What follows belongs to an exercise in optimizing a design on an open flow for small area; a production flow would make more cautious choices. The RTL was checked by simulation tests, not by an equivalence proof against the original design. Not every run is shown, and edits may drop behaviour that the tests do not exercise. No activity file was given, so power comes from the tool's default toggle rates.

==> design.v <==
`default_nettype none
module Inverter
#(
    parameter       WORD_WIDTH         = 0
)
(
    input   wire                       invert,
    input   wire    [WORD_WIDTH-1:0]   in,
    output  reg     [WORD_WIDTH-1:0]   out
);
    always @(*) begin
        out = (invert == 1'b1) ? ~in : in;
    end
endmodule
`default_nettype none
module Addressed_Mux
#(
    parameter       WORD_WIDTH          = 0,
    parameter       ADDR_WIDTH          = 0,
    parameter       INPUT_COUNT         = 0,
    parameter   TOTAL_WIDTH = WORD_WIDTH * INPUT_COUNT
)
(
    input   wire    [ADDR_WIDTH-1:0]    addr,    
    input   wire    [TOTAL_WIDTH-1:0]   in,
    output  reg     [WORD_WIDTH-1:0]    out
);
    integer i;
    always @(*) begin
        out = {WORD_WIDTH{1'b0}};
        for (i = 0; i < INPUT_COUNT; i = i + 1) begin
            if (addr == i[ADDR_WIDTH-1:0]) begin
                out = in[(i * WORD_WIDTH) +: WORD_WIDTH];
            end
        end
    end
endmodule
`default_nettype none
module Bitwise_2to1_Mux
#(
    parameter WORD_WIDTH = 0
)
(
    input   wire    [WORD_WIDTH-1:0]    select_mask,
    input   wire    [WORD_WIDTH-1:0]    in1,
    input   wire    [WORD_WIDTH-1:0]    in2,
    output  wire    [WORD_WIDTH-1:0]    out
);
    generate
        genvar j;
        for(j = 0; j < WORD_WIDTH; j = j+1) begin: per_bit
            Addressed_Mux
            #(
                .WORD_WIDTH     (1),
                .ADDR_WIDTH     (1),
                .INPUT_COUNT    (2)
            )
            Mux
            (
                .addr           (select_mask[j]),    
                .in             ({in2[j],in1[j]}),
                .out            (out[j])
            );
        end
    endgenerate
endmodule
`default_nettype none
module Dyadic_Boolean_Operator
#(
    parameter WORD_WIDTH                        = 0
)
(
    input   wire    [4-1:0]    op,
    input   wire    [WORD_WIDTH-1:0]            a,
    input   wire    [WORD_WIDTH-1:0]            b,
    output  wire    [WORD_WIDTH-1:0]            o
);
    generate
        genvar i;
        for(i = 0; i < WORD_WIDTH; i = i+1) begin: per_bit
            Addressed_Mux
            #(
                .WORD_WIDTH     (1),
                .ADDR_WIDTH     (2),
                .INPUT_COUNT    (4)
            )
            Operator
            (
                .addr           ({a[i],b[i]}),    
                .in             (op),
                .out            (o[i])
            );
        end
    endgenerate
endmodule
`default_nettype none
module Carryin_Calculator
#(
    parameter WORD_WIDTH = 0
)
(
    input   wire    [WORD_WIDTH-1:0]    A,
    input   wire    [WORD_WIDTH-1:0]    B,
    input   wire    [WORD_WIDTH-1:0]    S,
    output  reg     [WORD_WIDTH-1:0]    Cin
);
    always @(*) begin
        Cin = A ^ B ^ S;
    end
endmodule
`default_nettype none
module AddSub_Ripple_Carry_NoCarry
#(
    parameter               WORD_WIDTH          = 0
)
(
    input   wire    signed  [WORD_WIDTH-1:0]    A,
    input   wire                                A_negative,
    input   wire    signed  [WORD_WIDTH-1:0]    B,
    input   wire                                B_negative,
    output  reg     signed  [WORD_WIDTH-1:0]    sum,
    output  reg                                 carry_out,
    output  reg                                 overflow
);
    localparam ZERO = {WORD_WIDTH{1'b0}};
    wire [WORD_WIDTH-1:0] A_signed;
    wire [WORD_WIDTH-1:0] B_signed;
    Inverter
    #(
        .WORD_WIDTH (WORD_WIDTH)
    )
    A_inv
    (
        .invert     (A_negative),
        .in         (A),
        .out        (A_signed)
    );
    Inverter
    #(
        .WORD_WIDTH (WORD_WIDTH)
    )
    B_inv
    (
        .invert     (B_negative),
        .in         (B),
        .out        (B_signed)
    );
    reg [WORD_WIDTH-1:0] A_negative_ext;
    reg [WORD_WIDTH-1:0] B_negative_ext;
    always @(*) begin
        A_negative_ext = {{WORD_WIDTH-1{1'b0}},A_negative};
        B_negative_ext = {{WORD_WIDTH-1{1'b0}},B_negative};
    end
    always @(*) begin
        {carry_out,sum} = A_signed + B_signed + A_negative_ext + B_negative_ext;
    end
    wire carry_in;
    Carryin_Calculator
    #(
        .WORD_WIDTH (1)
    )
    MSB_Cin
    (
        .A          (A_signed[WORD_WIDTH-1]),
        .B          (B_signed[WORD_WIDTH-1]),
        .S          (sum     [WORD_WIDTH-1]),
        .Cin        (carry_in)
    );
    always @(*) begin
        overflow = carry_in ^ carry_out;  
    end
endmodule
`default_nettype none
module Delay_Line 
#(
    parameter       DEPTH           = 0, 
    parameter       WIDTH           = 0
) 
(
    /*verilator lint_off UNUSED*/
    input   wire                    clock,
    /*verilator lint_on UNUSED*/
    input   wire    [WIDTH-1:0]     in,
    output  reg     [WIDTH-1:0]     out
);
    localparam ZERO = {WIDTH{1'b0}};
    generate
        if (DEPTH == 0) begin
            always @(*) begin
                out = in;
            end
        end
        else begin
            integer i;
            reg [WIDTH-1:0] stage [DEPTH-1:0];
            always @(posedge clock) begin
                stage[0] <= in;
                for(i = 1; i < DEPTH; i = i + 1) begin
                    stage[i] <= stage[i-1];
                end
            end
            always @(*) begin
                out = stage[DEPTH-1];
            end
        end
    endgenerate
endmodule
`default_nettype none
module UpDown_Counter
#(
    parameter WORD_WIDTH      = 0,
    parameter INITIAL_COUNT   = 0   
)
(
    input   wire                        clock,
    input   wire                        up_down,         
    input   wire                        run,             
    input   wire                        wren,            
    input   wire    [WORD_WIDTH-1:0]    write_data,
    output  reg     [WORD_WIDTH-1:0]    count,
    output  reg     [WORD_WIDTH-1:0]    next_count       
);
    localparam ZERO         = {WORD_WIDTH{1'b0}};
    localparam ONE          = {{WORD_WIDTH-1{1'b0}},1'b1};
    localparam MINUS_ONE    = ~ZERO;
    reg [WORD_WIDTH-1:0] increment;
    always @(*) begin
        increment   = (up_down == 1'b1) ? ONE : MINUS_ONE;
        next_count  = (wren    == 1'b1) ? write_data : (count + increment);
    end
    always @(posedge clock) begin
        count <= ((run == 1'b1) || (wren == 1'b1)) ? next_count : count;
    end
endmodule
`default_nettype none
module Thread_Number
#(
    parameter   INITIAL_THREAD                  = 0,
    parameter   THREAD_COUNT                    = 0,
    parameter   THREAD_COUNT_WIDTH              = 0  
)
(
    input   wire                                clock,
    output  wire    [THREAD_COUNT_WIDTH-1:0]    current_thread,
    output  wire    [THREAD_COUNT_WIDTH-1:0]    next_thread
);
    localparam ZERO        = {THREAD_COUNT_WIDTH{1'b0}};
    localparam LAST_THREAD = THREAD_COUNT - 1;
    reg last_thread;
    always @(*) begin
        last_thread = (current_thread == LAST_THREAD [THREAD_COUNT_WIDTH-1:0]);
    end
    UpDown_Counter
    #(
        .WORD_WIDTH     (THREAD_COUNT_WIDTH),
        .INITIAL_COUNT  (INITIAL_THREAD)
    )
    Thread
    (
        .clock          (clock),
        .up_down        (1'b1),          
        .run            (1'b1),          
        .wren           (last_thread),   
        .write_data     (ZERO),
        .count          (current_thread),
        .next_count     (next_thread)
    );
endmodule
`default_nettype none
module RAM_SDP 
#(
    parameter       WORD_WIDTH          = 0,
    parameter       ADDR_WIDTH          = 0,
    parameter       DEPTH               = 0,
    parameter       RAMSTYLE            = "",
    parameter       READ_NEW_DATA       = 0,
    parameter       USE_INIT_FILE       = 0,
    parameter       INIT_FILE           = ""
)
(
    input  wire                         clock,
    input  wire                         wren,
    input  wire     [ADDR_WIDTH-1:0]    write_addr,
    input  wire     [WORD_WIDTH-1:0]    write_data,
    input  wire                         rden,
    input  wire     [ADDR_WIDTH-1:0]    read_addr, 
    output reg      [WORD_WIDTH-1:0]    read_data
);
    localparam ZERO = {WORD_WIDTH{1'b0}};
    reg [WORD_WIDTH-1:0] ram [DEPTH-1:0];
    generate
        if (READ_NEW_DATA == 0) begin
            always @(posedge clock) begin
                if(wren == 1'b1) begin
                    ram[write_addr] <= write_data;
                end
                if(rden == 1'b1) begin
                    read_data <= ram[read_addr];
                end
            end
        end
        /*verilator lint_off BLKSEQ*/
        else begin
            always @(posedge clock) begin
                if(wren == 1'b1) begin
                    ram[write_addr] = write_data;
                end
                if(rden == 1'b1) begin
                    read_data = ram[read_addr];
                end
            end
        end
        /*verilator lint_on BLKSEQ*/
    endgenerate
endmodule
`default_nettype none
module Address_Range_Decoder_Static
#(
    parameter       ADDR_WIDTH          = 0,
    parameter       ADDR_BASE           = 0,
    parameter       ADDR_BOUND          = 0
)
(
    input   wire                        enable,
    input   wire    [ADDR_WIDTH-1:0]    addr,
    output  reg                         hit 
);
    localparam ADDR_COUNT = ADDR_BOUND - ADDR_BASE + 1;
    localparam COUNT_ZERO = {ADDR_COUNT{1'b0}};
    integer                     i;
    reg     [ADDR_COUNT-1:0]    per_addr_match;
    always @(*) begin
        for(i = ADDR_BASE; i <= ADDR_BOUND; i = i + 1) begin : addr_decode
            per_addr_match[i-ADDR_BASE] = (addr == i[ADDR_WIDTH-1:0]);
        end
    end
    reg hit_raw;
    always @(*) begin : is_hit
        hit_raw = | per_addr_match;
        hit     = hit_raw & enable;
    end 
endmodule
`default_nettype none
module R_Flags
#(
    parameter WORD_WIDTH = 0
)
(
    input   wire  [WORD_WIDTH-1:0]  R,
    output  reg                     R_zero,
    output  reg                     R_negative
);
    always @(*) begin
        R_zero     = ~|R;
        R_negative = R[WORD_WIDTH-1];
    end
endmodule
`default_nettype none
module Triadic_ALU_Forward_Path
#(
    parameter       WORD_WIDTH                      = 0
)
(
    input   wire                                    clock,
    input   wire    [20-1:0]   control,     
    input   wire    [WORD_WIDTH-1:0]                A,           
    input   wire    [WORD_WIDTH-1:0]                B,           
    input   wire    [WORD_WIDTH-1:0]                R,           
    input   wire                                    R_zero,      
    input   wire                                    R_negative,  
    input   wire    [WORD_WIDTH-1:0]                S,           
    output  reg     [WORD_WIDTH-1:0]                Ra,          
    output  reg     [WORD_WIDTH-1:0]                Rb,          
    output  wire                                    carry_out,   
    output  wire                                    overflow     
);
    localparam PIPELINE_STAGES              = 4;
    localparam DYADIC_CTRL_WIDTH            = 4;
    localparam R_SELECTOR_CTRL_WIDTH        = 2;
    localparam R_SELECTOR_INPUT_COUNT       = 2**R_SELECTOR_CTRL_WIDTH;
    localparam ADD_SUB_CTRL_WIDTH           = 2;
    localparam ADD_SUB_PIPE_DEPTH           = 2;
    localparam SHIFT_SELECTOR_CTRL_WIDTH    = 2;
    localparam SHIFT_SELECTOR_INPUT_COUNT   = 2**SHIFT_SELECTOR_CTRL_WIDTH;
    localparam SPLIT_SELECTOR_CTRL_WIDTH    = 1;
    localparam SPLIT_SELECTOR_INPUT_COUNT   = 2**SPLIT_SELECTOR_CTRL_WIDTH;
    localparam TRIADIC_DUAL_WIDTH           = 1;
    integer i;
    reg [20-1:0] control_pipeline [PIPELINE_STAGES-1:0];
    always @(*) begin
        control_pipeline[0] = control;
    end
    always @(posedge clock) begin
        for(i = 1; i < PIPELINE_STAGES; i = i+1) begin
            control_pipeline[i] <= control_pipeline[i-1];
        end
    end
    reg [R_SELECTOR_CTRL_WIDTH-1:0]     R_selector      [PIPELINE_STAGES-1:0];
    reg [SPLIT_SELECTOR_CTRL_WIDTH-1:0] split_selector  [PIPELINE_STAGES-1:0];
    reg [SHIFT_SELECTOR_CTRL_WIDTH-1:0] shift_selector  [PIPELINE_STAGES-1:0];
    reg [DYADIC_CTRL_WIDTH-1:0]         dyadic_1        [PIPELINE_STAGES-1:0];
    reg [DYADIC_CTRL_WIDTH-1:0]         dyadic_2        [PIPELINE_STAGES-1:0];
    reg [DYADIC_CTRL_WIDTH-1:0]         dyadic_3        [PIPELINE_STAGES-1:0];
    reg [ADD_SUB_CTRL_WIDTH-1:0]        add_sub         [PIPELINE_STAGES-1:0];
    reg [TRIADIC_DUAL_WIDTH-1:0]        triadic_dual    [PIPELINE_STAGES-1:0];
    always @(*) begin
        for(i = 0; i < PIPELINE_STAGES; i = i+1) begin
            {split_selector[i],shift_selector[i],dyadic_3[i],add_sub[i],triadic_dual[i],dyadic_2[i],dyadic_1[i],R_selector[i]} = control_pipeline[i];
        end
    end
    reg [WORD_WIDTH-1:0] R_zero_mask;
    reg [WORD_WIDTH-1:0] R_negative_mask;
    always @(*) begin
        R_zero_mask     = {WORD_WIDTH{R_zero}};
        R_negative_mask = {WORD_WIDTH{R_negative}};
    end
    wire [WORD_WIDTH-1:0] selected_R_raw;
    Addressed_Mux
    #(
        .WORD_WIDTH     (WORD_WIDTH),
        .ADDR_WIDTH     (R_SELECTOR_CTRL_WIDTH),
        .INPUT_COUNT    (R_SELECTOR_INPUT_COUNT)
    )
    Select_R
    (
        .addr           (R_selector[0]),    
        .in             ({S,R_negative_mask,R_zero_mask,R}),
        .out            (selected_R_raw)
    );
    reg [WORD_WIDTH-1:0] selected_R;
    always @(posedge clock) begin
        selected_R <= selected_R_raw;
    end
    wire [WORD_WIDTH-1:0] D1_raw;
    Dyadic_Boolean_Operator
    #(
        .WORD_WIDTH     (WORD_WIDTH)
    )
    D1
    (
        .op             (dyadic_1[0]),
        .a              (A),
        .b              (B),
        .o              (D1_raw)
    );
    reg [WORD_WIDTH-1:0] D1_out;
    always @(posedge clock) begin
        D1_out <= D1_raw;
    end
    wire [WORD_WIDTH-1:0] D2_raw;
    Dyadic_Boolean_Operator
    #(
        .WORD_WIDTH     (WORD_WIDTH)
    )
    D2
    (
        .op             (dyadic_2[0]),
        .a              (A),
        .b              (B),
        .o              (D2_raw)
    );
    reg [WORD_WIDTH-1:0] D2_out;
    always @(posedge clock) begin
        D2_out <= D2_raw;
    end
    wire [WORD_WIDTH-1:0]   sum_raw;
    wire                    carry_out_raw;
    wire                    overflow_raw;
    AddSub_Ripple_Carry_NoCarry
    #(
        .WORD_WIDTH      (WORD_WIDTH)
    )
    AddSub
    (
        .A              (A),
        .A_negative     (add_sub[0][0]),
        .B              (B),
        .B_negative     (add_sub[0][1]),
        .sum            (sum_raw),
        .carry_out      (carry_out_raw),
        .overflow       (overflow_raw)
    );
    wire [WORD_WIDTH-1:0] sum;
    Delay_Line 
    #(
        .DEPTH  (ADD_SUB_PIPE_DEPTH), 
        .WIDTH  (WORD_WIDTH)
    ) 
    AddSub_pipeline
    (
        .clock  (clock),
        .in     (sum_raw),
        .out    (sum)
    );
    Delay_Line 
    #(
        .DEPTH  (PIPELINE_STAGES), 
        .WIDTH  (2)
    ) 
    Predicates_pipeline
    (
        .clock  (clock),
        .in     ({carry_out_raw,overflow_raw}),
        .out    ({carry_out,overflow})
    );
    wire [WORD_WIDTH-1:0] selected_dyadic_1_raw;
    Bitwise_2to1_Mux
    #(
        .WORD_WIDTH     (WORD_WIDTH)
    )
    SD1
    (
        .select_mask     (selected_R),
        .in1             (D1_out),
        .in2             (D2_out), 
        .out             (selected_dyadic_1_raw)
    );
    reg [WORD_WIDTH-1:0] selected_dyadic_1;
    always @(posedge clock) begin
        selected_dyadic_1 <= selected_dyadic_1_raw;
    end
    wire [WORD_WIDTH-1:0] selected_R_inverted;
    Inverter
    #(
        .WORD_WIDTH     (WORD_WIDTH)
    )
    Triadic_Mode
    (
        .invert (triadic_dual[1]),
        .in     (selected_R),
        .out    (selected_R_inverted)
    );
    wire [WORD_WIDTH-1:0] selected_dyadic_2_raw;
    Bitwise_2to1_Mux
    #(
        .WORD_WIDTH     (WORD_WIDTH)
    )
    SD2
    (
        .select_mask     (selected_R_inverted),
        .in1             (D1_out),
        .in2             (D2_out), 
        .out             (selected_dyadic_2_raw)
    );
    reg [WORD_WIDTH-1:0] selected_dyadic_2;
    always @(posedge clock) begin
        selected_dyadic_2 <= selected_dyadic_2_raw;
    end
    wire [WORD_WIDTH-1:0] D3_raw;
    Dyadic_Boolean_Operator
    #(
        .WORD_WIDTH     (WORD_WIDTH)
    )
    D3
    (
        .op             (dyadic_3[2]),
        .a              (selected_dyadic_2),
        .b              (sum),
        .o              (D3_raw)
    );
    reg [WORD_WIDTH-1:0] D3_out;
    always @(posedge clock) begin
        D3_out <= D3_raw;
    end
    reg [WORD_WIDTH-1:0] selected_dyadic_1_2;
    always @(posedge clock) begin
        selected_dyadic_1_2 <= selected_dyadic_1;
    end
    wire [WORD_WIDTH-1:0] D3_shifted;
    Addressed_Mux
    #(
        .WORD_WIDTH     (WORD_WIDTH),
        .ADDR_WIDTH     (SHIFT_SELECTOR_CTRL_WIDTH),
        .INPUT_COUNT    (SHIFT_SELECTOR_INPUT_COUNT)
    )
    Shift
    (
        .addr           (shift_selector[3]),    
        .in             ({D3_out << 1, $signed(D3_out) >>> 1, $unsigned(D3_out) >>> 1, D3_out}),
        .out            (D3_shifted)
    );
    always @(posedge clock) begin
        Rb <= D3_shifted;
    end
    wire [WORD_WIDTH-1:0] selected_dyadic_1_3;
    Addressed_Mux
    #(
        .WORD_WIDTH     (WORD_WIDTH),
        .ADDR_WIDTH     (SPLIT_SELECTOR_CTRL_WIDTH),
        .INPUT_COUNT    (SPLIT_SELECTOR_INPUT_COUNT)
    )
    Split
    (
        .addr           (split_selector[3]),    
        .in             ({selected_dyadic_1_2,D3_shifted}),
        .out            (selected_dyadic_1_3)
    );
    always @(posedge clock) begin
        Ra <= selected_dyadic_1_3;
    end
endmodule
`default_nettype none
module Triadic_ALU_Feedback_Path
#(
    parameter       WORD_WIDTH          = 0,
    parameter       ADDR_WIDTH          = 0,
    parameter       S_WRITE_ADDR        = 0,
    parameter       S_RAMSTYLE          = "",
    parameter       S_READ_NEW_DATA     = 0,
    parameter       THREAD_COUNT        = 0,
    parameter       THREAD_COUNT_WIDTH  = 0
)
(
    input   wire                        clock,
    input   wire    [WORD_WIDTH-1:0]    Ra,          
    input   wire    [WORD_WIDTH-1:0]    Rb,          
    input   wire    [ADDR_WIDTH-1:0]    DB,          
    input   wire                        IO_Ready,
    input   wire                        Cancel,
    output  wire    [WORD_WIDTH-1:0]    R,           
    output  wire                        R_zero,      
    output  wire                        R_negative,  
    output  wire    [WORD_WIDTH-1:0]    S            
);
    localparam INPUT_SYNC_DEPTH  = 2;
    localparam INPUT_SYNC_WIDTH  = 1 + 1 + ADDR_WIDTH + WORD_WIDTH + WORD_WIDTH;
    localparam OUTPUT_SYNC_DEPTH = 1;
    localparam OUTPUT_SYNC_WIDTH = 1 + 1 + WORD_WIDTH + WORD_WIDTH;
    wire                    IO_Ready_stage2;
    wire                    Cancel_stage2;
    wire [ADDR_WIDTH-1:0]   DB_stage2;
    wire [WORD_WIDTH-1:0]   Ra_stage2;
    wire [WORD_WIDTH-1:0]   Rb_stage2;
    Delay_Line 
    #(
        .DEPTH  (INPUT_SYNC_DEPTH-1), 
        .WIDTH  (INPUT_SYNC_WIDTH)
    ) 
    Input_Sync_Stage3
    (
        .clock  (clock),
        .in     ({IO_Ready,          Cancel,         DB,         Ra,         Rb}),
        .out    ({IO_Ready_stage2,   Cancel_stage2,  DB_stage2,  Ra_stage2,  Rb_stage2})
    );
    reg not_nop;
    always @(*) begin
        not_nop = (IO_Ready_stage2 == 1'b1) & (Cancel_stage2 == 1'b0);
    end
    wire S_wren_stage2;
    Address_Range_Decoder_Static
    #(
        .ADDR_WIDTH     (ADDR_WIDTH),
        .ADDR_BASE      (S_WRITE_ADDR),
        .ADDR_BOUND     (S_WRITE_ADDR) 
    )
    S_ADDR_MATCH
    (
        .enable         (not_nop),
        .addr           (DB_stage2),
        .hit            (S_wren_stage2)   
    );
    wire                    S_wren_stage1;
    wire [WORD_WIDTH-1:0]   Ra_stage1;
    wire [WORD_WIDTH-1:0]   Rb_stage1;
    Delay_Line 
    #(
        .DEPTH  (1), 
        .WIDTH  (WORD_WIDTH + WORD_WIDTH + 1)
    ) 
    Input_Sync_Stage2
    (
        .clock  (clock),
        .in     ({S_wren_stage2,  Ra_stage2,  Rb_stage2}),
        .out    ({S_wren_stage1,  Ra_stage1,  Rb_stage1})
    );
    wire [THREAD_COUNT_WIDTH-1:0] S_thread_write;
    wire [THREAD_COUNT_WIDTH-1:0] S_thread_read;
    Thread_Number
    #(
        .INITIAL_THREAD     (0),
        .THREAD_COUNT       (THREAD_COUNT),
        .THREAD_COUNT_WIDTH (THREAD_COUNT_WIDTH)
    )
    TN_S
    (
        .clock              (clock),
        .current_thread     (S_thread_write),
        .next_thread        (S_thread_read)
    );
    wire [WORD_WIDTH-1:0] S_stage0;
    RAM_SDP 
    #(
        .WORD_WIDTH     (WORD_WIDTH),
        .ADDR_WIDTH     (THREAD_COUNT_WIDTH),
        .DEPTH          (THREAD_COUNT),
        .RAMSTYLE       (S_RAMSTYLE),
        .READ_NEW_DATA  (S_READ_NEW_DATA),
        .USE_INIT_FILE  (0),
        .INIT_FILE      ()
    )
    S_Register
    (
        .clock          (clock),
        .wren           (S_wren_stage1),
        .write_addr     (S_thread_write),
        .write_data     (Rb_stage1),
        .rden           (1'b1),
        .read_addr      (S_thread_read), 
        .read_data      (S_stage0)
    );
    wire R_zero_raw;
    wire R_negative_raw;
    R_Flags
    #(
        .WORD_WIDTH (WORD_WIDTH)
    )
    R_Flags
    (
        .R          (Ra_stage1),
        .R_zero     (R_zero_raw),
        .R_negative (R_negative_raw)
    );
    reg  R_zero_stage0;
    reg  R_negative_stage0;
    always @(posedge clock) begin
        R_zero_stage0       <= R_zero_raw;
        R_negative_stage0   <= R_negative_raw;
    end
    reg [WORD_WIDTH-1:0] Ra_stage0;
    always @(posedge clock) begin
        Ra_stage0 <= Ra_stage1;
    end
    Delay_Line 
    #(
        .DEPTH  (OUTPUT_SYNC_DEPTH), 
        .WIDTH  (OUTPUT_SYNC_WIDTH)
    ) 
    Output_Sync
    (
        .clock  (clock),
        .in     ({Ra_stage0, R_zero_stage0,  R_negative_stage0,  S_stage0}),
        .out    ({R,         R_zero,         R_negative,         S})
    );
endmodule
`default_nettype none
module Triadic_ALU
#(
    parameter       WORD_WIDTH                      = 36,
    parameter       ADDR_WIDTH                      = 12,
    parameter       S_WRITE_ADDR                    = 3072,
    parameter       S_RAMSTYLE                      = "",
    parameter       S_READ_NEW_DATA                 = 0,
    parameter       THREAD_COUNT                    = 8,
    parameter       THREAD_COUNT_WIDTH              = 3,
    parameter       WRITE_RETIME_STAGES             = 3
)
(
    input   wire                                    clock,
    input   wire                                    IO_Ready,
    input   wire                                    Cancel,
    input   wire    [ADDR_WIDTH-1:0]                DB,          
    input   wire    [20-1:0]   control,     
    input   wire    [WORD_WIDTH-1:0]                A,           
    input   wire    [WORD_WIDTH-1:0]                B,           
    output  wire    [WORD_WIDTH-1:0]                Ra,          
    output  wire    [WORD_WIDTH-1:0]                Rb,          
    output  wire                                    carry_out,   
    output  wire                                    overflow     
);
    localparam W = WORD_WIDTH;
    wire [1:0]  R_selector   = control[1:0];
    wire [3:0]  dyadic_1     = control[5:2];
    wire [3:0]  dyadic_2     = control[9:6];
    wire        triadic_dual = control[10];
    wire [1:0]  add_sub      = control[12:11];
    wire [3:0]  dyadic_3     = control[16:13];
    wire [1:0]  shift        = control[18:17];
    wire        split        = control[19];
    reg [7*W-1:0]   Ra_line;     
    reg [6*W-1:0]   Rb_line;     
    reg [7:0]       pred_line;   
    reg [8*W-1:0]   S_ring;      
    reg [2:0]       S_addr_hit;  
    reg [2:0]       S_wren;      
    wire [W-1:0] R          = Ra_line[7*W-1:6*W];
    wire         R_zero     = ~|R;
    wire         R_negative = R[W-1];
    wire [W-1:0] S          = S_ring[8*W-1:7*W];
    reg [W-1:0] X;
    always @(*) begin
        case (R_selector)
            2'd0:      X = R;
            2'd1: X = {W{R_zero}};
            2'd2:  X = {W{R_negative}};
            default:        X = S;
        endcase
    end
    reg [W-1:0] D1, D2, T1, T2, D3;
    integer i;
    always @(*) begin
        for (i = 0; i < W; i = i + 1) begin
            D1[i] = dyadic_1[{A[i], B[i]}];
            D2[i] = dyadic_2[{A[i], B[i]}];
        end
        T1 = (D2 & X) | (D1 & ~X);
        T2 = (D2 & (X ^ {W{triadic_dual}})) | (D1 & ~(X ^ {W{triadic_dual}}));
    end
    wire [W-1:0] A_signed = A ^ {W{add_sub[0]}};
    wire [W-1:0] B_signed = B ^ {W{add_sub[1]}};
    wire [W:0]   sum_full = A_signed + B_signed + add_sub[0] + add_sub[1];
    wire [W-1:0] sum      = sum_full[W-1:0];
    wire         co       = sum_full[W];
    wire         ov       = A_signed[W-1] ^ B_signed[W-1] ^ sum[W-1] ^ co;
    always @(*) begin
        for (i = 0; i < W; i = i + 1) begin
            D3[i] = dyadic_3[{T2[i], sum[i]}];
        end
    end
    reg [W-1:0] Ra_1, Rb_1;
    reg [1:0]   shift_1;
    reg         split_1;
    reg [W-1:0] Rb_shifted;
    always @(*) begin
        case (shift_1)
            2'd0:         Rb_shifted = Rb_1;
            2'd1:        Rb_shifted = {1'b0, Rb_1[W-1:1]};
            2'd2: Rb_shifted = {Rb_1[W-1], Rb_1[W-1:1]};
            default:             Rb_shifted = {Rb_1[W-2:0], 1'b0};
        endcase
    end
    wire [W-1:0] Ra_2 = split_1 ? Ra_1 : Rb_shifted;
    always @(posedge clock) begin
        Ra_1       <= T1;
        Rb_1       <= D3;
        shift_1    <= shift;
        split_1    <= split;
        Ra_line    <= {Ra_line[6*W-1:0], Ra_2};
        Rb_line    <= {Rb_line[5*W-1:0], Rb_shifted};
        pred_line  <= {pred_line[5:0], co, ov};
        S_addr_hit <= {S_addr_hit[1:0], DB == S_WRITE_ADDR[ADDR_WIDTH-1:0]};
        S_wren     <= {S_wren[1:0], S_addr_hit[2] & IO_Ready & ~Cancel};
        S_ring     <= {S_ring[7*W-1:0], S_wren[2] ? Rb_line[6*W-1:5*W] : S};
    end
    assign Ra                   = Ra_line[3*W-1:2*W];
    assign Rb                   = Rb_line[3*W-1:2*W];
    assign {carry_out,overflow} = pred_line[7:6];
endmodule
==> flow/run.sh <==
#!/bin/bash
# The standard layout (standard.sh) with these changes:
#  - after the standard synthesis, the combinational cells are mapped again by
#    ABC for area (flip-flops, their names and the ports are kept as they are);
#  - input and output ports buffered with buf_1 instead of the default delay cell;
#  - clock tree synthesis without dummy loads and with larger sink clusters.
# Logs: make_synth.log, remap.log and make.log here; each ORFS step in orfs/logs.
set -euo pipefail
source flow/knobs.sh
R=orfs/results/sky130hd/Triadic_ALU/base
bash standard.sh synth > make_synth.log 2>&1
cp $R/1_2_yosys.v $R/1_2_yosys_standard.v
yosys -l remap.log -s flow/remap.ys > /dev/null 2>&1
mv $R/1_2_yosys_remap.v $R/1_2_yosys.v
rm -f $R/1_synth.odb $R/1_synth.sdc
bash standard.sh > make.log 2>&1
==> flow/knobs.sh <==
export BUFFER_PORTS_ARGS="-buffer_cell sky130_fd_sc_hd__buf_1"
export CTS_ARGS="-sink_clustering_enable -repair_clock_nets -dont_use_dummy_load -sink_clustering_size 16 -sink_clustering_max_diameter 60 -buf_list sky130_fd_sc_hd__clkbuf_8"
export GLOBAL_PLACEMENT_ARGS="-keep_resize_below_overflow 0"
==> flow/remap.abc <==
&get -n
&st
&synch2
&nf
&put
==> flow/remap.ys <==
# Map the standard synthesis's combinational logic again, for area. The
# flip-flop cells stay as they are (kept as submodules, then blackboxed), so
# their instance names, cell types and connections do not change.
read_liberty -ignore_miss_func /OpenROAD-flow-scripts/flow/platforms/sky130hd/lib/sky130_fd_sc_hd__tt_025C_1v80.lib
read_verilog orfs/results/sky130hd/Triadic_ALU/base/1_2_yosys_standard.v
hierarchy -top Triadic_ALU
setattr -mod -set keep_hierarchy 1 sky130_fd_sc_hd__df*
flatten
opt_clean
abc -script flow/remap.abc -liberty /OpenROAD-flow-scripts/flow/platforms/sky130hd/lib/sky130_fd_sc_hd__tt_025C_1v80.lib -dont_use sky130_fd_sc_hd__probe_p_8 -dont_use sky130_fd_sc_hd__probec_p_8 -dont_use sky130_fd_sc_hd__lpflow_bleeder_1 -dont_use sky130_fd_sc_hd__lpflow_clkbufkapwr_1 -dont_use sky130_fd_sc_hd__lpflow_clkbufkapwr_16 -dont_use sky130_fd_sc_hd__lpflow_clkbufkapwr_2 -dont_use sky130_fd_sc_hd__lpflow_clkbufkapwr_4 -dont_use sky130_fd_sc_hd__lpflow_clkbufkapwr_8 -dont_use sky130_fd_sc_hd__lpflow_clkinvkapwr_1 -dont_use sky130_fd_sc_hd__lpflow_clkinvkapwr_16 -dont_use sky130_fd_sc_hd__lpflow_clkinvkapwr_2 -dont_use sky130_fd_sc_hd__lpflow_clkinvkapwr_4 -dont_use sky130_fd_sc_hd__lpflow_clkinvkapwr_8 -dont_use sky130_fd_sc_hd__lpflow_decapkapwr_12 -dont_use sky130_fd_sc_hd__lpflow_decapkapwr_3 -dont_use sky130_fd_sc_hd__lpflow_decapkapwr_4 -dont_use sky130_fd_sc_hd__lpflow_decapkapwr_6 -dont_use sky130_fd_sc_hd__lpflow_decapkapwr_8 -dont_use sky130_fd_sc_hd__lpflow_inputiso0n_1 -dont_use sky130_fd_sc_hd__lpflow_inputiso0p_1 -dont_use sky130_fd_sc_hd__lpflow_inputiso1n_1 -dont_use sky130_fd_sc_hd__lpflow_inputiso1p_1 -dont_use sky130_fd_sc_hd__lpflow_inputisolatch_1 -dont_use sky130_fd_sc_hd__lpflow_isobufsrc_1 -dont_use sky130_fd_sc_hd__lpflow_isobufsrc_16 -dont_use sky130_fd_sc_hd__lpflow_isobufsrc_2 -dont_use sky130_fd_sc_hd__lpflow_isobufsrc_4 -dont_use sky130_fd_sc_hd__lpflow_isobufsrc_8 -dont_use sky130_fd_sc_hd__lpflow_isobufsrckapwr_16 -dont_use sky130_fd_sc_hd__lpflow_lsbuf_lh_hl_isowell_tap_1 -dont_use sky130_fd_sc_hd__lpflow_lsbuf_lh_hl_isowell_tap_2 -dont_use sky130_fd_sc_hd__lpflow_lsbuf_lh_hl_isowell_tap_4 -dont_use sky130_fd_sc_hd__lpflow_lsbuf_lh_isowell_4 -dont_use sky130_fd_sc_hd__lpflow_lsbuf_lh_isowell_tap_1 -dont_use sky130_fd_sc_hd__lpflow_lsbuf_lh_isowell_tap_2 -dont_use sky130_fd_sc_hd__lpflow_lsbuf_lh_isowell_tap_4
opt_clean -purge
hilomap -singleton -hicell sky130_fd_sc_hd__conb_1 HI -locell sky130_fd_sc_hd__conb_1 LO
blackbox sky130_fd_sc_hd__*
stat -liberty /OpenROAD-flow-scripts/flow/platforms/sky130hd/lib/sky130_fd_sc_hd__tt_025C_1v80.lib
write_verilog -noattr -noexpr -nohex -nodec orfs/results/sky130hd/Triadic_ALU/base/1_2_yosys_remap.v
==> standard.sh <==
#!/bin/bash
# synth_recipe.tcl (not shown) runs the flow's synth.tcl, then flattens the netlist and writes it again
# the make line also repeats each setting of config.mk as NAME=value (left out here)
make -C /OpenROAD-flow-scripts/flow DESIGN_CONFIG=/design/flow/config.mk WORK_HOME=/design/flow/orfs CLKGATE_MAP_FILE= SYNTH_SCRIPT=/design/flow/synth_recipe.tcl "${@:-finish}"
==> config.mk <==
export PLATFORM = sky130hd
export DESIGN_NAME = Triadic_ALU
export DESIGN_NICKNAME = Triadic_ALU
export VERILOG_FILES = /design/flow/design.v
export SDC_FILE = /design/flow/constraint.sdc
export NUM_CORES = 4
export LEC_CHECK = 0
export CAP_MARGIN = 20
export CORE_MARGIN = 2
export CORE_UTILIZATION = 40
export SETUP_SLACK_MARGIN = 0.05
export SLEW_MARGIN = 20
==> constraint.sdc <==
create_clock -name core_clock -period 3.7 [get_ports {clock}]
set_input_delay 0.7400 -clock core_clock [delete_from_list [all_inputs] [get_ports {clock}]]
set_output_delay 0.7400 -clock core_clock [all_outputs]
set_load 0.01 [all_outputs]
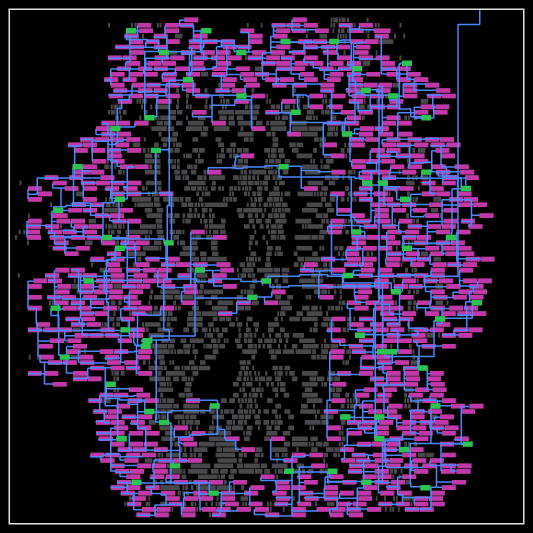
Run 1: clock distribution
(2 px per um)
- magenta: flip-flops (count 845)
- green: clock-net drivers (count 68)
- blue: clock wires (length 8,400 um)
- routed clock nets: 69

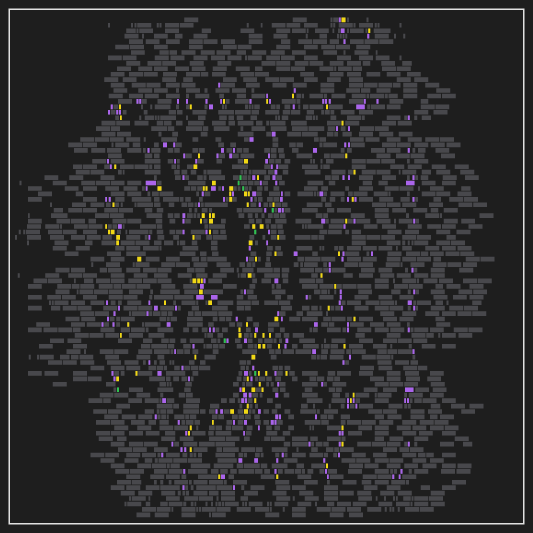
Run 1: logic cells by family
(2 px per um)
- yellow: nand cells (cells 102; most used nand2_1)
- purple: nor cells (cells 216; most used nor2_1)
- green: inv cells (cells 8; most used clkinv_1)

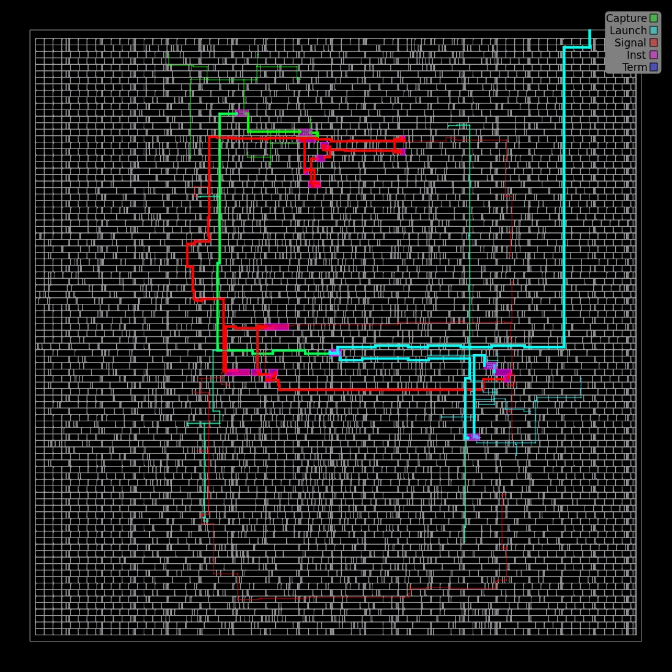
Run 1: path with the least slack
Final WS setup: 0.127 ns
utilization of the core after routing: 46.3%
fin cells: 3,053
final total negative setup slack: 0 ns

[run 1: registers in the layout, indices dropped and copies added, names as in the netlist]
signal	count
S_ring	288
Ra_line	252
Rb_line	216
Ra_1	36
Rb_1	36
pred_line	8
S_addr_hit	3
S_wren	3
shift_1	2
split_1	1
[run 1: critical path, delay by kind of cell (launching register included)]
kind,cells,cell delay [ns]
simple gates,6,1.74
flops,1,0.32
buf+inv,2,0.36
mux,1,0.35
xor+xnor,1,0.20
compound gates,3,0.40
[run 1: power by group]
group	internal [uW]	switching, uW
Clock	1650	2670
Sequential	11100	773
Combinational	1450	1970
[run 1: layout make-up]
class | instances | area, um^2
multi-input cells | 1067 | 8790
clock buffers | 68 | 936
inverters | 8 | 30.0
diodes | 8 | 20.0
fillers | 5725 | 33900
repair buffers | 211 | 1450
flip-flops and latches | 845 | 16900
well taps | 846 | 1060
[run 1: metal layers]
layer	global-route usage (%)	up-vias
met5	0	-
met4	8.09	30
met3	4.56	142
met2	29.4	445
met1	22.9	7456
li1	-	7244
[run 1: metrics by stage]
step,power [uW],instances
6_report,19600,3053
5_1_grt,20700,3053
2_1_floorplan,14000,1920
3_3_place_gp,15200,2946
4_1_cts,19800,3042
3_5_place_dp,15400,2972
[run 1: final timing paths]
path | start | to | slack (ns) | cells past startpoint
setup / recovery | Ra_line[221] | Rb_1[27] | 0.13 | 13
hold / removal | control[17] | shift_1[0] | 0.18 | 1
setup reg to reg | Ra_line[221] | Rb_1[27] | 0.13 | 13
hold reg to reg | Ra_line[215] | Ra_line[251] | 0.27 | 0
[run 1: what timing repair did]
action | in CTS | in global routing
buffers inserted | 1 | 2
pin swaps | 2 | 10
endpoints found under the setup margin | 14 | 15
resized for setup | 11 | 30
gates cloned | 1 | 1
==> impl_results.html, run 1 <==
<table>
<tr><th>Metric</th><th>Value</th></tr>
<tr><th colspan="2">Outcome</th></tr>
<tr><td>Outcome</td><td>complete, no violations</td></tr>
<tr><th colspan="2">Placement</th></tr>
<tr><td>Instance area at placement</td><td>28,000 um^2</td></tr>
<tr><td>Detail Placement HPWL</td><td>43,400 um</td></tr>
<tr><td>IO buf count</td><td>180</td></tr>
<tr><th colspan="2">Clock network</th></tr>
<tr><td>Cts bufs inserted</td><td>68</td></tr>
<tr><td>Max clock buf depth</td><td>3</td></tr>
<tr><td>CTS H-tree depth</td><td>3</td></tr>
<tr><th colspan="2">Pwr</th></tr>
<tr><td>Power Density</td><td>672 nW/um^2</td></tr>
<tr><td>Total leakage power</td><td>0.0113 uW</td></tr>
<tr><th colspan="2">Finish</th></tr>
<tr><td>Total Nets Final</td><td>2,308</td></tr>
<tr><td>Area growth from synthesis to layout</td><td>14.5%</td></tr>
<tr><td>Leading cell type in the layout, fill and taps excluded</td><td>sky130_fd_sc_hd__dfxtp_1</td></tr>
<tr><td>Post-layout instance area</td><td>29,200 um^2</td></tr>
<tr><th colspan="2">Critical path</th></tr>
<tr><td>Worst-path cell chain</td><td>nor4_1 &gt; nand4_1 &gt; nor3_2 &gt; nor2_4 &gt; buf_16 &gt; buf_16 &gt; nor2_1 &gt; a21oi_1 &gt; xnor2_1 &gt; mux2i_1 &gt; nor2b_1 &gt; a211oi_1 &gt; a21oi_1</td></tr>
<tr><td>CP Data Required Time</td><td>4.18 ns</td></tr>
<tr><td>Category of the most critical setup path</td><td>flop to flop</td></tr>
<tr><th colspan="2">Route</th></tr>
<tr><td>Count of nets left with antenna violations after detail routing</td><td>0</td></tr>
<tr><td>1st-iter DRT viols</td><td>889</td></tr>
<tr><td>Sum of met2 wire segment lengths after detailed routing</td><td>28,000 um</td></tr>
<tr><td>Routed length per placed instance</td><td>19.6 um</td></tr>
<tr><td>Total vias in the final route</td><td>15,317</td></tr>
<tr><td>Highest Signal Layer</td><td>met5</td></tr>
<tr><th colspan="2">Yosys</th></tr>
<tr><td>Cell Area, Synth</td><td>25,500 um^2</td></tr>
<tr><td>Mean Syn Cell Area</td><td>13.3 um^2</td></tr>
<tr><td>Net count after synthesis</td><td>2,027</td></tr>
<tr><td>Total number of yosys warnings</td><td>1</td></tr>
<tr><th colspan="2">Floorplan</th></tr>
<tr><td>Number of placement rows</td><td>92</td></tr>
<tr><td>Starting density of the core</td><td>40.4%</td></tr>
<tr><th colspan="2">Timing</th></tr>
<tr><td>FMAX</td><td>0.280 GHz</td></tr>
<tr><th colspan="2">Global routing</th></tr>
<tr><td>Number of antenna violations at the first check in global routing</td><td>23</td></tr>
<tr><td>Maximum number of pins on one net before global-route repair</td><td>41</td></tr>
<tr><th colspan="2">Min path</th></tr>
<tr><td>Kind of path behind the tightest hold check</td><td>input pin to flop</td></tr>
</table>
==> run 1 -> run 2 <==
--- a/config.mk
+++ b/config.mk
@@ -6,7 +6,7 @@
 export NUM_CORES = 4
 export LEC_CHECK = 0
-export CAP_MARGIN = 20
+export CAP_MARGIN = 0
 export CORE_MARGIN = 2
 export CORE_UTILIZATION = 40
 export SETUP_SLACK_MARGIN = 0.05
-export SLEW_MARGIN = 20
+export SLEW_MARGIN = 0
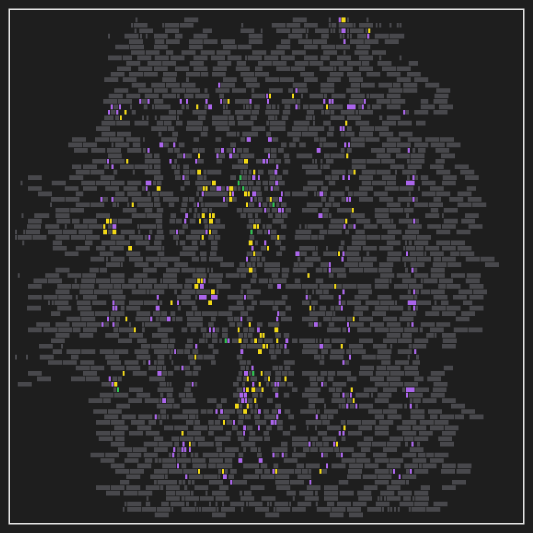
Run 2: logic cells by family
(2 px per um)
- purple: nor cells (cells 216; most used nor2_1)
- green: inv cells (cells 8; most used clkinv_1)
- yellow: nand cells (cells 102; most used nand2_1)

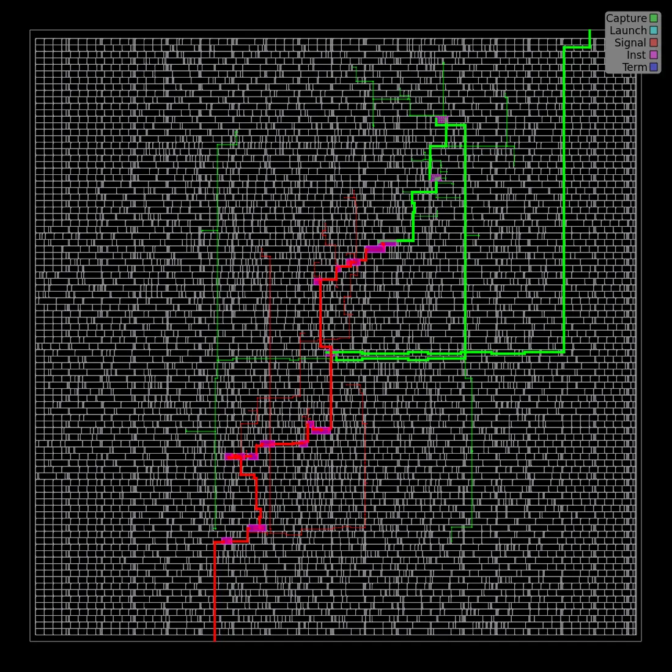
Run 2: path with the least slack
fin cells: 3,034
utilization of the core after routing: 45.5%
Final WS setup: 0.200 ns
post-layout minimum cycle time: 3.50 ns

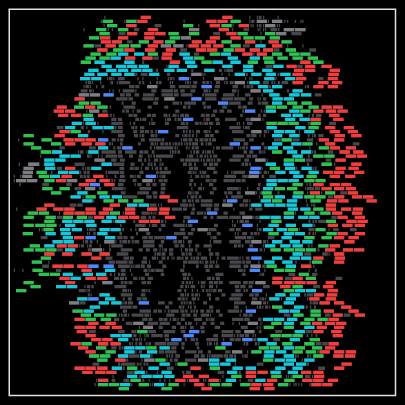
Run 2: where the registers sit
(1.5 px per um) Other sequential cells in the stronger grey, the rest of the logic in the fainter grey.
- blue: `Rb_1` (flops 36)
- cyan: `Ra_line` (flops 252)
- red: `S_ring` (flops 288; where all over the die)
- green: `Rb_line` (flops 216; where all over the die)
- not coloured: 53

==> run 2 against run 1 <==
  * Cell count fell by 0.62%
  * Sequential cell count did not move
  * Setup slack improved by 0.073 ns
  * Power fell by 0.52%
  * Utilization fell by 0.76 points
  * Clock skew fell by 0.0018 ns
  * Highest routed layer unchanged
==> impl_results.html, run 2 <==
<table>
<tr><th>Metric</th><th>Value</th></tr>
<tr><th colspan="2">Placement</th></tr>
<tr><td>Instance area at placement</td><td>27,500 um^2 (-1.5%)</td></tr>
<tr><td>IO buf count</td><td>180 (unchanged)</td></tr>
<tr><td>Detail Placement HPWL</td><td>40,700 um (-6.2%)</td></tr>
<tr><th colspan="2">Finish</th></tr>
<tr><td>Number of flip-flops under the largest register name</td><td>288 (unchanged)</td></tr>
<tr><td>Post-layout instance area</td><td>28,700 um^2 (-1.6%)</td></tr>
<tr><td>Final-layout fill cell count</td><td>5,803 (+1.4%)</td></tr>
<tr><td>Total Nets Final</td><td>2,292 (-0.69%)</td></tr>
<tr><td>Leading cell type in the layout, fill and taps excluded</td><td>sky130_fd_sc_hd__dfxtp_1</td></tr>
<tr><td>Top flop regs</td><td>S_ring (288), Ra_line (252), Rb_line (216)</td></tr>
<tr><td>Area growth from synthesis to layout</td><td>12.7%</td></tr>
<tr><th colspan="2">Outcome</th></tr>
<tr><td>Outcome</td><td>complete, no violations</td></tr>
<tr><th colspan="2">Route</th></tr>
<tr><td>Count of nets left with antenna violations after detail routing</td><td>0 (unchanged)</td></tr>
<tr><td>Routed length per placed instance</td><td>19.7 um (+0.12%)</td></tr>
<tr><td>1st-iter DRT viols</td><td>825 (-7.2%)</td></tr>
<tr><td>Total vias in the final route</td><td>15,236 (-0.53%)</td></tr>
<tr><th colspan="2">Pwr</th></tr>
<tr><td>Power Density</td><td>679 nW/um^2 (+1.1%)</td></tr>
<tr><th colspan="2">Yosys</th></tr>
<tr><td>Total number of yosys warnings</td><td>1 (unchanged)</td></tr>
<tr><td>Net count after synthesis</td><td>2,027 (unchanged)</td></tr>
<tr><td>Cell Area, Synth</td><td>25,500 um^2 (unchanged)</td></tr>
<tr><th colspan="2">Global routing</th></tr>
<tr><td>Maximum number of pins on one net before global-route repair</td><td>41 (unchanged)</td></tr>
<tr><th colspan="2">Floorplan</th></tr>
<tr><td>Starting density of the core</td><td>40.4% (unchanged)</td></tr>
<tr><td>Number of placement rows</td><td>92 (unchanged)</td></tr>
<tr><th colspan="2">Min path</th></tr>
<tr><td>Kind of path behind the tightest hold check</td><td>input pin to flop</td></tr>
<tr><th colspan="2">Critical path</th></tr>
<tr><td>CP Data Required Time</td><td>4.25 ns (+0.07 ns)</td></tr>
<tr><td>Category of the most critical setup path</td><td>input pin to flop</td></tr>
</table>
[run 2: path summary, 6_finish.rpt]
check,depth (start not counted),from,slack [ns],to
worst max-delay path,14,control[11],0.20,Rb_1[23]
worst min-delay path,1,control[18],0.18,shift_1[1]
worst max register to register,12,Ra_line[240],0.42,Rb_1[15]
worst min register to register,0,Ra_line[179],0.29,Ra_line[215]
[run 2: per-layer routing]
metal	share of wire, %	global-route usage, %
met5	0.30	0
met2	46	29.0
met3	6.2	4.70
met1	44	22.7
met4	3.6	8.01
[run 2: per-stage QoR]
step / cells / power [uW]
after floorplan: 1920 / 14000
after global placement: 2946 / 15200
after detailed placement: 2956 / 15300
after CTS: 3025 / 19600
after global routing: 3033 / 20500
final: 3034 / 19500
[run 2: report_power, final]
| group | switching, uW | internal [uW] |
|---|---|---|
| clock network | 2650 | 1630 |
| registers | 778 | 11100 |
| logic | 1950 | 1400 |
| total | 5380 | 14100 |
[run 2: critical path, stage by stage]
cell                       delay [ns]
sky130_fd_sc_hd__buf_6           0.20
sky130_fd_sc_hd__buf_12          0.20
sky130_fd_sc_hd__xnor2_1         0.17
sky130_fd_sc_hd__xnor2_1         0.14
sky130_fd_sc_hd__maj3_2          0.36
sky130_fd_sc_hd__o21ai_4         0.20
sky130_fd_sc_hd__a21oi_2         0.10
sky130_fd_sc_hd__o211ai_1        0.27
sky130_fd_sc_hd__a31oi_4         0.19
sky130_fd_sc_hd__o21a_2          0.28
sky130_fd_sc_hd__o21ai_0         0.32
sky130_fd_sc_hd__a21oi_1         0.14
sky130_fd_sc_hd__xnor2_1         0.20
sky130_fd_sc_hd__mux4_2          0.51
[run 2: what timing repair did]
| item | 4_1_cts | 5_1_grt |
|---|---|---|
| cloned | 2 | 0 |
| pin swaps | 0 | 10 |
| endpoints found under the setup margin | 9 | 22 |
| resized for setup | 8 | 25 |
| setup buffers | 0 | 4 |
[run 2: cell type report]
| cell class | count | area [um^2] | area share (%) |
|---|---|---|---|
| inverters | 8 | 30.0 | 0.105 |
| well taps | 846 | 1060 | 3.68 |
| diodes | 5 | 12.5 | 0.0435 |
| repair buffers | 196 | 1030 | 3.59 |
| flip-flops and latches | 845 | 16900 | 58.9 |
| clock buffers | 67 | 922 | 3.21 |
| multi-input cells | 1067 | 8760 | 30.5 |
==> run 2 -> run 3 <==
==> flow/knobs.sh (replaced) <==
export BUFFER_PORTS_ARGS="-buffer_cell sky130_fd_sc_hd__buf_1"
export CTS_ARGS="-sink_clustering_enable -repair_clock_nets -dont_use_dummy_load -sink_clustering_size 9 -sink_clustering_max_diameter 50 -buf_list sky130_fd_sc_hd__clkbuf_4"
export GLOBAL_PLACEMENT_ARGS="-keep_resize_below_overflow 0"
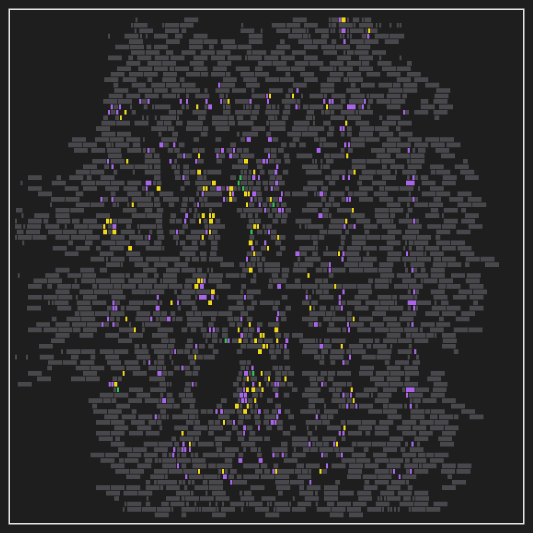
Run 3: logic cells by family
(2 px per um)
- yellow: nand cells (cells 102; most used nand2_1)
- green: inv cells (cells 8; most used clkinv_1)
- purple: nor cells (cells 216; most used nor2_1)
multi-input gate share of the layout cell area: 30.4%
fin cells: 3,084

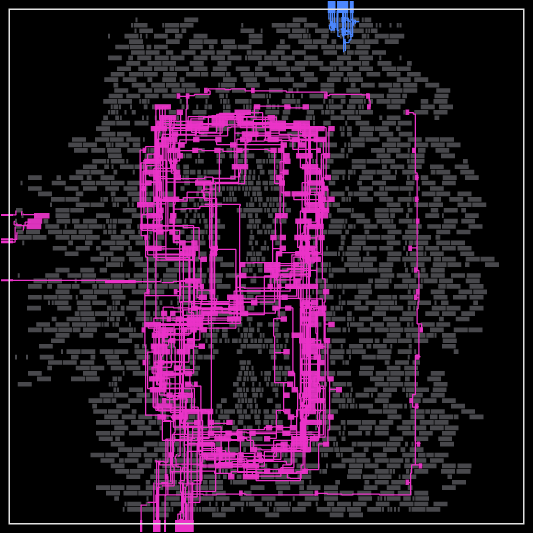
Run 3: wires at chosen ports, followed through buffers
(2 px per um)
- magenta: `control` (bits 20; direction input; end cells 309; wire 11,600 um)
- blue: `DB` (bits 12; direction input; end cells 4; wire 198 um)

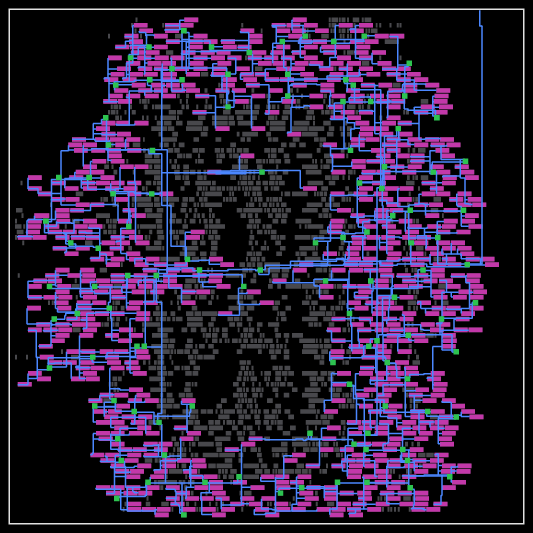
Run 3: clock distribution
(2 px per um)
- magenta: flip-flops (count 845)
- blue: clock wires (length 8,590 um)
- green: clock-net drivers (count 110)
- flops lie: all over the die
- routed clock nets: 111

==> run 3 against run 2 <==
  * Fmax increased by 1.6%
  * Critical path type unchanged
  * Clock skew rose by 0.028 ns
  * First-iteration DRC count is 4.0% lower
  * Die area unchanged
  * Clock-buffer cell count up 43
  * Combinational power hardly changed
  * Cell count increased by 1.6%
  * Power shrank 1.5%
  * Global-route usage rose by 0.087 points
  * Non-clock buffer count grew 5
==> impl_results.html, run 3 <==
<table>
<tr><th>Metric</th><th>Value</th></tr>
<tr><th colspan="2">Placement</th></tr>
<tr><td>Placed Cells</td><td>2,956 (unchanged)</td></tr>
<tr><td>Instance area at placement</td><td>27,500 um^2 (unchanged)</td></tr>
<tr><td>IO buf count</td><td>180 (unchanged)</td></tr>
<tr><td>Detail Placement HPWL</td><td>40,700 um (unchanged)</td></tr>
<tr><th colspan="2">Critical path</th></tr>
<tr><td>Category of the most critical setup path</td><td>input pin to flop</td></tr>
<tr><td>FF-to-FF End</td><td>Rb_1[9]</td></tr>
<tr><td>Worst path max stage delay</td><td>0.51 ns (about the same)</td></tr>
<tr><td>Worst-path cell chain</td><td>buf_4 &gt; buf_12 &gt; xnor2_1 &gt; xnor2_1 &gt; maj3_1 &gt; o21ai_4 &gt; a21oi_2 &gt; o211ai_1 &gt; a31oi_4 &gt; o41ai_4 &gt; and2_1 &gt; a21oi_1 &gt; xnor2_1 &gt; mux4_2</td></tr>
<tr><td>CP Data Required Time</td><td>4.46 ns (+0.21 ns)</td></tr>
<tr><td>Worst-case reg-to-reg path depth</td><td>12 (unchanged)</td></tr>
<tr><td>Slowest library cell on the worst path</td><td>sky130_fd_sc_hd__mux4_2</td></tr>
<tr><td>Timing startpoint of the critical path</td><td>control[11]</td></tr>
<tr><td>Top cell by count, worst path</td><td>sky130_fd_sc_hd__xnor2_1</td></tr>
<tr><td>CP top delay family</td><td>compound AO/OA/AOI/OAI gates</td></tr>
<tr><th colspan="2">Outcome</th></tr>
<tr><td>Outcome</td><td>complete, no violations</td></tr>
<tr><th colspan="2">Min path</th></tr>
<tr><td>Kind of path behind the tightest hold check</td><td>flop to flop</td></tr>
<tr><th colspan="2">Global routing</th></tr>
<tr><td>Maximum number of pins on one net before global-route repair</td><td>41 (unchanged)</td></tr>
<tr><th colspan="2">Finish</th></tr>
<tr><td>Post-layout instance area</td><td>28,600 um^2 (-0.37%)</td></tr>
<tr><td>Utilization of the core after routing</td><td>45.4% (-0.17 points)</td></tr>
<tr><td>Sequential cell area</td><td>16,900 um^2 (unchanged)</td></tr>
<tr><td>Final-layout fill cell count</td><td>5,861 (+1.0%)</td></tr>
<tr><td>Total Nets Final</td><td>2,340 (+2.1%)</td></tr>
<tr><td>Top flop regs</td><td>S_ring (288), Ra_line (252), Rb_line (216)</td></tr>
<tr><td>Area taken by multi-input logic gates</td><td>8710 um^2 (-0.53%)</td></tr>
<tr><th colspan="2">Timing</th></tr>
<tr><td>Final number of max-transition violations</td><td>0</td></tr>
<tr><td>Worst slew margin relative to its limit</td><td>30.0%</td></tr>
<tr><td>Post-layout minimum cycle time</td><td>3.44 ns (-0.0559 ns)</td></tr>
<tr><td>Final WS setup</td><td>0.255 ns (+0.0559 ns)</td></tr>
<tr><th colspan="2">Route</th></tr>
<tr><td>Total vias in the final route</td><td>15,462 (+1.5%)</td></tr>
<tr><td>Count of nets left with antenna violations after detail routing</td><td>0 (unchanged)</td></tr>
<tr><td>1st-iter DRT viols</td><td>792 (-4.0%)</td></tr>
<tr><th colspan="2">Yosys</th></tr>
<tr><td>Net count after synthesis</td><td>2,027 (unchanged)</td></tr>
<tr><td>Total number of yosys warnings</td><td>1 (unchanged)</td></tr>
<tr><th colspan="2">Floorplan</th></tr>
<tr><td>Starting density of the core</td><td>40.4% (unchanged)</td></tr>
<tr><td>Horiz. Die Dim</td><td>257 um</td></tr>
<tr><th colspan="2">Pwr</th></tr>
<tr><td>Power Density</td><td>672 nW/um^2 (-1.1%)</td></tr>
</table>
## run 3: cell type report
class,instances,share of cell area (%)
sequential,845,59.1
multi-input combinational,1067,30.4
timing repair buffer,201,3.72
tap,846,3.70
clock buffer,110,2.88
inverter,8,0.105
antenna,7,0.0612
## run 3: how the worst min path moves through the flow
stage / startpoint / to / depth (start not counted)
2_1_floorplan: Ra_line[64] / Ra_line[100] / 0
3_3_place_gp: Rb_line[125] / Rb_line[161] / 0
3_5_place_dp: Ra_line[69] / Ra_line[105] / 0
4_1_cts: A[10] / Ra_1[10] / 3
5_1_grt: Ra_line[208] / Ra_line[244] / 0
6_report: Rb_line[0] / Rb_line[36] / 0
## run 3: power breakdown
group          switching (uW)  internal (uW)  total (uW)
registers                 774          11100       11900
logic                    1940           1380        3320
clock network            2670           1360        4030
total                    5380          13800       19200
## run 3: layer usage
metal | up-vias | wire [um] | part of all wire [%] | GRT usage, %
met3 | 146 | 4280 | 7.2 | 5.36
met1 | 7465 | 25800 | 43 | 22.5
met4 | 30 | 1960 | 3.3 | 8.16
li1 | 7348 | - | - | -
met2 | 473 | 27600 | 46 | 29.1
met5 | - | 190 | 0.32 | 0
## run 3: what timing repair did
| action | 4_1_cts | 5_1_grt |
|---|---|---|
| endpoints found under the setup margin | 3 | 18 |
| hold buffers | 8 | 0 |
| pin swaps | 0 | 4 |
| buffers inserted | 0 | 1 |
| hold endpoints to repair | 5 | 0 |
| gates cloned | 0 | 2 |
| resized for setup | 2 | 23 |
## run 3: through the flow
step           hold slack [ns]  power [uW]
2_1_floorplan            0.310       14000
3_3_place_gp             0.310       15200
3_5_place_dp             0.312       15300
4_1_cts                  0.255       19400
5_1_grt                  0.268       20300
6_report                 0.267       19200
==> run 3 -> run 4 <==
==> flow/remap.abc (replaced) <==
&get -n
&st
&dc2
&synch2
&nf
&put
--- a/config.mk
+++ b/config.mk
@@ -9,4 +9,5 @@
 export CORE_MARGIN = 2
 export CORE_UTILIZATION = 40
+export PLACE_DENSITY = 0.8
 export SETUP_SLACK_MARGIN = 0.05
 export SLEW_MARGIN = 0
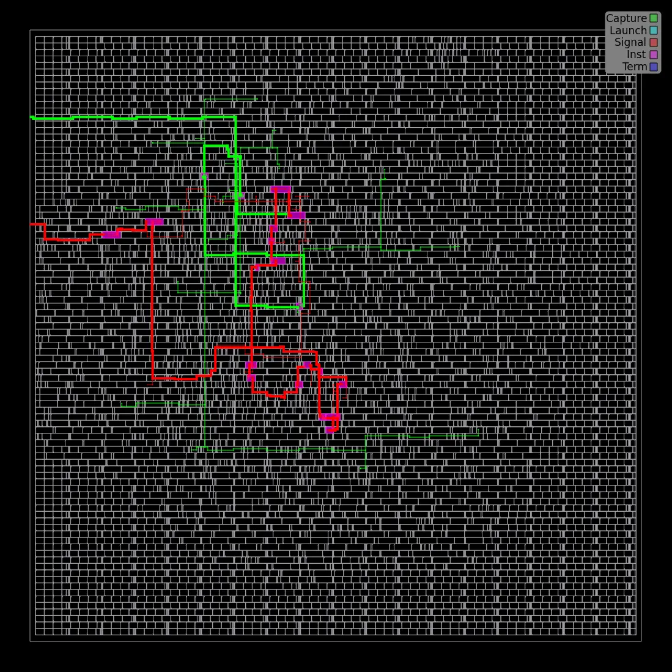
Run 4: path with the least slack
post-layout minimum cycle time: 3.57 ns
utilization of the core after routing: 45.6%
fin cells: 3,007

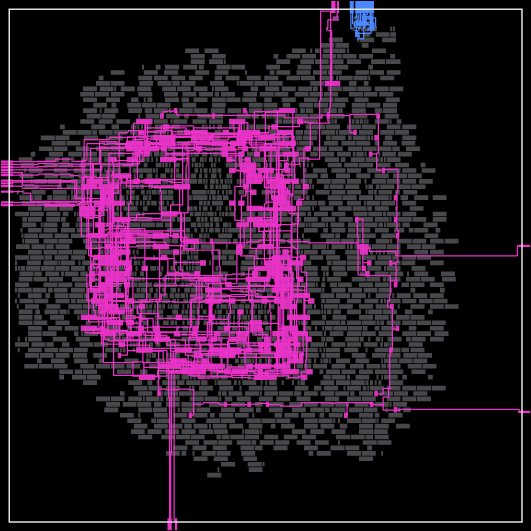
Run 4: wires at chosen ports, followed through buffers
(2 px per um)
- blue: `DB` (bits 12; direction input; end cells 4; wire 191 um)
- magenta: `control` (bits 20; direction input; end cells 276; wire 11,300 um)

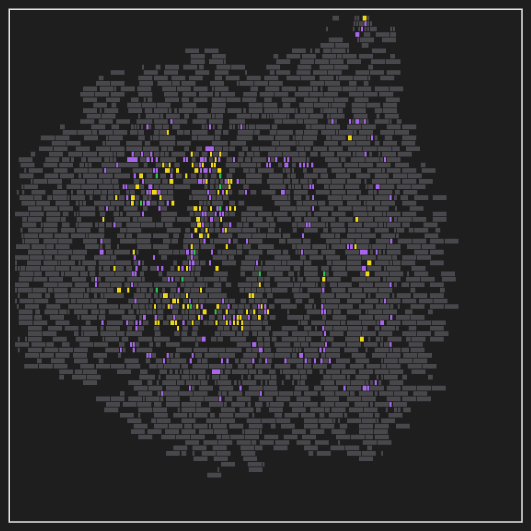
Run 4: logic cells by family
(2 px per um)
- green: inv cells (cells 12; most used clkinv_1)
- yellow: nand cells (cells 98; most used nand2_1)
- purple: nor cells (cells 202; most used nor2_1)

==> run 4 against run 3 <==
  * Non-clock buffer count increased by 3
  * Clock power decreased by 1%
  * Worst hold slack got worse by 0.17 ns
  * Sequential cell count unchanged
  * Clock skew increased by 0.017 ns
  * Cell area about the same
  * Die area decreased by 0.65%
  * Critical endpoint is now Rb_1[29]
  * Largest cell class unchanged
==> impl_results.html, run 4 <==
<table>
<tr><th>Metric</th><th>Value</th></tr>
<tr><th colspan="2">Floorplan</th></tr>
<tr><td>Starting density of the core</td><td>40.3% (-0.12 points)</td></tr>
<tr><td>Horiz. Die Dim</td><td>256 um (-0.33%)</td></tr>
<tr><th colspan="2">Route</th></tr>
<tr><td>Total vias in the final route</td><td>15,145 (-2.1%)</td></tr>
<tr><td>Routed length per placed instance</td><td>19.9 um</td></tr>
<tr><td>Via density per instance</td><td>5.04</td></tr>
<tr><td>Met3 routed WL</td><td>5590 um (+31%)</td></tr>
<tr><td>Highest Signal Layer</td><td>met5</td></tr>
<tr><td>M1 wire length</td><td>25,500 um (-1.0%)</td></tr>
<tr><td>Sum of met2 wire segment lengths after detailed routing</td><td>27,000 um (-2.0%)</td></tr>
<tr><td>Count of nets left with antenna violations after detail routing</td><td>0 (unchanged)</td></tr>
<tr><td>WL final</td><td>59,700 um</td></tr>
<tr><td>1st-iter DRT viols</td><td>1,280 (+62%)</td></tr>
<tr><th colspan="2">Min path</th></tr>
<tr><td>Worst hold path startpoint</td><td>IO_Ready</td></tr>
<tr><td>Kind of path behind the tightest hold check</td><td>input pin to flop</td></tr>
<tr><th colspan="2">Placement</th></tr>
<tr><td>IO buf count</td><td>180 (unchanged)</td></tr>
<tr><td>Instance area at placement</td><td>27,400 um^2 (-0.31%)</td></tr>
<tr><td>Detail Placement HPWL</td><td>41,200 um (+1.3%)</td></tr>
<tr><th colspan="2">Yosys</th></tr>
<tr><td>Total number of yosys warnings</td><td>1 (unchanged)</td></tr>
<tr><td>Net count after synthesis</td><td>1,951 (-3.7%)</td></tr>
<tr><td>Mean Syn Cell Area</td><td>13.7 um^2</td></tr>
<tr><td>Gate Count Post-Synth</td><td>1,844</td></tr>
<tr><th colspan="2">Critical path</th></tr>
<tr><td>Worst Path Max Fanout</td><td>16</td></tr>
<tr><td>Kind of start point of the critical path</td><td>input pin</td></tr>
<tr><td>FF-to-FF End</td><td>Rb_1[10]</td></tr>
<tr><td>Category of the most critical setup path</td><td>input pin to flop</td></tr>
<tr><td>Worst-case reg-to-reg path depth</td><td>12 (unchanged)</td></tr>
<tr><td>CP Data Required Time</td><td>4.44 ns (-0.02 ns)</td></tr>
<tr><td>Timing startpoint of the critical path</td><td>control[12]</td></tr>
<tr><th colspan="2">Finish</th></tr>
<tr><td>Sequential cell area</td><td>16,900 um^2 (unchanged)</td></tr>
<tr><td>Largest Register</td><td>S_ring</td></tr>
<tr><td>Top library cells by usage in the layout, fill and taps aside</td><td>843 x sky130_fd_sc_hd__dfxtp_1, 173 x sky130_fd_sc_hd__nor2_1, 162 x sky130_fd_sc_hd__buf_1</td></tr>
<tr><td>Top flop regs</td><td>S_ring (288), Ra_line (252), Rb_line (216)</td></tr>
<tr><td>Total Nets Final</td><td>2,264 (-3.2%)</td></tr>
<tr><td>Final-layout fill cell count</td><td>5,554 (-5.2%)</td></tr>
<tr><td>Area taken by multi-input logic gates</td><td>8660 um^2 (-0.55%)</td></tr>
<tr><td>Post-layout instance area</td><td>28,600 um^2 (about the same)</td></tr>
<tr><th colspan="2">Pwr</th></tr>
<tr><td>Sum of internal, switching and leakage power</td><td>19,300 uW (+0.13%)</td></tr>
<tr><td>Power Density</td><td>672 nW/um^2 (about the same)</td></tr>
<tr><th colspan="2">Global routing</th></tr>
<tr><td>Maximum number of pins on one net before global-route repair</td><td>37 (-9.8%)</td></tr>
<tr><th colspan="2">Timing</th></tr>
<tr><td>Final number of max-transition violations</td><td>0 (unchanged)</td></tr>
<tr><td>Worst slew margin relative to its limit</td><td>41.3% (+11 points)</td></tr>
<tr><th colspan="2">Outcome</th></tr>
<tr><td>Outcome</td><td>complete, no violations</td></tr>
<tr><th colspan="2">Clock network</th></tr>
<tr><td>Clock sink count</td><td>845</td></tr>
</table>
[run 4: cell types whose count changed in the layout (fill, tap and decap cells not counted), moves of 5 or more]
cell | previous run | this run
sky130_fd_sc_hd__nor2_1 | 164 | 173
sky130_fd_sc_hd__mux4_2 | 81 | 103
sky130_fd_sc_hd__xnor2_1 | 172 | 123
sky130_fd_sc_hd__mux2_1 | 82 | 108
sky130_fd_sc_hd__nor3_1 | 21 | 7
sky130_fd_sc_hd__o31ai_1 | 36 | 2
sky130_fd_sc_hd__a211oi_1 | 19 | 7
sky130_fd_sc_hd__a21oi_1 | 127 | 92
sky130_fd_sc_hd__and2_0 | 1 | 8
sky130_fd_sc_hd__nor2b_1 | 18 | 10
sky130_fd_sc_hd__xor2_1 | 45 | 64
sky130_fd_sc_hd__o211ai_1 | 5 | 10
sky130_fd_sc_hd__mux2i_1 | 72 | 43
[run 4: power by group]
part | leakage (uW) | internal (uW) | switching [uW]
Combinational | 0.00356 | 1410 | 1920
Clock | 0.000492 | 1320 | 2640
Sequential | 0.00702 | 11200 | 744
Total | 0.0111 | 13900 | 5310
[run 4: metrics by stage]
step	setup WS, ns	setup TNS (ns)	std cells	hold slack, ns
2_1_floorplan	-0.233	-0.331	1844	0.310
3_3_place_gp	-3.32	-245.68	2870	0.310
3_5_place_dp	-1.31	-36.85	2880	0.312
4_1_cts	0.0199	0	2993	0.0123
5_1_grt	-0.0372	-0.0372	3004	0.0101
6_report	0.128	0	3007	0.0932
[run 4: routing by layer]
metal  global-route usage (%)  vias up
met1                     23.8     7335
li1                         -     7034
met5                        0        -
met2                     28.3      617
met4                     5.15       16
met3                     6.09      143
[run 4: timing repair]
action                     4_1_cts  5_1_grt
setup endpoints to repair       19        9
resized for setup                9       23
hold endpoints to repair         2        0
setup buffers                    0        6
hold buffers                     4        0
gates cloned                     2        2
pin swaps                        0        6
[run 4: worst min-delay path by stage]
stage                   end  slack, ns  cells after the start
2_1_floorplan  Ra_line[100]       0.31                      0
3_3_place_gp   Rb_line[165]       0.31                      0
3_5_place_dp    S_ring[242]       0.31                      0
4_1_cts           S_wren[0]       0.01                      2
5_1_grt           S_wren[0]       0.01                      2
6_report          S_wren[0]       0.09                      2
[run 4: final cells by class]
type / instances / area share, %
timing repair buffer: 204 / 3.99
tap: 846 / 3.69
antenna: 6 / 0.0524
multi-input combinational: 987 / 30.2
clock buffer: 107 / 2.80
inverter: 12 / 0.157
sequential: 845 / 59.1
[run 4: critical path: stages]
cell	delay, ns
sky130_fd_sc_hd__buf_12	0.14
sky130_fd_sc_hd__buf_12	0.16
sky130_fd_sc_hd__buf_4	0.14
sky130_fd_sc_hd__xnor2_1	0.29
sky130_fd_sc_hd__xnor2_2	0.19
sky130_fd_sc_hd__xor2_1	0.29
sky130_fd_sc_hd__nand3_1	0.15
sky130_fd_sc_hd__o21a_1	0.22
sky130_fd_sc_hd__o21ai_2	0.20
sky130_fd_sc_hd__a41oi_1	0.16
sky130_fd_sc_hd__o31ai_2	0.40
sky130_fd_sc_hd__nand2_1	0.13
sky130_fd_sc_hd__a41oi_2	0.19
sky130_fd_sc_hd__a31oi_1	0.13
sky130_fd_sc_hd__xnor2_1	0.23
sky130_fd_sc_hd__mux4_2	0.53
==> run 4 -> run 5 <==
==> flow/remap.abc (replaced) <==
&get -n
&st
&synch2
&nf
&put
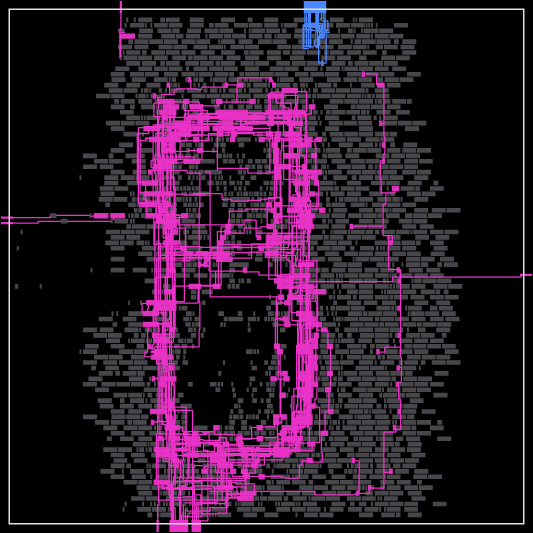
Run 5: wires at chosen ports, followed through buffers
(2 px per um)
- magenta: `control` (bits 20; direction input; end cells 309; wire 11,500 um)
- blue: `DB` (bits 12; direction input; end cells 4; wire 297 um)

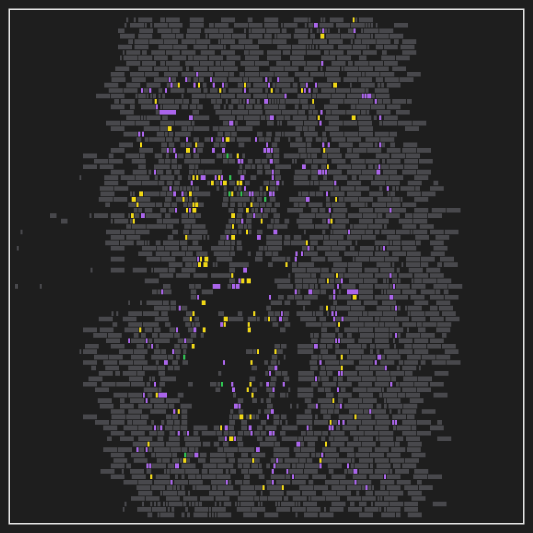
Run 5: logic cells by family
(2 px per um)
- green: inv cells (cells 8; most used clkinv_1)
- yellow: nand cells (cells 102; most used nand2_1)
- purple: nor cells (cells 216; most used nor2_1)
leading cell type in the layout, fill and taps excluded: sky130_fd_sc_hd__dfxtp_1
multi-input gate share of the layout cell area: 30.5%

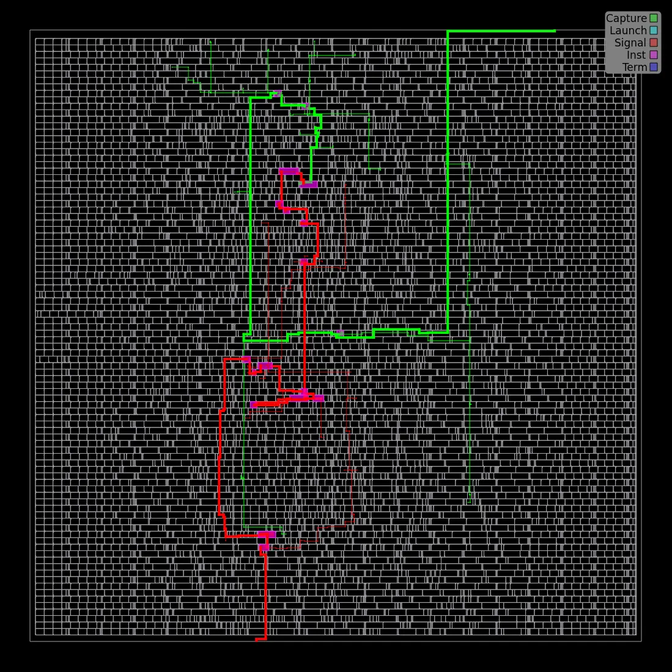
Run 5: path with the least slack
Final WS setup: 0.214 ns
fin cells: 3,082
post-layout minimum cycle time: 3.49 ns
utilization of the core after routing: 45.3%

==> run 5 against run 4 <==
  * Clock skew up 0.0055 ns
  * Worst hold slack better by 0.022 ns
  * Sequential power about the same
  * Largest cell class unchanged
  * Routed wire length up 0.77%
  * Sequential share of layout area up 0.13 points
  * Still clean on timing, DRC and antenna
  * Setup slack better by 0.086 ns
  * Power down 0.27%
  * Sequential cell count unchanged
  * Non-clock buffer count down 6
  * Cell area down 0.22%
  * Via count up 3.3%
==> impl_results.html, run 5 <==
<table>
<tr><th>Metric</th><th>Value</th></tr>
<tr><th colspan="2">Outcome</th></tr>
<tr><td>Outcome</td><td>complete, no violations</td></tr>
<tr><th colspan="2">Route</th></tr>
<tr><td>Count of nets left with antenna violations after detail routing</td><td>0 (unchanged)</td></tr>
<tr><td>1st-iter DRT viols</td><td>954 (-25%)</td></tr>
<tr><td>Via density per instance</td><td>5.08 (+0.80%)</td></tr>
<tr><td>WL final</td><td>60,200 um (+0.77%)</td></tr>
<tr><td>Total vias in the final route</td><td>15,647 (+3.3%)</td></tr>
<tr><td>Routed length per placed instance</td><td>19.5 um (-1.7%)</td></tr>
<tr><th colspan="2">Floorplan</th></tr>
<tr><td>Starting density of the core</td><td>40.4% (+0.12 points)</td></tr>
<tr><td>Horiz. Die Dim</td><td>257 um (+0.33%)</td></tr>
<tr><td>Die Outline Area</td><td>65,800 um^2</td></tr>
<tr><th colspan="2">Timing</th></tr>
<tr><td>Maximum clock skew at final layout</td><td>0.115 ns</td></tr>
<tr><td>Worst slew pin tran</td><td>1.03 ns</td></tr>
<tr><td>Worst slew margin relative to its limit</td><td>31.4% (-9.8 points)</td></tr>
<tr><td>Setup violators final</td><td>0</td></tr>
<tr><td>Final number of max-transition violations</td><td>0 (unchanged)</td></tr>
<tr><td>Final Hold Slack</td><td>0.116 ns (+0.0224 ns)</td></tr>
<tr><td>Final total negative setup slack</td><td>0 ns (unchanged)</td></tr>
<tr><th colspan="2">Critical path</th></tr>
<tr><td>CP Data Required Time</td><td>4.45 ns (about the same)</td></tr>
<tr><td>Category of the most critical setup path</td><td>input pin to flop</td></tr>
<tr><td>Signal arrival time at the worst endpoint</td><td>4.24 ns</td></tr>
<tr><td>Worst-case reg-to-reg path depth</td><td>12 (unchanged)</td></tr>
<tr><td>Worst Path Max Fanout</td><td>14 (-2)</td></tr>
<tr><td>Kind of start point of the critical path</td><td>input pin</td></tr>
<tr><th colspan="2">Clock network</th></tr>
<tr><td>CTS clock-pin slew for the worst setup and hold paths</td><td>0.10 ns</td></tr>
<tr><td>Max clock buf depth</td><td>3</td></tr>
<tr><td>Clock sink count</td><td>845 (unchanged)</td></tr>
<tr><td>Clock latency on the worst-skew pair</td><td>0.88 ns</td></tr>
<tr><th colspan="2">Finish</th></tr>
<tr><td>Area taken by multi-input logic gates</td><td>8710 um^2 (+0.52%)</td></tr>
<tr><td>Top library cells by usage in the layout, fill and taps aside</td><td>843 x sky130_fd_sc_hd__dfxtp_1, 170 x sky130_fd_sc_hd__xnor2_1, 164 x sky130_fd_sc_hd__nor2_1</td></tr>
<tr><td>Final-layout fill cell count</td><td>5,625 (+1.3%)</td></tr>
<tr><td>Total Nets Final</td><td>2,332 (+3.0%)</td></tr>
<tr><td>Top flop regs</td><td>S_ring (288), Ra_line (252), Rb_line (216)</td></tr>
<tr><td>Largest Register</td><td>S_ring</td></tr>
<tr><td>Sequential cell area</td><td>16,900 um^2 (unchanged)</td></tr>
<tr><th colspan="2">Yosys</th></tr>
<tr><td>Net count after synthesis</td><td>2,027 (+3.9%)</td></tr>
<tr><td>Mean Syn Cell Area</td><td>13.3 um^2 (-3.3%)</td></tr>
<tr><td>Gate Count Post-Synth</td><td>1,920 (+4.1%)</td></tr>
<tr><td>Total number of yosys warnings</td><td>1 (unchanged)</td></tr>
<tr><th colspan="2">Placement</th></tr>
<tr><td>Placed Cells</td><td>2,956 (+2.6%)</td></tr>
<tr><td>Post-placement setup slack</td><td>-1.27 ns (+0.0492 ns)</td></tr>
<tr><td>IO buf count</td><td>180 (unchanged)</td></tr>
<tr><td>Detail Placement HPWL</td><td>42,000 um (+2.0%)</td></tr>
<tr><th colspan="2">Min path</th></tr>
<tr><td>Number of stages on the worst hold path</td><td>3 (+1)</td></tr>
<tr><td>Kind of path behind the tightest hold check</td><td>input pin to flop</td></tr>
<tr><th colspan="2">Pwr</th></tr>
<tr><td>Power Density</td><td>672 nW/um^2 (about the same)</td></tr>
<tr><td>Sum of internal, switching and leakage power</td><td>19,200 uW (-0.27%)</td></tr>
<tr><th colspan="2">Global routing</th></tr>
<tr><td>Maximum number of pins on one net before global-route repair</td><td>49 (+32%)</td></tr>
<tr><td>Number of antenna violations at the first check in global routing</td><td>30</td></tr>
</table>
[run 5: cell types whose count changed in the layout (fill, tap and decap cells not counted), moves of 7 or more]
cell and delta:
sky130_fd_sc_hd__o31ai_1 +34, sky130_fd_sc_hd__nor3_1 +13, sky130_fd_sc_hd__a21oi_1 +36, sky130_fd_sc_hd__nor2b_1 +8
sky130_fd_sc_hd__a211oi_1 +13, sky130_fd_sc_hd__and2_0 -7, sky130_fd_sc_hd__xnor2_1 +47, sky130_fd_sc_hd__mux4_2 -22
sky130_fd_sc_hd__xor2_1 -17, sky130_fd_sc_hd__diode_2 +7, sky130_fd_sc_hd__mux2_1 -26, sky130_fd_sc_hd__mux2i_1 +29
sky130_fd_sc_hd__nor2_1 -9
[run 5: what timing repair did]
action                     in CTS  in global routing
hold endpoints to repair        4                  0
gates cloned                    0                  2
setup endpoints to repair      32                 16
setup buffers                   0                  2
hold buffers                    4                  0
pin swaps                       0                  3
gates resized for setup         9                 14
[run 5: final timing paths]
check	to	startpoint	slack, ns
max	Rb_1[29]	control[12]	0.21
min	S_addr_hit[0]	DB[11]	0.12
max reg2reg	Rb_1[27]	Ra_line[235]	0.23
min reg2reg	Ra_line[39]	Ra_line[3]	0.25
[run 5: metrics by stage]
step | area (um^2) | util [%]
floorplan | 25500 | -
global placement | 27200 | 43.2
detailed placement | 27500 | 43.6
CTS | 28400 | 45.0
global route | 28600 | 45.3
finish | 28600 | 45.3
[run 5: critical path, cell delays in order]
cell	delay, ns
sky130_fd_sc_hd__buf_6	0.19
sky130_fd_sc_hd__buf_12	0.20
sky130_fd_sc_hd__xnor2_1	0.11
sky130_fd_sc_hd__nor2_1	0.23
sky130_fd_sc_hd__xor2_2	0.31
sky130_fd_sc_hd__o211ai_1	0.16
sky130_fd_sc_hd__a31oi_2	0.31
sky130_fd_sc_hd__o211ai_1	0.21
sky130_fd_sc_hd__a31oi_4	0.35
sky130_fd_sc_hd__o21a_1	0.25
sky130_fd_sc_hd__a211oi_1	0.12
sky130_fd_sc_hd__o31ai_1	0.31
sky130_fd_sc_hd__xnor2_1	0.19
sky130_fd_sc_hd__mux4_2	0.52
[run 5: final cells by class]
cell class                 instances  area share [%]
antenna                           13           0.114
tap                              846            3.70
multi-input combinational       1067            30.5
timing repair buffer             198            3.67
sequential                       845            59.2
clock buffer                     105            2.76
inverter                           8           0.105
[run 5: per-layer routing]
metal,global-route usage (%),part of all wire (%),up-vias
li1,-,-,7324
met1,20.4,40,7517
met2,30.8,48,553
met3,4.81,7.1,221
met4,10.3,4.6,32
met5,0,0.31,-
[run 5: report_power, final]
group / leakage (uW) / switching (uW) / internal (uW)
Sequential: 0.00701 / 796 / 11100
Combinational: 0.00356 / 1970 / 1390
Clock: 0.000483 / 2640 / 1300
==> run 5 -> run 6 <==
--- a/config.mk
+++ b/config.mk
@@ -12,2 +12,3 @@
 export SETUP_SLACK_MARGIN = 0.05
 export SLEW_MARGIN = 0
+export TNS_END_PERCENT = 30
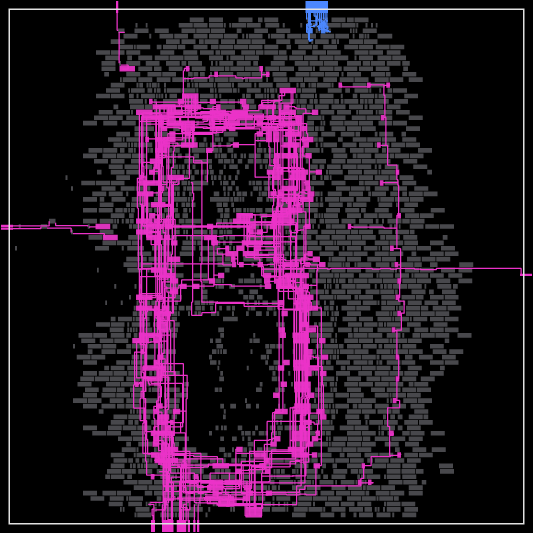
Run 6: wires at chosen ports, followed through buffers
(2 px per um)
- magenta: `control` (bits 20; direction input; end cells 309; wire 11,600 um)
- blue: `DB` (bits 12; direction input; end cells 4; wire 157 um)
number of placed I/O pins: 181
IO buf count: 180

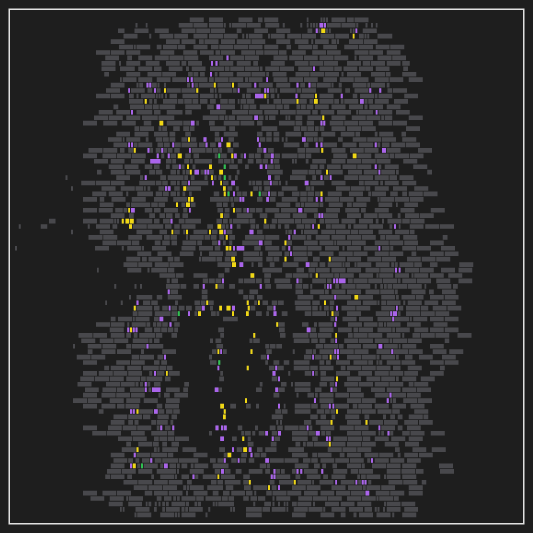
Run 6: logic cells by family
(2 px per um)
- purple: nor cells (cells 216; most used nor2_1)
- green: inv cells (cells 8; most used clkinv_1)
- yellow: nand cells (cells 102; most used nand2_1)
fin cells: 3,084
multi-input gate share of the layout cell area: 30.4%

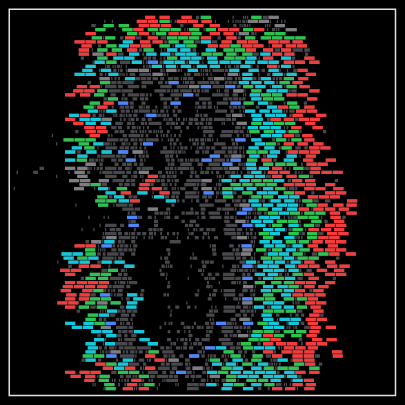
Run 6: where the registers sit
(1.5 px per um) Other sequential cells in the stronger grey, the rest of the logic in the fainter grey.
- blue: `Rb_1` (flops 36)
- cyan: `Ra_line` (flops 252)
- red: `S_ring` (flops 288; where all over the die)
- green: `Rb_line` (flops 216)
- not coloured: 53

==> run 6 against run 5 <==
  * Routed wire length up 1.1%
  * Critical path depth unchanged
  * Still clean on timing, DRC and antenna
  * Synthesized cell count unchanged
  * Area after synthesis unchanged
==> impl_results.html, run 6 <==
<table>
<tr><th>Metric</th><th>Value</th></tr>
<tr><th colspan="2">Finish</th></tr>
<tr><td>Leading cell type in the layout, fill and taps excluded</td><td>sky130_fd_sc_hd__dfxtp_1</td></tr>
<tr><td>Total Nets Final</td><td>2,336 (+0.17%)</td></tr>
<tr><td>Largest Register</td><td>S_ring</td></tr>
<tr><td>Final-layout fill cell count</td><td>5,646 (+0.37%)</td></tr>
<tr><td>Post-layout instance area</td><td>28,600 um^2 (+0.14%)</td></tr>
<tr><th colspan="2">Timing</th></tr>
<tr><td>Post-layout minimum cycle time</td><td>3.54 ns (+0.0554 ns)</td></tr>
<tr><td>Final number of max-transition violations</td><td>0 (unchanged)</td></tr>
<tr><td>Worst slew pin tran</td><td>0.997 ns (-0.0317 ns)</td></tr>
<tr><td>Final WS setup</td><td>0.158 ns (-0.0554 ns)</td></tr>
<tr><td>Maximum clock skew at final layout</td><td>0.168 ns (+0.0521 ns)</td></tr>
<tr><th colspan="2">Placement</th></tr>
<tr><td>Post-placement setup slack</td><td>-1.18 ns (+0.0901 ns)</td></tr>
<tr><td>Detail Placement HPWL</td><td>42,300 um (+0.56%)</td></tr>
<tr><td>Instance area at placement</td><td>27,500 um^2 (about the same)</td></tr>
<tr><th colspan="2">Clock network</th></tr>
<tr><td>Max clock buf depth</td><td>3 (unchanged)</td></tr>
<tr><td>CTS clock-pin slew for the worst setup and hold paths</td><td>0.09 ns (about the same)</td></tr>
<tr><td>Clock latency on the worst-skew pair</td><td>0.93 ns (+0.05 ns)</td></tr>
<tr><th colspan="2">Critical path</th></tr>
<tr><td>Signal arrival time at the worst endpoint</td><td>4.23 ns (about the same)</td></tr>
<tr><td>CP Data Required Time</td><td>4.38 ns (-0.07 ns)</td></tr>
<tr><td>Kind of start point of the critical path</td><td>input pin</td></tr>
<tr><th colspan="2">Route</th></tr>
<tr><td>Sum of met2 wire segment lengths after detailed routing</td><td>29,900 um (+2.9%)</td></tr>
<tr><td>Routed length per placed instance</td><td>19.7 um (+1.1%)</td></tr>
<tr><td>M1 wire length</td><td>23,800 um (about the same)</td></tr>
<tr><th colspan="2">Min path</th></tr>
<tr><td>Worst hold path startpoint</td><td>IO_Ready</td></tr>
<tr><td>Kind of path behind the tightest hold check</td><td>input pin to flop</td></tr>
<tr><th colspan="2">Yosys</th></tr>
<tr><td>Gate Count Post-Synth</td><td>1,920 (unchanged)</td></tr>
<tr><td>Net count after synthesis</td><td>2,027 (unchanged)</td></tr>
<tr><th colspan="2">Floorplan</th></tr>
<tr><td>Die Outline Area</td><td>65,800 um^2 (unchanged)</td></tr>
<tr><td>Starting density of the core</td><td>40.4% (unchanged)</td></tr>
<tr><th colspan="2">Global routing</th></tr>
<tr><td>Number of antenna violations at the first check in global routing</td><td>25 (-17%)</td></tr>
<tr><td>Maximum number of pins on one net before global-route repair</td><td>54 (+10%)</td></tr>
<tr><th colspan="2">Pwr</th></tr>
<tr><td>Power Density</td><td>673 nW/um^2 (+0.20%)</td></tr>
<tr><th colspan="2">Outcome</th></tr>
<tr><td>Outcome</td><td>complete, no violations</td></tr>
</table>
[run 6: critical path: stages]
cell	delay [ns]
sky130_fd_sc_hd__buf_6	0.21
sky130_fd_sc_hd__buf_16	0.21
sky130_fd_sc_hd__xnor2_1	0.17
sky130_fd_sc_hd__xor2_1	0.32
sky130_fd_sc_hd__xor2_1	0.16
sky130_fd_sc_hd__a22o_1	0.22
sky130_fd_sc_hd__a21oi_1	0.31
sky130_fd_sc_hd__o211ai_1	0.21
sky130_fd_sc_hd__a31oi_4	0.28
sky130_fd_sc_hd__o21a_1	0.25
sky130_fd_sc_hd__a211oi_2	0.11
sky130_fd_sc_hd__o31ai_1	0.31
sky130_fd_sc_hd__xnor2_1	0.19
sky130_fd_sc_hd__mux4_2	0.51
[run 6: path summary, 6_finish.rpt]
kind             endpoint  cells after the start
max              Rb_1[29]                     14
min             S_wren[0]                      3
max reg2reg      Rb_1[18]                     12
min reg2reg  Ra_line[184]                      0
[run 6: final cells by class]
| class | count | area [um^2] | share of cell area [%] |
|---|---|---|---|
| tap | 846 | 1060 | 3.70 |
| inverter | 8 | 30.0 | 0.105 |
| sequential | 845 | 16900 | 59.1 |
| antenna | 11 | 27.5 | 0.0962 |
| timing repair buffer | 201 | 1090 | 3.82 |
| clock buffer | 106 | 796 | 2.78 |
| multi-input combinational | 1067 | 8700 | 30.4 |
[run 6: stage by stage]
stage	TNS [ns]	total power, uW	std cells	hold slack, ns
after global placement	-304.01	15200	2946	0.310
after CTS	0	19400	3067	0.0259
final	0	19300	3084	0.116
after global routing	0	20200	3082	0.0666
after detailed placement	-50.67	15400	2957	0.312
after floorplan	0	14000	1920	0.310
[run 6: timing repair]
| action | 4_1_cts | 5_1_grt |
|---|---|---|
| setup buffers | 0 | 4 |
| hold endpoints to repair | 4 | 0 |
| resized for setup | 9 | 12 |
| setup endpoints to repair | 28 | 8 |
| cloned | 0 | 2 |
| pin swaps | 0 | 4 |
| hold buffers | 4 | 0 |
[run 6: metal layers]
metal,vias to the layer above,global-route usage (%)
li1,7336,-
met1,7601,20.3
met2,501,30.8
met3,164,6.22
met4,28,9.80
met5,-,0
[run 6: where the power goes]
part           internal (uW)  switching, uW
clock                   1310           2660
combinational           1390           1970
sequential             11100            816
total                  13800           5450
==> run 6 -> run 7 <==
--- a/config.mk
+++ b/config.mk
@@ -10,5 +10,4 @@
 export CORE_UTILIZATION = 40
 export PLACE_DENSITY = 0.8
-export SETUP_SLACK_MARGIN = 0.05
+export SETUP_SLACK_MARGIN = 0.02
 export SLEW_MARGIN = 0
-export TNS_END_PERCENT = 30
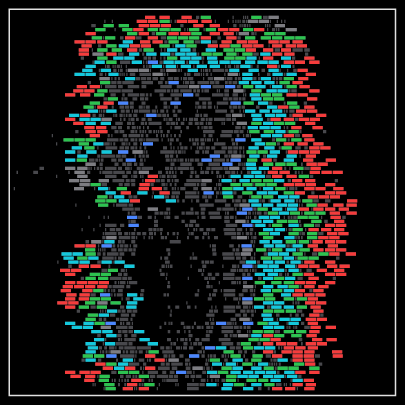
Run 7: where the registers sit
(1.5 px per um) Other sequential cells in the stronger grey, the rest of the logic in the fainter grey.
- blue: `Rb_1` (flops 36)
- red: `S_ring` (flops 288; where all over the die)
- green: `Rb_line` (flops 216)
- cyan: `Ra_line` (flops 252)

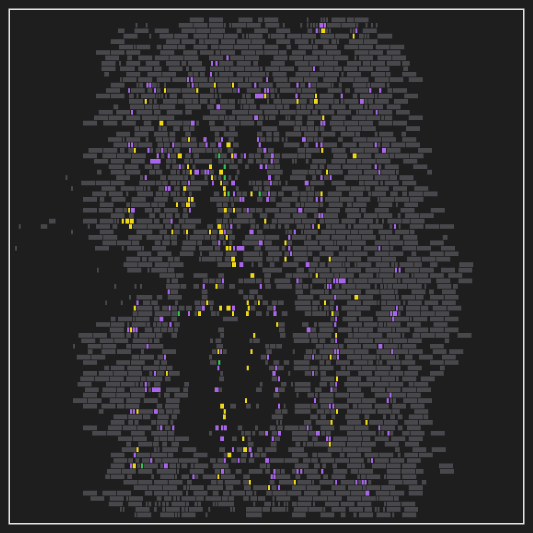
Run 7: logic cells by family
(2 px per um)
- green: inv cells (cells 8; most used clkinv_1)
- purple: nor cells (cells 216; most used nor2_1)
- yellow: nand cells (cells 102; most used nand2_1)
fin cells: 3,082
multi-input gate share of the layout cell area: 30.4%

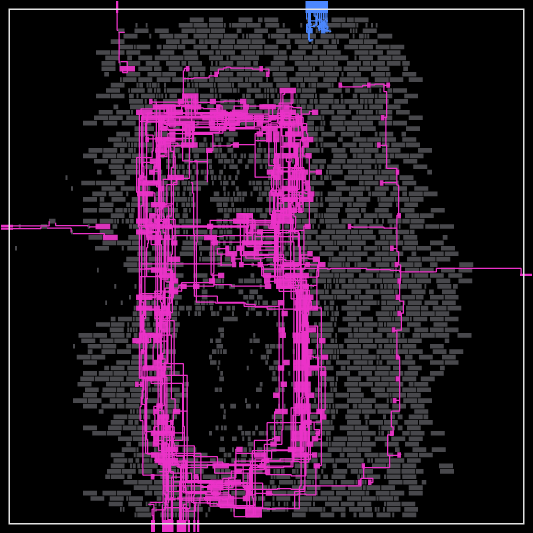
Run 7: wires at chosen ports, followed through buffers
(2 px per um)
- magenta: `control` (bits 20; direction input; end cells 309; wire 11,700 um)
- blue: `DB` (bits 12; direction input; end cells 4; wire 157 um)

==> run 7 against run 6 <==
  * Still clean on timing, DRC and antenna
  * First-iteration DRC count down 2.3%
  * Cell count about the same
  * Utilization about the same
  * Via count up 0.13%
  * Clock skew down 0.0081 ns
  * Power about the same
  * Non-clock buffer count down 2
  * Global-route usage unchanged
  * Critical path depth unchanged
  * Setup slack better by 0.0010 ns
  * Worst hold slack worse by 0.0024 ns
  * Combinational power about the same
  * Critical endpoint unchanged
  * Largest cell class unchanged
==> impl_results.html, run 7 <==
<table>
<tr><th>Metric</th><th>Value</th></tr>
<tr><th colspan="2">Outcome</th></tr>
<tr><td>Outcome</td><td>complete, no violations</td></tr>
<tr><th colspan="2">Pwr</th></tr>
<tr><td>Power Density</td><td>673 nW/um^2 (about the same)</td></tr>
<tr><td>Portion of total power attributed to combinational logic</td><td>17.4% (about the same)</td></tr>
<tr><td>Int Power</td><td>13,800 uW (about the same)</td></tr>
<tr><td>Switch share</td><td>28.3% (-0.032 points)</td></tr>
<tr><td>Clock group share of total power</td><td>20.6% (about the same)</td></tr>
<tr><td>Total leakage power</td><td>0.0111 uW</td></tr>
<tr><td>Register share of total power</td><td>61.9% (about the same)</td></tr>
<tr><td>Total net switching power</td><td>5440 uW (-0.20%)</td></tr>
<tr><th colspan="2">Floorplan</th></tr>
<tr><td>Starting density of the core</td><td>40.4% (unchanged)</td></tr>
<tr><td>Number of placed I/O pins</td><td>181 (unchanged)</td></tr>
<tr><td>Die Outline Area</td><td>65,800 um^2 (unchanged)</td></tr>
<tr><td>Die Ht</td><td>257 um</td></tr>
<tr><th colspan="2">Finish</th></tr>
<tr><td>Number of flip-flops under the largest register name</td><td>288</td></tr>
<tr><td>Total Nets Final</td><td>2,334 (-0.086%)</td></tr>
<tr><td>Largest Register</td><td>S_ring</td></tr>
<tr><td>Leading cell type in the layout, fill and taps excluded</td><td>sky130_fd_sc_hd__dfxtp_1</td></tr>
<tr><th colspan="2">Critical path</th></tr>
<tr><td>Slowest library cell on the worst path</td><td>sky130_fd_sc_hd__mux4_2</td></tr>
<tr><td>CP Data Required Time</td><td>4.38 ns (about the same)</td></tr>
<tr><td>Signal arrival time at the worst endpoint</td><td>4.22 ns (about the same)</td></tr>
<tr><td>Number of logic stages on the critical path including buffering</td><td>14 (unchanged)</td></tr>
<tr><td>CP top delay family</td><td>compound AO/OA/AOI/OAI gates</td></tr>
<tr><td>Worst-path cell chain</td><td>buf_6 &gt; buf_16 &gt; xnor2_1 &gt; xor2_1 &gt; xor2_1 &gt; a22o_1 &gt; a21oi_1 &gt; o211ai_1 &gt; a31oi_4 &gt; o21a_1 &gt; a211oi_2 &gt; o31ai_1 &gt; xnor2_1 &gt; mux4_2</td></tr>
<tr><td>Kind of start point of the critical path</td><td>input pin</td></tr>
<tr><td>FF-to-FF End</td><td>Rb_1[18]</td></tr>
<tr><td>Worst-case reg-to-reg path depth</td><td>12 (unchanged)</td></tr>
<tr><td>Worst path max stage delay</td><td>0.51 ns (about the same)</td></tr>
<tr><td>Crit path buf inv count</td><td>2 (unchanged)</td></tr>
<tr><th colspan="2">Timing</th></tr>
<tr><td>Maximum clock skew at final layout</td><td>0.160 ns (-0.00813 ns)</td></tr>
<tr><td>FMAX</td><td>0.282 GHz</td></tr>
<tr><td>Final WS setup</td><td>0.159 ns (+0.00104 ns)</td></tr>
<tr><td>Final Hold Slack</td><td>0.113 ns (-0.00237 ns)</td></tr>
<tr><td>Post-layout minimum cycle time</td><td>3.54 ns (-0.00104 ns)</td></tr>
<tr><td>Final number of max-transition violations</td><td>0 (unchanged)</td></tr>
<tr><td>Final total negative setup slack</td><td>0 ns (unchanged)</td></tr>
<tr><td>Worst slew pin tran</td><td>1.02 ns (+0.0191 ns)</td></tr>
<tr><th colspan="2">Route</th></tr>
<tr><td>Routed length per placed instance</td><td>19.7 um (about the same)</td></tr>
<tr><td>First-pass detailed-route iteration total</td><td>5</td></tr>
<tr><th colspan="2">Min path</th></tr>
<tr><td>Worst hold path startpoint</td><td>IO_Ready</td></tr>
<tr><td>Kind of path behind the tightest hold check</td><td>input pin to flop</td></tr>
<tr><td>Terminating pin of the worst hold path</td><td>S_wren[0]</td></tr>
<tr><td>Number of stages on the worst hold path</td><td>3 (unchanged)</td></tr>
<tr><th colspan="2">Global routing</th></tr>
<tr><td>Number of antenna violations at the first check in global routing</td><td>25 (unchanged)</td></tr>
<tr><td>Maximum number of pins on one net before global-route repair</td><td>54 (unchanged)</td></tr>
<tr><th colspan="2">Yosys</th></tr>
<tr><td>Mean Syn Cell Area</td><td>13.3 um^2</td></tr>
<tr><td>Net count after synthesis</td><td>2,027 (unchanged)</td></tr>
<tr><td>Cell Area, Synth</td><td>25,500 um^2</td></tr>
<tr><td>Gate Count Post-Synth</td><td>1,920 (unchanged)</td></tr>
<tr><th colspan="2">Clock network</th></tr>
<tr><td>CTS clock-pin slew for the worst setup and hold paths</td><td>0.09 ns (about the same)</td></tr>
<tr><td>Clock latency on the worst-skew pair</td><td>0.92 ns (about the same)</td></tr>
<tr><td>Max clock buf depth</td><td>3 (unchanged)</td></tr>
<tr><th colspan="2">Placement</th></tr>
<tr><td>Placed Cells</td><td>2,957 (unchanged)</td></tr>
<tr><td>Post-placement setup slack</td><td>-1.18 ns (unchanged)</td></tr>
<tr><td>IO buf count</td><td>180 (unchanged)</td></tr>
<tr><td>Detail Placement HPWL</td><td>42,300 um (unchanged)</td></tr>
</table>
## run 7: metrics by stage
step	power, uW	area, um^2
floorplan	14000	25500
global placement	15200	27200
detailed placement	15400	27500
CTS	19400	28400
global route	20200	28600
finish	19200	28600
## run 7: timing repair
action / CTS / global route
gates resized for setup: 9 / 12
hold buffers: 4 / 0
pin swaps: 0 / 4
buffers inserted: 0 / 2
endpoints found under the hold margin: 4 / 0
endpoints found under the setup margin: 26 / 7
gates cloned: 0 / 2
## run 7: worst max-delay path by stage
stage,endpoint,slack (ns)
after global routing,Rb_1[29],0.02
after CTS,Rb_1[29],0.06
after global placement,Rb_1[27],-3.29
final,Rb_1[29],0.16
after floorplan,Rb_1[31],0.04
after detailed placement,Rb_1[29],-1.18
## run 7: final cells by class
| class | count | area [um^2] |
|---|---|---|
| diodes | 11 | 27.5 |
| clock buffers | 106 | 796 |
| fillers | 5642 | 34500 |
| inverters | 8 | 30.0 |
| multi-input cells | 1067 | 8700 |
| flip-flops and latches | 845 | 16900 |
| well taps | 846 | 1060 |
| repair buffers | 199 | 1080 |
## run 7: worst register-to-register path, stage by stage, from the launching register on
cell,delay (ns)
sky130_fd_sc_hd__dfxtp_1,0.34
sky130_fd_sc_hd__nor4_2,0.66
sky130_fd_sc_hd__nand4_1,0.22
sky130_fd_sc_hd__nor3_2,0.37
sky130_fd_sc_hd__nor2_4,0.23
sky130_fd_sc_hd__buf_16,0.22
sky130_fd_sc_hd__nor2_1,0.15
sky130_fd_sc_hd__a21oi_1,0.12
sky130_fd_sc_hd__xnor2_1,0.22
sky130_fd_sc_hd__mux2i_1,0.37
sky130_fd_sc_hd__nor2b_1,0.10
sky130_fd_sc_hd__a211oi_1,0.24
sky130_fd_sc_hd__a21oi_1,0.06
## run 7: power groups by stage
stage	clock (uW)	combinational (uW)	sequential (uW)
6_report	3970	3350	11900
5_1_grt	4460	3640	12100
4_1_cts	4120	3310	11900
3_5_place_dp	0	3270	12100
3_3_place_gp	0	3190	12100
2_1_floorplan	0	2100	11900
## run 7: layer usage
layer	part of all wire, %	global-route usage (%)	wire length [um]
met1	39	20.3	23900
met2	49	30.8	29800
met3	7.3	6.22	4430
met4	4.1	9.80	2510
met5	0.26	0	159
==> run 7 -> run 8 <==
--- a/flow/run.sh
+++ b/flow/run.sh
@@ -1,5 +1,7 @@
 #!/bin/bash
 # The standard layout (standard.sh) with these changes:
-#  - after the standard synthesis, the combinational cells are mapped again by
+#  - synthesis with yosys's default (Brent-Kung) carry lookahead instead of
+#    ORFS's Kogge-Stone (SYNTH_OPERATIONS_ARGS set, so the extra map is dropped);
+#  - after the synthesis, the combinational cells are mapped again by
 #    ABC for area (flip-flops, their names and the ports are kept as they are);
 #  - input and output ports buffered with buf_1 instead of the default delay cell;
--- a/flow/knobs.sh
+++ b/flow/knobs.sh
@@ -2,2 +2,3 @@
 export CTS_ARGS="-sink_clustering_enable -repair_clock_nets -dont_use_dummy_load -sink_clustering_size 9 -sink_clustering_max_diameter 50 -buf_list sky130_fd_sc_hd__clkbuf_4"
 export GLOBAL_PLACEMENT_ARGS="-keep_resize_below_overflow 0"
+export SYNTH_OPERATIONS_ARGS="-booth"
--- a/config.mk
+++ b/config.mk
@@ -10,4 +10,4 @@
 export CORE_UTILIZATION = 40
 export PLACE_DENSITY = 0.8
-export SETUP_SLACK_MARGIN = 0.02
+export SETUP_SLACK_MARGIN = 0.05
 export SLEW_MARGIN = 0
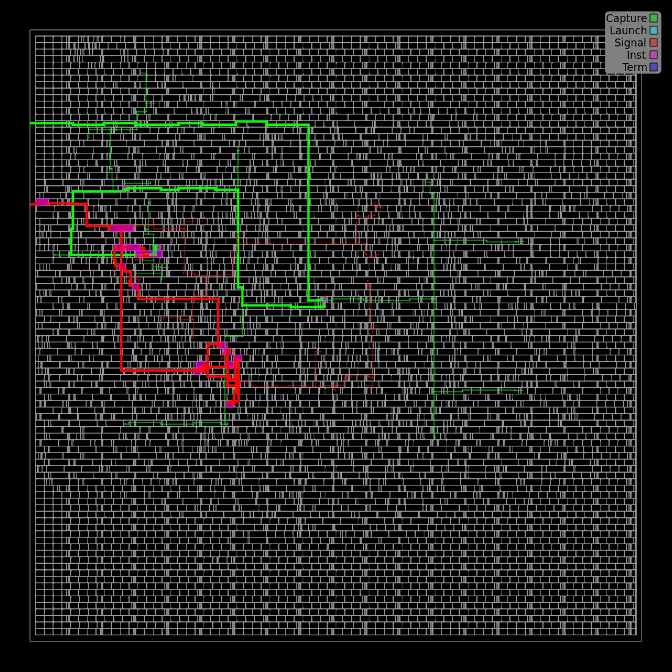
Run 8: path with the least slack
Final WS setup: 0.0848 ns
post-layout minimum cycle time: 3.62 ns
utilization of the core after routing: 45.6%
fin cells: 2,979

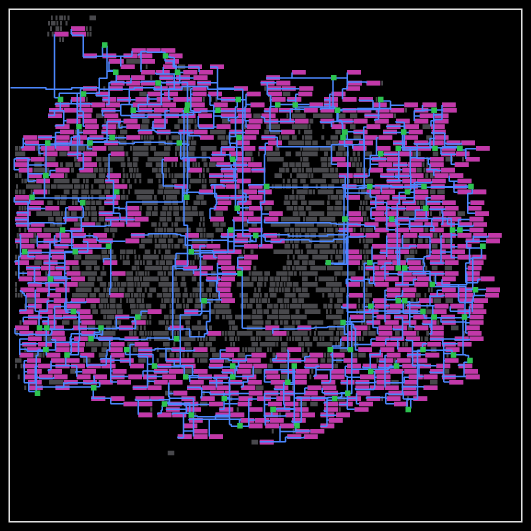
Run 8: clock distribution
(2 px per um)
- magenta: flip-flops (count 845)
- blue: clock wires (length 8,310 um)
- green: clock-net drivers (count 106)
- routed clock nets: 107
clock latency on the worst-skew pair: 0.89 ns
maximum clock skew at final layout: 0.0766 ns
clock group share of total power: 21.2%

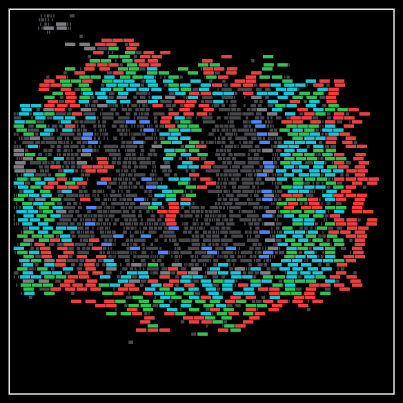
Run 8: where the registers sit
(1.5 px per um) Other sequential cells in the stronger grey, the rest of the logic in the fainter grey.
- blue: `Rb_1` (flops 36)
- green: `Rb_line` (flops 216)
- cyan: `Ra_line` (flops 252)
- red: `S_ring` (flops 288)
- not coloured: 53

==> run 8 against run 7 <==
  * Critical path type unchanged
  * Critical path depth is 1 higher
  * Sequential share of layout area is 0.12 points lower
  * Register-to-register slack worse by 0.05 ns
  * Cell count is 3.3% lower
  * Sequential power hardly changed
  * Critical endpoint is now Rb_1[35]
  * Highest routed layer unchanged
  * Utilization is 0.26 points higher
  * Non-clock buffer count is 3 higher
  * Still clean on timing, DRC and antenna
==> impl_results.html, run 8 <==
<table>
<tr><th>Metric</th><th>Value</th></tr>
<tr><th colspan="2">Outcome</th></tr>
<tr><td>Outcome</td><td>complete, no violations</td></tr>
<tr><th colspan="2">Finish</th></tr>
<tr><td>Largest Register</td><td>S_ring</td></tr>
<tr><td>Final-layout fill cell count</td><td>5,585 (-1.0%)</td></tr>
<tr><td>Leading cell type in the layout, fill and taps excluded</td><td>sky130_fd_sc_hd__dfxtp_1</td></tr>
<tr><td>Number of flip-flops under the largest register name</td><td>288 (unchanged)</td></tr>
<tr><td>Total Nets Final</td><td>2,234 (-4.3%)</td></tr>
<tr><td>Post-layout instance area</td><td>28,700 um^2 (+0.21%)</td></tr>
<tr><th colspan="2">Pwr</th></tr>
<tr><td>Power Density</td><td>657 nW/um^2 (-2.3%)</td></tr>
<tr><td>Total leakage power</td><td>0.0111 uW (+0.60%)</td></tr>
<tr><td>Switch share</td><td>27.6% (-0.65 points)</td></tr>
<tr><td>Portion of total power attributed to combinational logic</td><td>17.2% (-0.2 points)</td></tr>
<tr><td>Total net switching power</td><td>5200 uW (-4.3%)</td></tr>
<tr><td>Int Power</td><td>13,600 uW (-1.2%)</td></tr>
<tr><td>Register share of total power</td><td>61.6% (-0.3 points)</td></tr>
<tr><td>Sum of internal, switching and leakage power</td><td>18,900 uW (-2.0%)</td></tr>
<tr><th colspan="2">Timing</th></tr>
<tr><td>Final Hold Slack</td><td>0.124 ns (+0.0102 ns)</td></tr>
<tr><td>FMAX</td><td>0.277 GHz (-2.1%)</td></tr>
<tr><td>Final total negative setup slack</td><td>0 ns (unchanged)</td></tr>
<tr><td>Worst slew pin tran</td><td>1.12 ns (+0.0993 ns)</td></tr>
<tr><td>Final number of max-transition violations</td><td>0 (unchanged)</td></tr>
<tr><th colspan="2">Yosys</th></tr>
<tr><td>Cell Area, Synth</td><td>25,300 um^2 (-0.79%)</td></tr>
<tr><td>Net count after synthesis</td><td>1,924 (-5.1%)</td></tr>
<tr><td>Gate Count Post-Synth</td><td>1,817 (-5.4%)</td></tr>
<tr><td>Total number of yosys warnings</td><td>1</td></tr>
<tr><td>Mean Syn Cell Area</td><td>13.9 um^2 (+4.8%)</td></tr>
<tr><th colspan="2">Critical path</th></tr>
<tr><td>Signal arrival time at the worst endpoint</td><td>4.37 ns (+0.15 ns)</td></tr>
<tr><td>CP Data Required Time</td><td>4.46 ns (+0.08 ns)</td></tr>
<tr><td>Kind of start point of the critical path</td><td>input pin</td></tr>
<tr><th colspan="2">Min path</th></tr>
<tr><td>Kind of path behind the tightest hold check</td><td>input pin to flop</td></tr>
<tr><th colspan="2">Placement</th></tr>
<tr><td>Instance area at placement</td><td>27,400 um^2 (-0.54%)</td></tr>
<tr><td>Detail Placement HPWL</td><td>41,000 um (-3.0%)</td></tr>
<tr><td>IO buf count</td><td>180 (unchanged)</td></tr>
<tr><th colspan="2">Clock network</th></tr>
<tr><td>CTS clock-pin slew for the worst setup and hold paths</td><td>0.09 ns (about the same)</td></tr>
<tr><td>Max clock buf depth</td><td>3 (unchanged)</td></tr>
<tr><td>Clock sink count</td><td>845</td></tr>
<tr><th colspan="2">Global routing</th></tr>
<tr><td>Maximum number of pins on one net before global-route repair</td><td>42 (-22%)</td></tr>
<tr><td>Number of antenna violations at the first check in global routing</td><td>12 (-52%)</td></tr>
<tr><td>Vias in the first global route</td><td>15,685</td></tr>
<tr><td>Total congestion overflow after global routing</td><td>0</td></tr>
<tr><th colspan="2">Route</th></tr>
<tr><td>Count of nets left with antenna violations after detail routing</td><td>0</td></tr>
<tr><td>First-pass detailed-route iteration total</td><td>5 (unchanged)</td></tr>
<tr><td>Routed length per placed instance</td><td>20.4 um (+3.4%)</td></tr>
<tr><th colspan="2">Floorplan</th></tr>
<tr><td>Die Ht</td><td>256 um (-0.39%)</td></tr>
<tr><td>Starting density of the core</td><td>40.3% (-0.17 points)</td></tr>
<tr><td>Number of placed I/O pins</td><td>181 (unchanged)</td></tr>
<tr><td>Die Outline Area</td><td>65,300 um^2 (-0.78%)</td></tr>
</table>
-- run 8: changes by cell type in the layout (fill, tap and decap cells not counted), moves of 15 or more --
cell and delta:
sky130_fd_sc_hd__mux2_1 +32, sky130_fd_sc_hd__o22ai_1 -31, sky130_fd_sc_hd__a221oi_1 +19, sky130_fd_sc_hd__a21oi_1 -81
sky130_fd_sc_hd__xnor2_1 -44, sky130_fd_sc_hd__nor2_1 -15, sky130_fd_sc_hd__a211oi_1 +17
-- run 8: layer usage --
metal | vias up | share of wire (%) | GRT usage (%)
li1 | 6961 | - | -
met1 | 7421 | 41 | 23.3
met2 | 708 | 47 | 29.7
met3 | 141 | 8.9 | 4.98
met4 | 8 | 2.7 | 6.56
met5 | - | 0.094 | 0
-- run 8: path summary, 6_finish.rpt --
| check | start | endpoint | cells past startpoint |
|---|---|---|---|
| worst max-delay path | control[11] | Rb_1[35] | 15 |
| worst min-delay path | IO_Ready | S_wren[0] | 3 |
| worst max register to register | Ra_line[240] | Rb_1[34] | 12 |
| worst min register to register | Rb_line[69] | Rb_line[105] | 0 |
-- run 8: final cells by class --
class                   instances  area, um^2  area share [%]
multi-input cells             962        8750            30.5
diodes                          8        20.0          0.0698
inverters                      10        41.3           0.144
repair buffers                202        1080            3.78
flip-flops and latches        845       16900            59.0
clock buffers                 106         796            2.78
well taps                     846        1060            3.69
-- run 8: metrics by stage --
step,std cells,setup WS (ns)
2_1_floorplan,1817,-0.119
3_3_place_gp,2843,-3.69
3_5_place_dp,2852,-2.20
4_1_cts,2965,0.0635
5_1_grt,2976,-0.0571
6_report,2979,0.0848
-- run 8: worst max-delay path, stage by stage --
cell	delay [ns]
sky130_fd_sc_hd__buf_8	0.22
sky130_fd_sc_hd__buf_16	0.22
sky130_fd_sc_hd__xor2_1	0.26
sky130_fd_sc_hd__xnor2_1	0.18
sky130_fd_sc_hd__nand2_1	0.15
sky130_fd_sc_hd__nor3b_1	0.21
sky130_fd_sc_hd__a221o_1	0.35
sky130_fd_sc_hd__a21bo_1	0.19
sky130_fd_sc_hd__a21o_1	0.22
sky130_fd_sc_hd__a211o_1	0.40
sky130_fd_sc_hd__a21o_1	0.24
sky130_fd_sc_hd__a21o_1	0.21
sky130_fd_sc_hd__maj3_2	0.33
sky130_fd_sc_hd__xnor2_2	0.22
sky130_fd_sc_hd__mux2i_1	0.20
-- run 8: power groups by stage --
stage	registers (uW)	logic (uW)	clock network, uW
floorplan	11700	1980	0
global placement	11700	2990	0
detailed placement	11800	3120	0
CTS	11600	3160	4130
global route	11800	3510	4480
finish	11600	3250	3990
-- run 8: repair_timing --
item	4_1_cts	5_1_grt
cloned	0	2
endpoints found under the setup margin	47	41
resized for setup	13	35
hold buffers	4	0
hold endpoints to repair	4	0
buffers inserted	3	4
pin swaps	3	5
==> run 8 -> run 9 <==
--- a/flow/run.sh
+++ b/flow/run.sh
@@ -1,7 +1,5 @@
 #!/bin/bash
 # The standard layout (standard.sh) with these changes:
-#  - synthesis with yosys's default (Brent-Kung) carry lookahead instead of
-#    ORFS's Kogge-Stone (SYNTH_OPERATIONS_ARGS set, so the extra map is dropped);
-#  - after the synthesis, the combinational cells are mapped again by
+#  - after the standard synthesis, the combinational cells are mapped again by
 #    ABC for area (flip-flops, their names and the ports are kept as they are);
 #  - input and output ports buffered with buf_1 instead of the default delay cell;
==> flow/knobs.sh (replaced) <==
export BUFFER_PORTS_ARGS="-buffer_cell sky130_fd_sc_hd__buf_1"
export CTS_ARGS="-sink_clustering_enable -repair_clock_nets -dont_use_dummy_load -sink_clustering_size 12 -sink_clustering_max_diameter 35 -buf_list sky130_fd_sc_hd__clkbuf_4"
export GLOBAL_PLACEMENT_ARGS="-keep_resize_below_overflow 0"
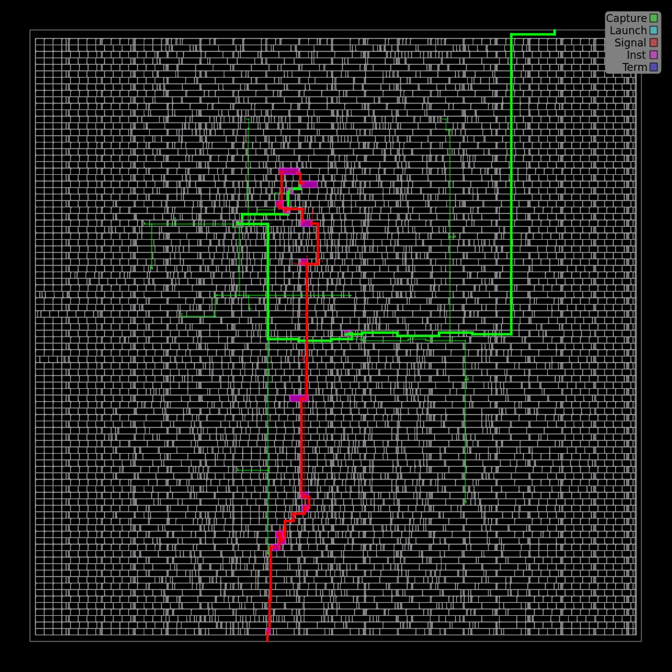
Run 9: path with the least slack
Final WS setup: 0.177 ns
post-layout minimum cycle time: 3.52 ns

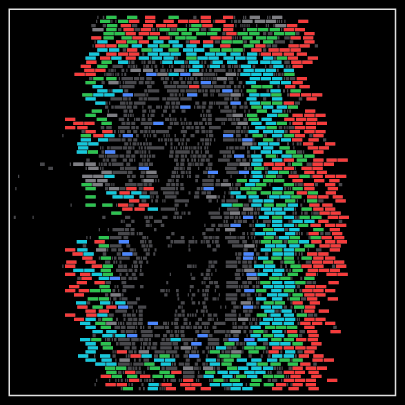
Run 9: where the registers sit
(1.5 px per um) Other sequential cells in the stronger grey, the rest of the logic in the fainter grey.
- red: `S_ring` (flops 288; where all over the die)
- green: `Rb_line` (flops 216)
- blue: `Rb_1` (flops 36)
- cyan: `Ra_line` (flops 252)
- not coloured: 53
Sequential cell area: 16,900 um^2
sequential share of cell area: 59.3%
total sequential power: 11,900 uW
utilization of the core after routing: 45.2%

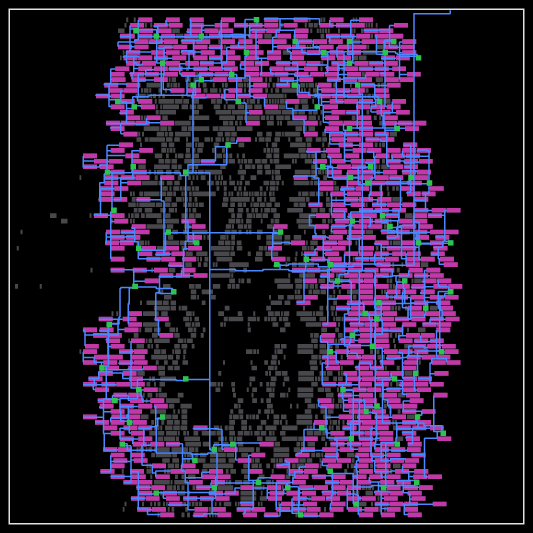
Run 9: clock distribution
(2 px per um)
- magenta: flip-flops (count 845)
- blue: clock wires (length 7,830 um)
- green: clock-net drivers (count 91)
- routed clock nets: 92
clock network power: 3710 uW
clock group share of total power: 19.5%

==> run 9 against run 8 <==
  * Register-to-register slack improved by 0.03 ns
  * Area after synthesis rose by 0.80%
  * Die area grew 0.79%
  * Clock skew up 0.036 ns
  * Combinational power increased by 4%
  * First-iteration DRC count shrank 27%
  * Cell area shrank 0.50%
  * Power increased by 0.68%
  * Utilization is 0.39 points lower
  * Fmax increased by 2.6%
  * Sequential share of layout area increased by 0.29 points
  * Critical path type unchanged
==> impl_results.html, run 9 <==
<table>
<tr><th>Metric</th><th>Value</th></tr>
<tr><th colspan="2">Outcome</th></tr>
<tr><td>Outcome</td><td>complete, no violations</td></tr>
<tr><th colspan="2">Finish</th></tr>
<tr><td>Final-layout fill cell count</td><td>5,641 (+1.0%)</td></tr>
<tr><td>Post-layout instance area</td><td>28,500 um^2 (-0.50%)</td></tr>
<tr><td>Fin cells</td><td>3,071 (+3.1%)</td></tr>
<tr><td>Total Nets Final</td><td>2,321 (+3.9%)</td></tr>
<tr><td>Number of flip-flops under the largest register name</td><td>288 (unchanged)</td></tr>
<tr><th colspan="2">Placement</th></tr>
<tr><td>Detail Placement HPWL</td><td>42,000 um (+2.5%)</td></tr>
<tr><td>Instance area at placement</td><td>27,500 um^2 (+0.47%)</td></tr>
<tr><td>Post-placement setup slack</td><td>-1.27 ns (+0.930 ns)</td></tr>
<tr><td>Placed Cells</td><td>2,956 (+3.6%)</td></tr>
<tr><th colspan="2">Yosys</th></tr>
<tr><td>Net count after synthesis</td><td>2,027 (+5.4%)</td></tr>
<tr><td>Cell Area, Synth</td><td>25,500 um^2 (+0.80%)</td></tr>
<tr><td>Gate Count Post-Synth</td><td>1,920 (+5.7%)</td></tr>
<tr><td>Total number of yosys warnings</td><td>1 (unchanged)</td></tr>
<tr><th colspan="2">Floorplan</th></tr>
<tr><td>Starting density of the core</td><td>40.4% (+0.17 points)</td></tr>
<tr><td>Die Ht</td><td>257 um (+0.39%)</td></tr>
<tr><td>Die Outline Area</td><td>65,800 um^2 (+0.79%)</td></tr>
<tr><th colspan="2">Clock network</th></tr>
<tr><td>Clock sink count</td><td>845 (unchanged)</td></tr>
<tr><td>Max clock buf depth</td><td>3 (unchanged)</td></tr>
<tr><td>Clock latency on the worst-skew pair</td><td>0.85 ns (-0.04 ns)</td></tr>
<tr><th colspan="2">Min path</th></tr>
<tr><td>Terminating pin of the worst hold path</td><td>S_addr_hit[0]</td></tr>
<tr><td>Kind of path behind the tightest hold check</td><td>input pin to flop</td></tr>
<tr><td>Worst hold path startpoint</td><td>DB[11]</td></tr>
<tr><td>Number of stages on the worst hold path</td><td>3 (unchanged)</td></tr>
<tr><th colspan="2">Critical path</th></tr>
<tr><td>Source of the worst register-to-register timing path</td><td>Ra_line[235]</td></tr>
<tr><td>CP top delay family</td><td>compound AO/OA/AOI/OAI gates</td></tr>
<tr><td>Worst path max stage delay</td><td>0.59 ns (+0.19 ns)</td></tr>
<tr><td>Crit path buf inv count</td><td>1 (-1)</td></tr>
<tr><td>FF-to-FF End</td><td>Rb_1[27]</td></tr>
<tr><td>Signal arrival time at the worst endpoint</td><td>4.15 ns (-0.22 ns)</td></tr>
<tr><td>Worst-case reg-to-reg path depth</td><td>12 (unchanged)</td></tr>
<tr><td>Kind of start point of the critical path</td><td>input pin</td></tr>
<tr><th colspan="2">Route</th></tr>
<tr><td>First-pass detailed-route iteration total</td><td>5 (unchanged)</td></tr>
<tr><td>Routed length per placed instance</td><td>19.5 um (-4.4%)</td></tr>
<tr><th colspan="2">Pwr</th></tr>
<tr><td>Power Density</td><td>665 nW/um^2 (+1.2%)</td></tr>
<tr><td>Total leakage power</td><td>0.0110 uW (-0.87%)</td></tr>
<tr><th colspan="2">Global routing</th></tr>
<tr><td>Total congestion overflow after global routing</td><td>0 (unchanged)</td></tr>
<tr><td>Maximum number of pins on one net before global-route repair</td><td>49 (+17%)</td></tr>
<tr><th colspan="2">Timing</th></tr>
<tr><td>Final number of max-transition violations</td><td>0 (unchanged)</td></tr>
<tr><td>FMAX</td><td>0.284 GHz (+2.6%)</td></tr>
</table>
==> run 9: cell types whose count changed in the layout (fill, tap and decap cells not counted), moves of 14 or more <==
cell,delta
sky130_fd_sc_hd__a21oi_1,+80
sky130_fd_sc_hd__xnor2_1,+43
sky130_fd_sc_hd__mux2_1,-32
sky130_fd_sc_hd__o22ai_1,+31
sky130_fd_sc_hd__a221oi_1,-19
sky130_fd_sc_hd__a211oi_1,-17
sky130_fd_sc_hd__clkbuf_4,-15
sky130_fd_sc_hd__nor2_1,+14
sky130_fd_sc_hd__nor3_1,+14
sky130_fd_sc_hd__xor2_2,-14
==> run 9: where the power goes <==
group          internal [uW]  switching (uW)
clock network           1130            2580
logic                   1400            1980
registers              11100             791
==> run 9: worst min-delay path: cells and delay by family <==
kind	cells	cell delay, ns
buffers and inverters	1	0.07
and+or+nand+nor	2	0.10
==> run 9: final cells by class <==
class / count / share of cell area (%)
sequential: 845 / 59.3
multi-input combinational: 1067 / 30.6
timing repair buffer: 201 / 3.79
tap: 846 / 3.71
clock buffer: 91 / 2.39
antenna: 13 / 0.114
inverter: 8 / 0.105
==> run 9: worst max-delay path by stage <==
| stage | from | to | depth (start not counted) |
|---|---|---|---|
| after detailed placement | control[0] | Rb_1[27] | 13 |
| after floorplan | A[1] | Rb_1[31] | 12 |
| after global routing | B[8] | Rb_1[29] | 13 |
| after CTS | control[12] | Rb_1[29] | 14 |
| after global placement | control[0] | Rb_1[27] | 9 |
| final | B[17] | Rb_1[29] | 12 |
==> run 9: per-stage QoR <==
| step | TNS (ns) | hold slack [ns] |
|---|---|---|
| after floorplan | 0 | 0.310 |
| after global placement | -297.40 | 0.309 |
| after detailed placement | -56.84 | 0.312 |
| after CTS | 0 | 0.0000142 |
| after global routing | 0 | 0.0367 |
| final | 0 | 0.101 |
==> run 9: what timing repair did <==
item                                    4_1_cts  5_1_grt
cloned                                        1        1
gates resized for setup                      12       14
pin swaps                                     1        3
hold buffers                                  5        0
buffers inserted                              0        4
endpoints found under the setup margin       34       18
endpoints found under the hold margin         4        0
==> run 9: layer usage <==
metal / vias to the layer above / wire length [um] / GRT usage, %
li1: 7305 / - / -
met1: 7518 / 23800 / 20.5
met2: 536 / 29200 / 30.7
met3: 187 / 4200 / 4.88
met4: 32 / 2470 / 10.2
met5: - / 190 / 0

==> screenshots <==
Wires at chosen ports, followed through buffers.
(2 px per um)
shot_01.png
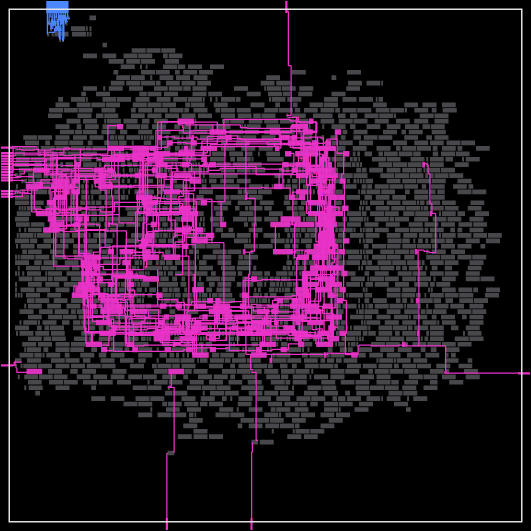
shot_02.png
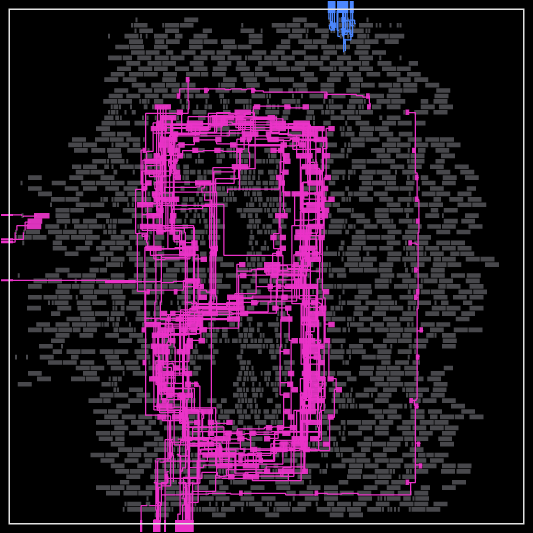
run 2 -> shot_02.png
run 8 -> shot_01.png

Key to shot_02.png:
- blue: `DB` (bits 12; direction input; end cells 4; wire 193 um)
- magenta: `control` (bits 20; direction input; end cells 309; wire 11,600 um)

afterwards: timing with drivers on the ports:
The flow's constraints put no driver on any port. The routed layouts listed below were extracted and timed again, unchanged, in two steps.
Step 1 (the two cells are an assumption about what drives the block):
set clk [get_ports {clock}]
set_driving_cell -lib_cell sky130_fd_sc_hd__clkbuf_16 $clk
set_driving_cell -lib_cell sky130_fd_sc_hd__buf_2 [delete_from_list [all_inputs] $clk]
Step 2 also shifts input and output timing later by t, the mid clock arrival at the registers, as if the neighbouring blocks saw the same clock.
Slacks: ideal ports / drivers / drivers and shift; pairs: ideal ports / drivers.
| run | t (ns) | setup WS [ns] | clock arrival spread, ns | slew at the worst register clock pin (ns) |
|---|---|---|---|---|
| run 1 | 0.700 | 0.127 / 0.126 / -0.501 | 0.066 / 0.067 | 0.10 / 0.10 |
| run 2 | 0.694 | 0.200 / 0.187 / -0.507 | 0.065 / 0.066 | 0.10 / 0.10 |
| run 3 | 0.912 | 0.255 / 0.254 / -0.658 | 0.093 / 0.093 | 0.11 / 0.11 |
| run 4 | 0.909 | 0.128 / 0.090 / -0.820 | 0.111 / 0.111 | 0.12 / 0.12 |
| run 5 | 0.881 | 0.214 / 0.191 / -0.690 | 0.126 / 0.126 | 0.11 / 0.11 |
| run 6 | 0.896 | 0.158 / 0.163 / -0.733 | 0.168 / 0.167 | 0.11 / 0.11 |
| run 7 | 0.896 | 0.159 / 0.165 / -0.731 | 0.159 / 0.160 | 0.12 / 0.12 |
| run 8 | 0.898 | 0.085 / 0.086 / -0.812 | 0.089 / 0.089 | 0.11 / 0.11 |
| run 9 | 0.848 | 0.177 / 0.180 / -0.668 | 0.113 / 0.113 | 0.12 / 0.12 |
Met with ideal ports but missed after step 2: setup timing in every run listed. For run 4, which loses most, drivers alone change the setup slack by -0.038 ns; drivers and shift together by -0.948 ns.
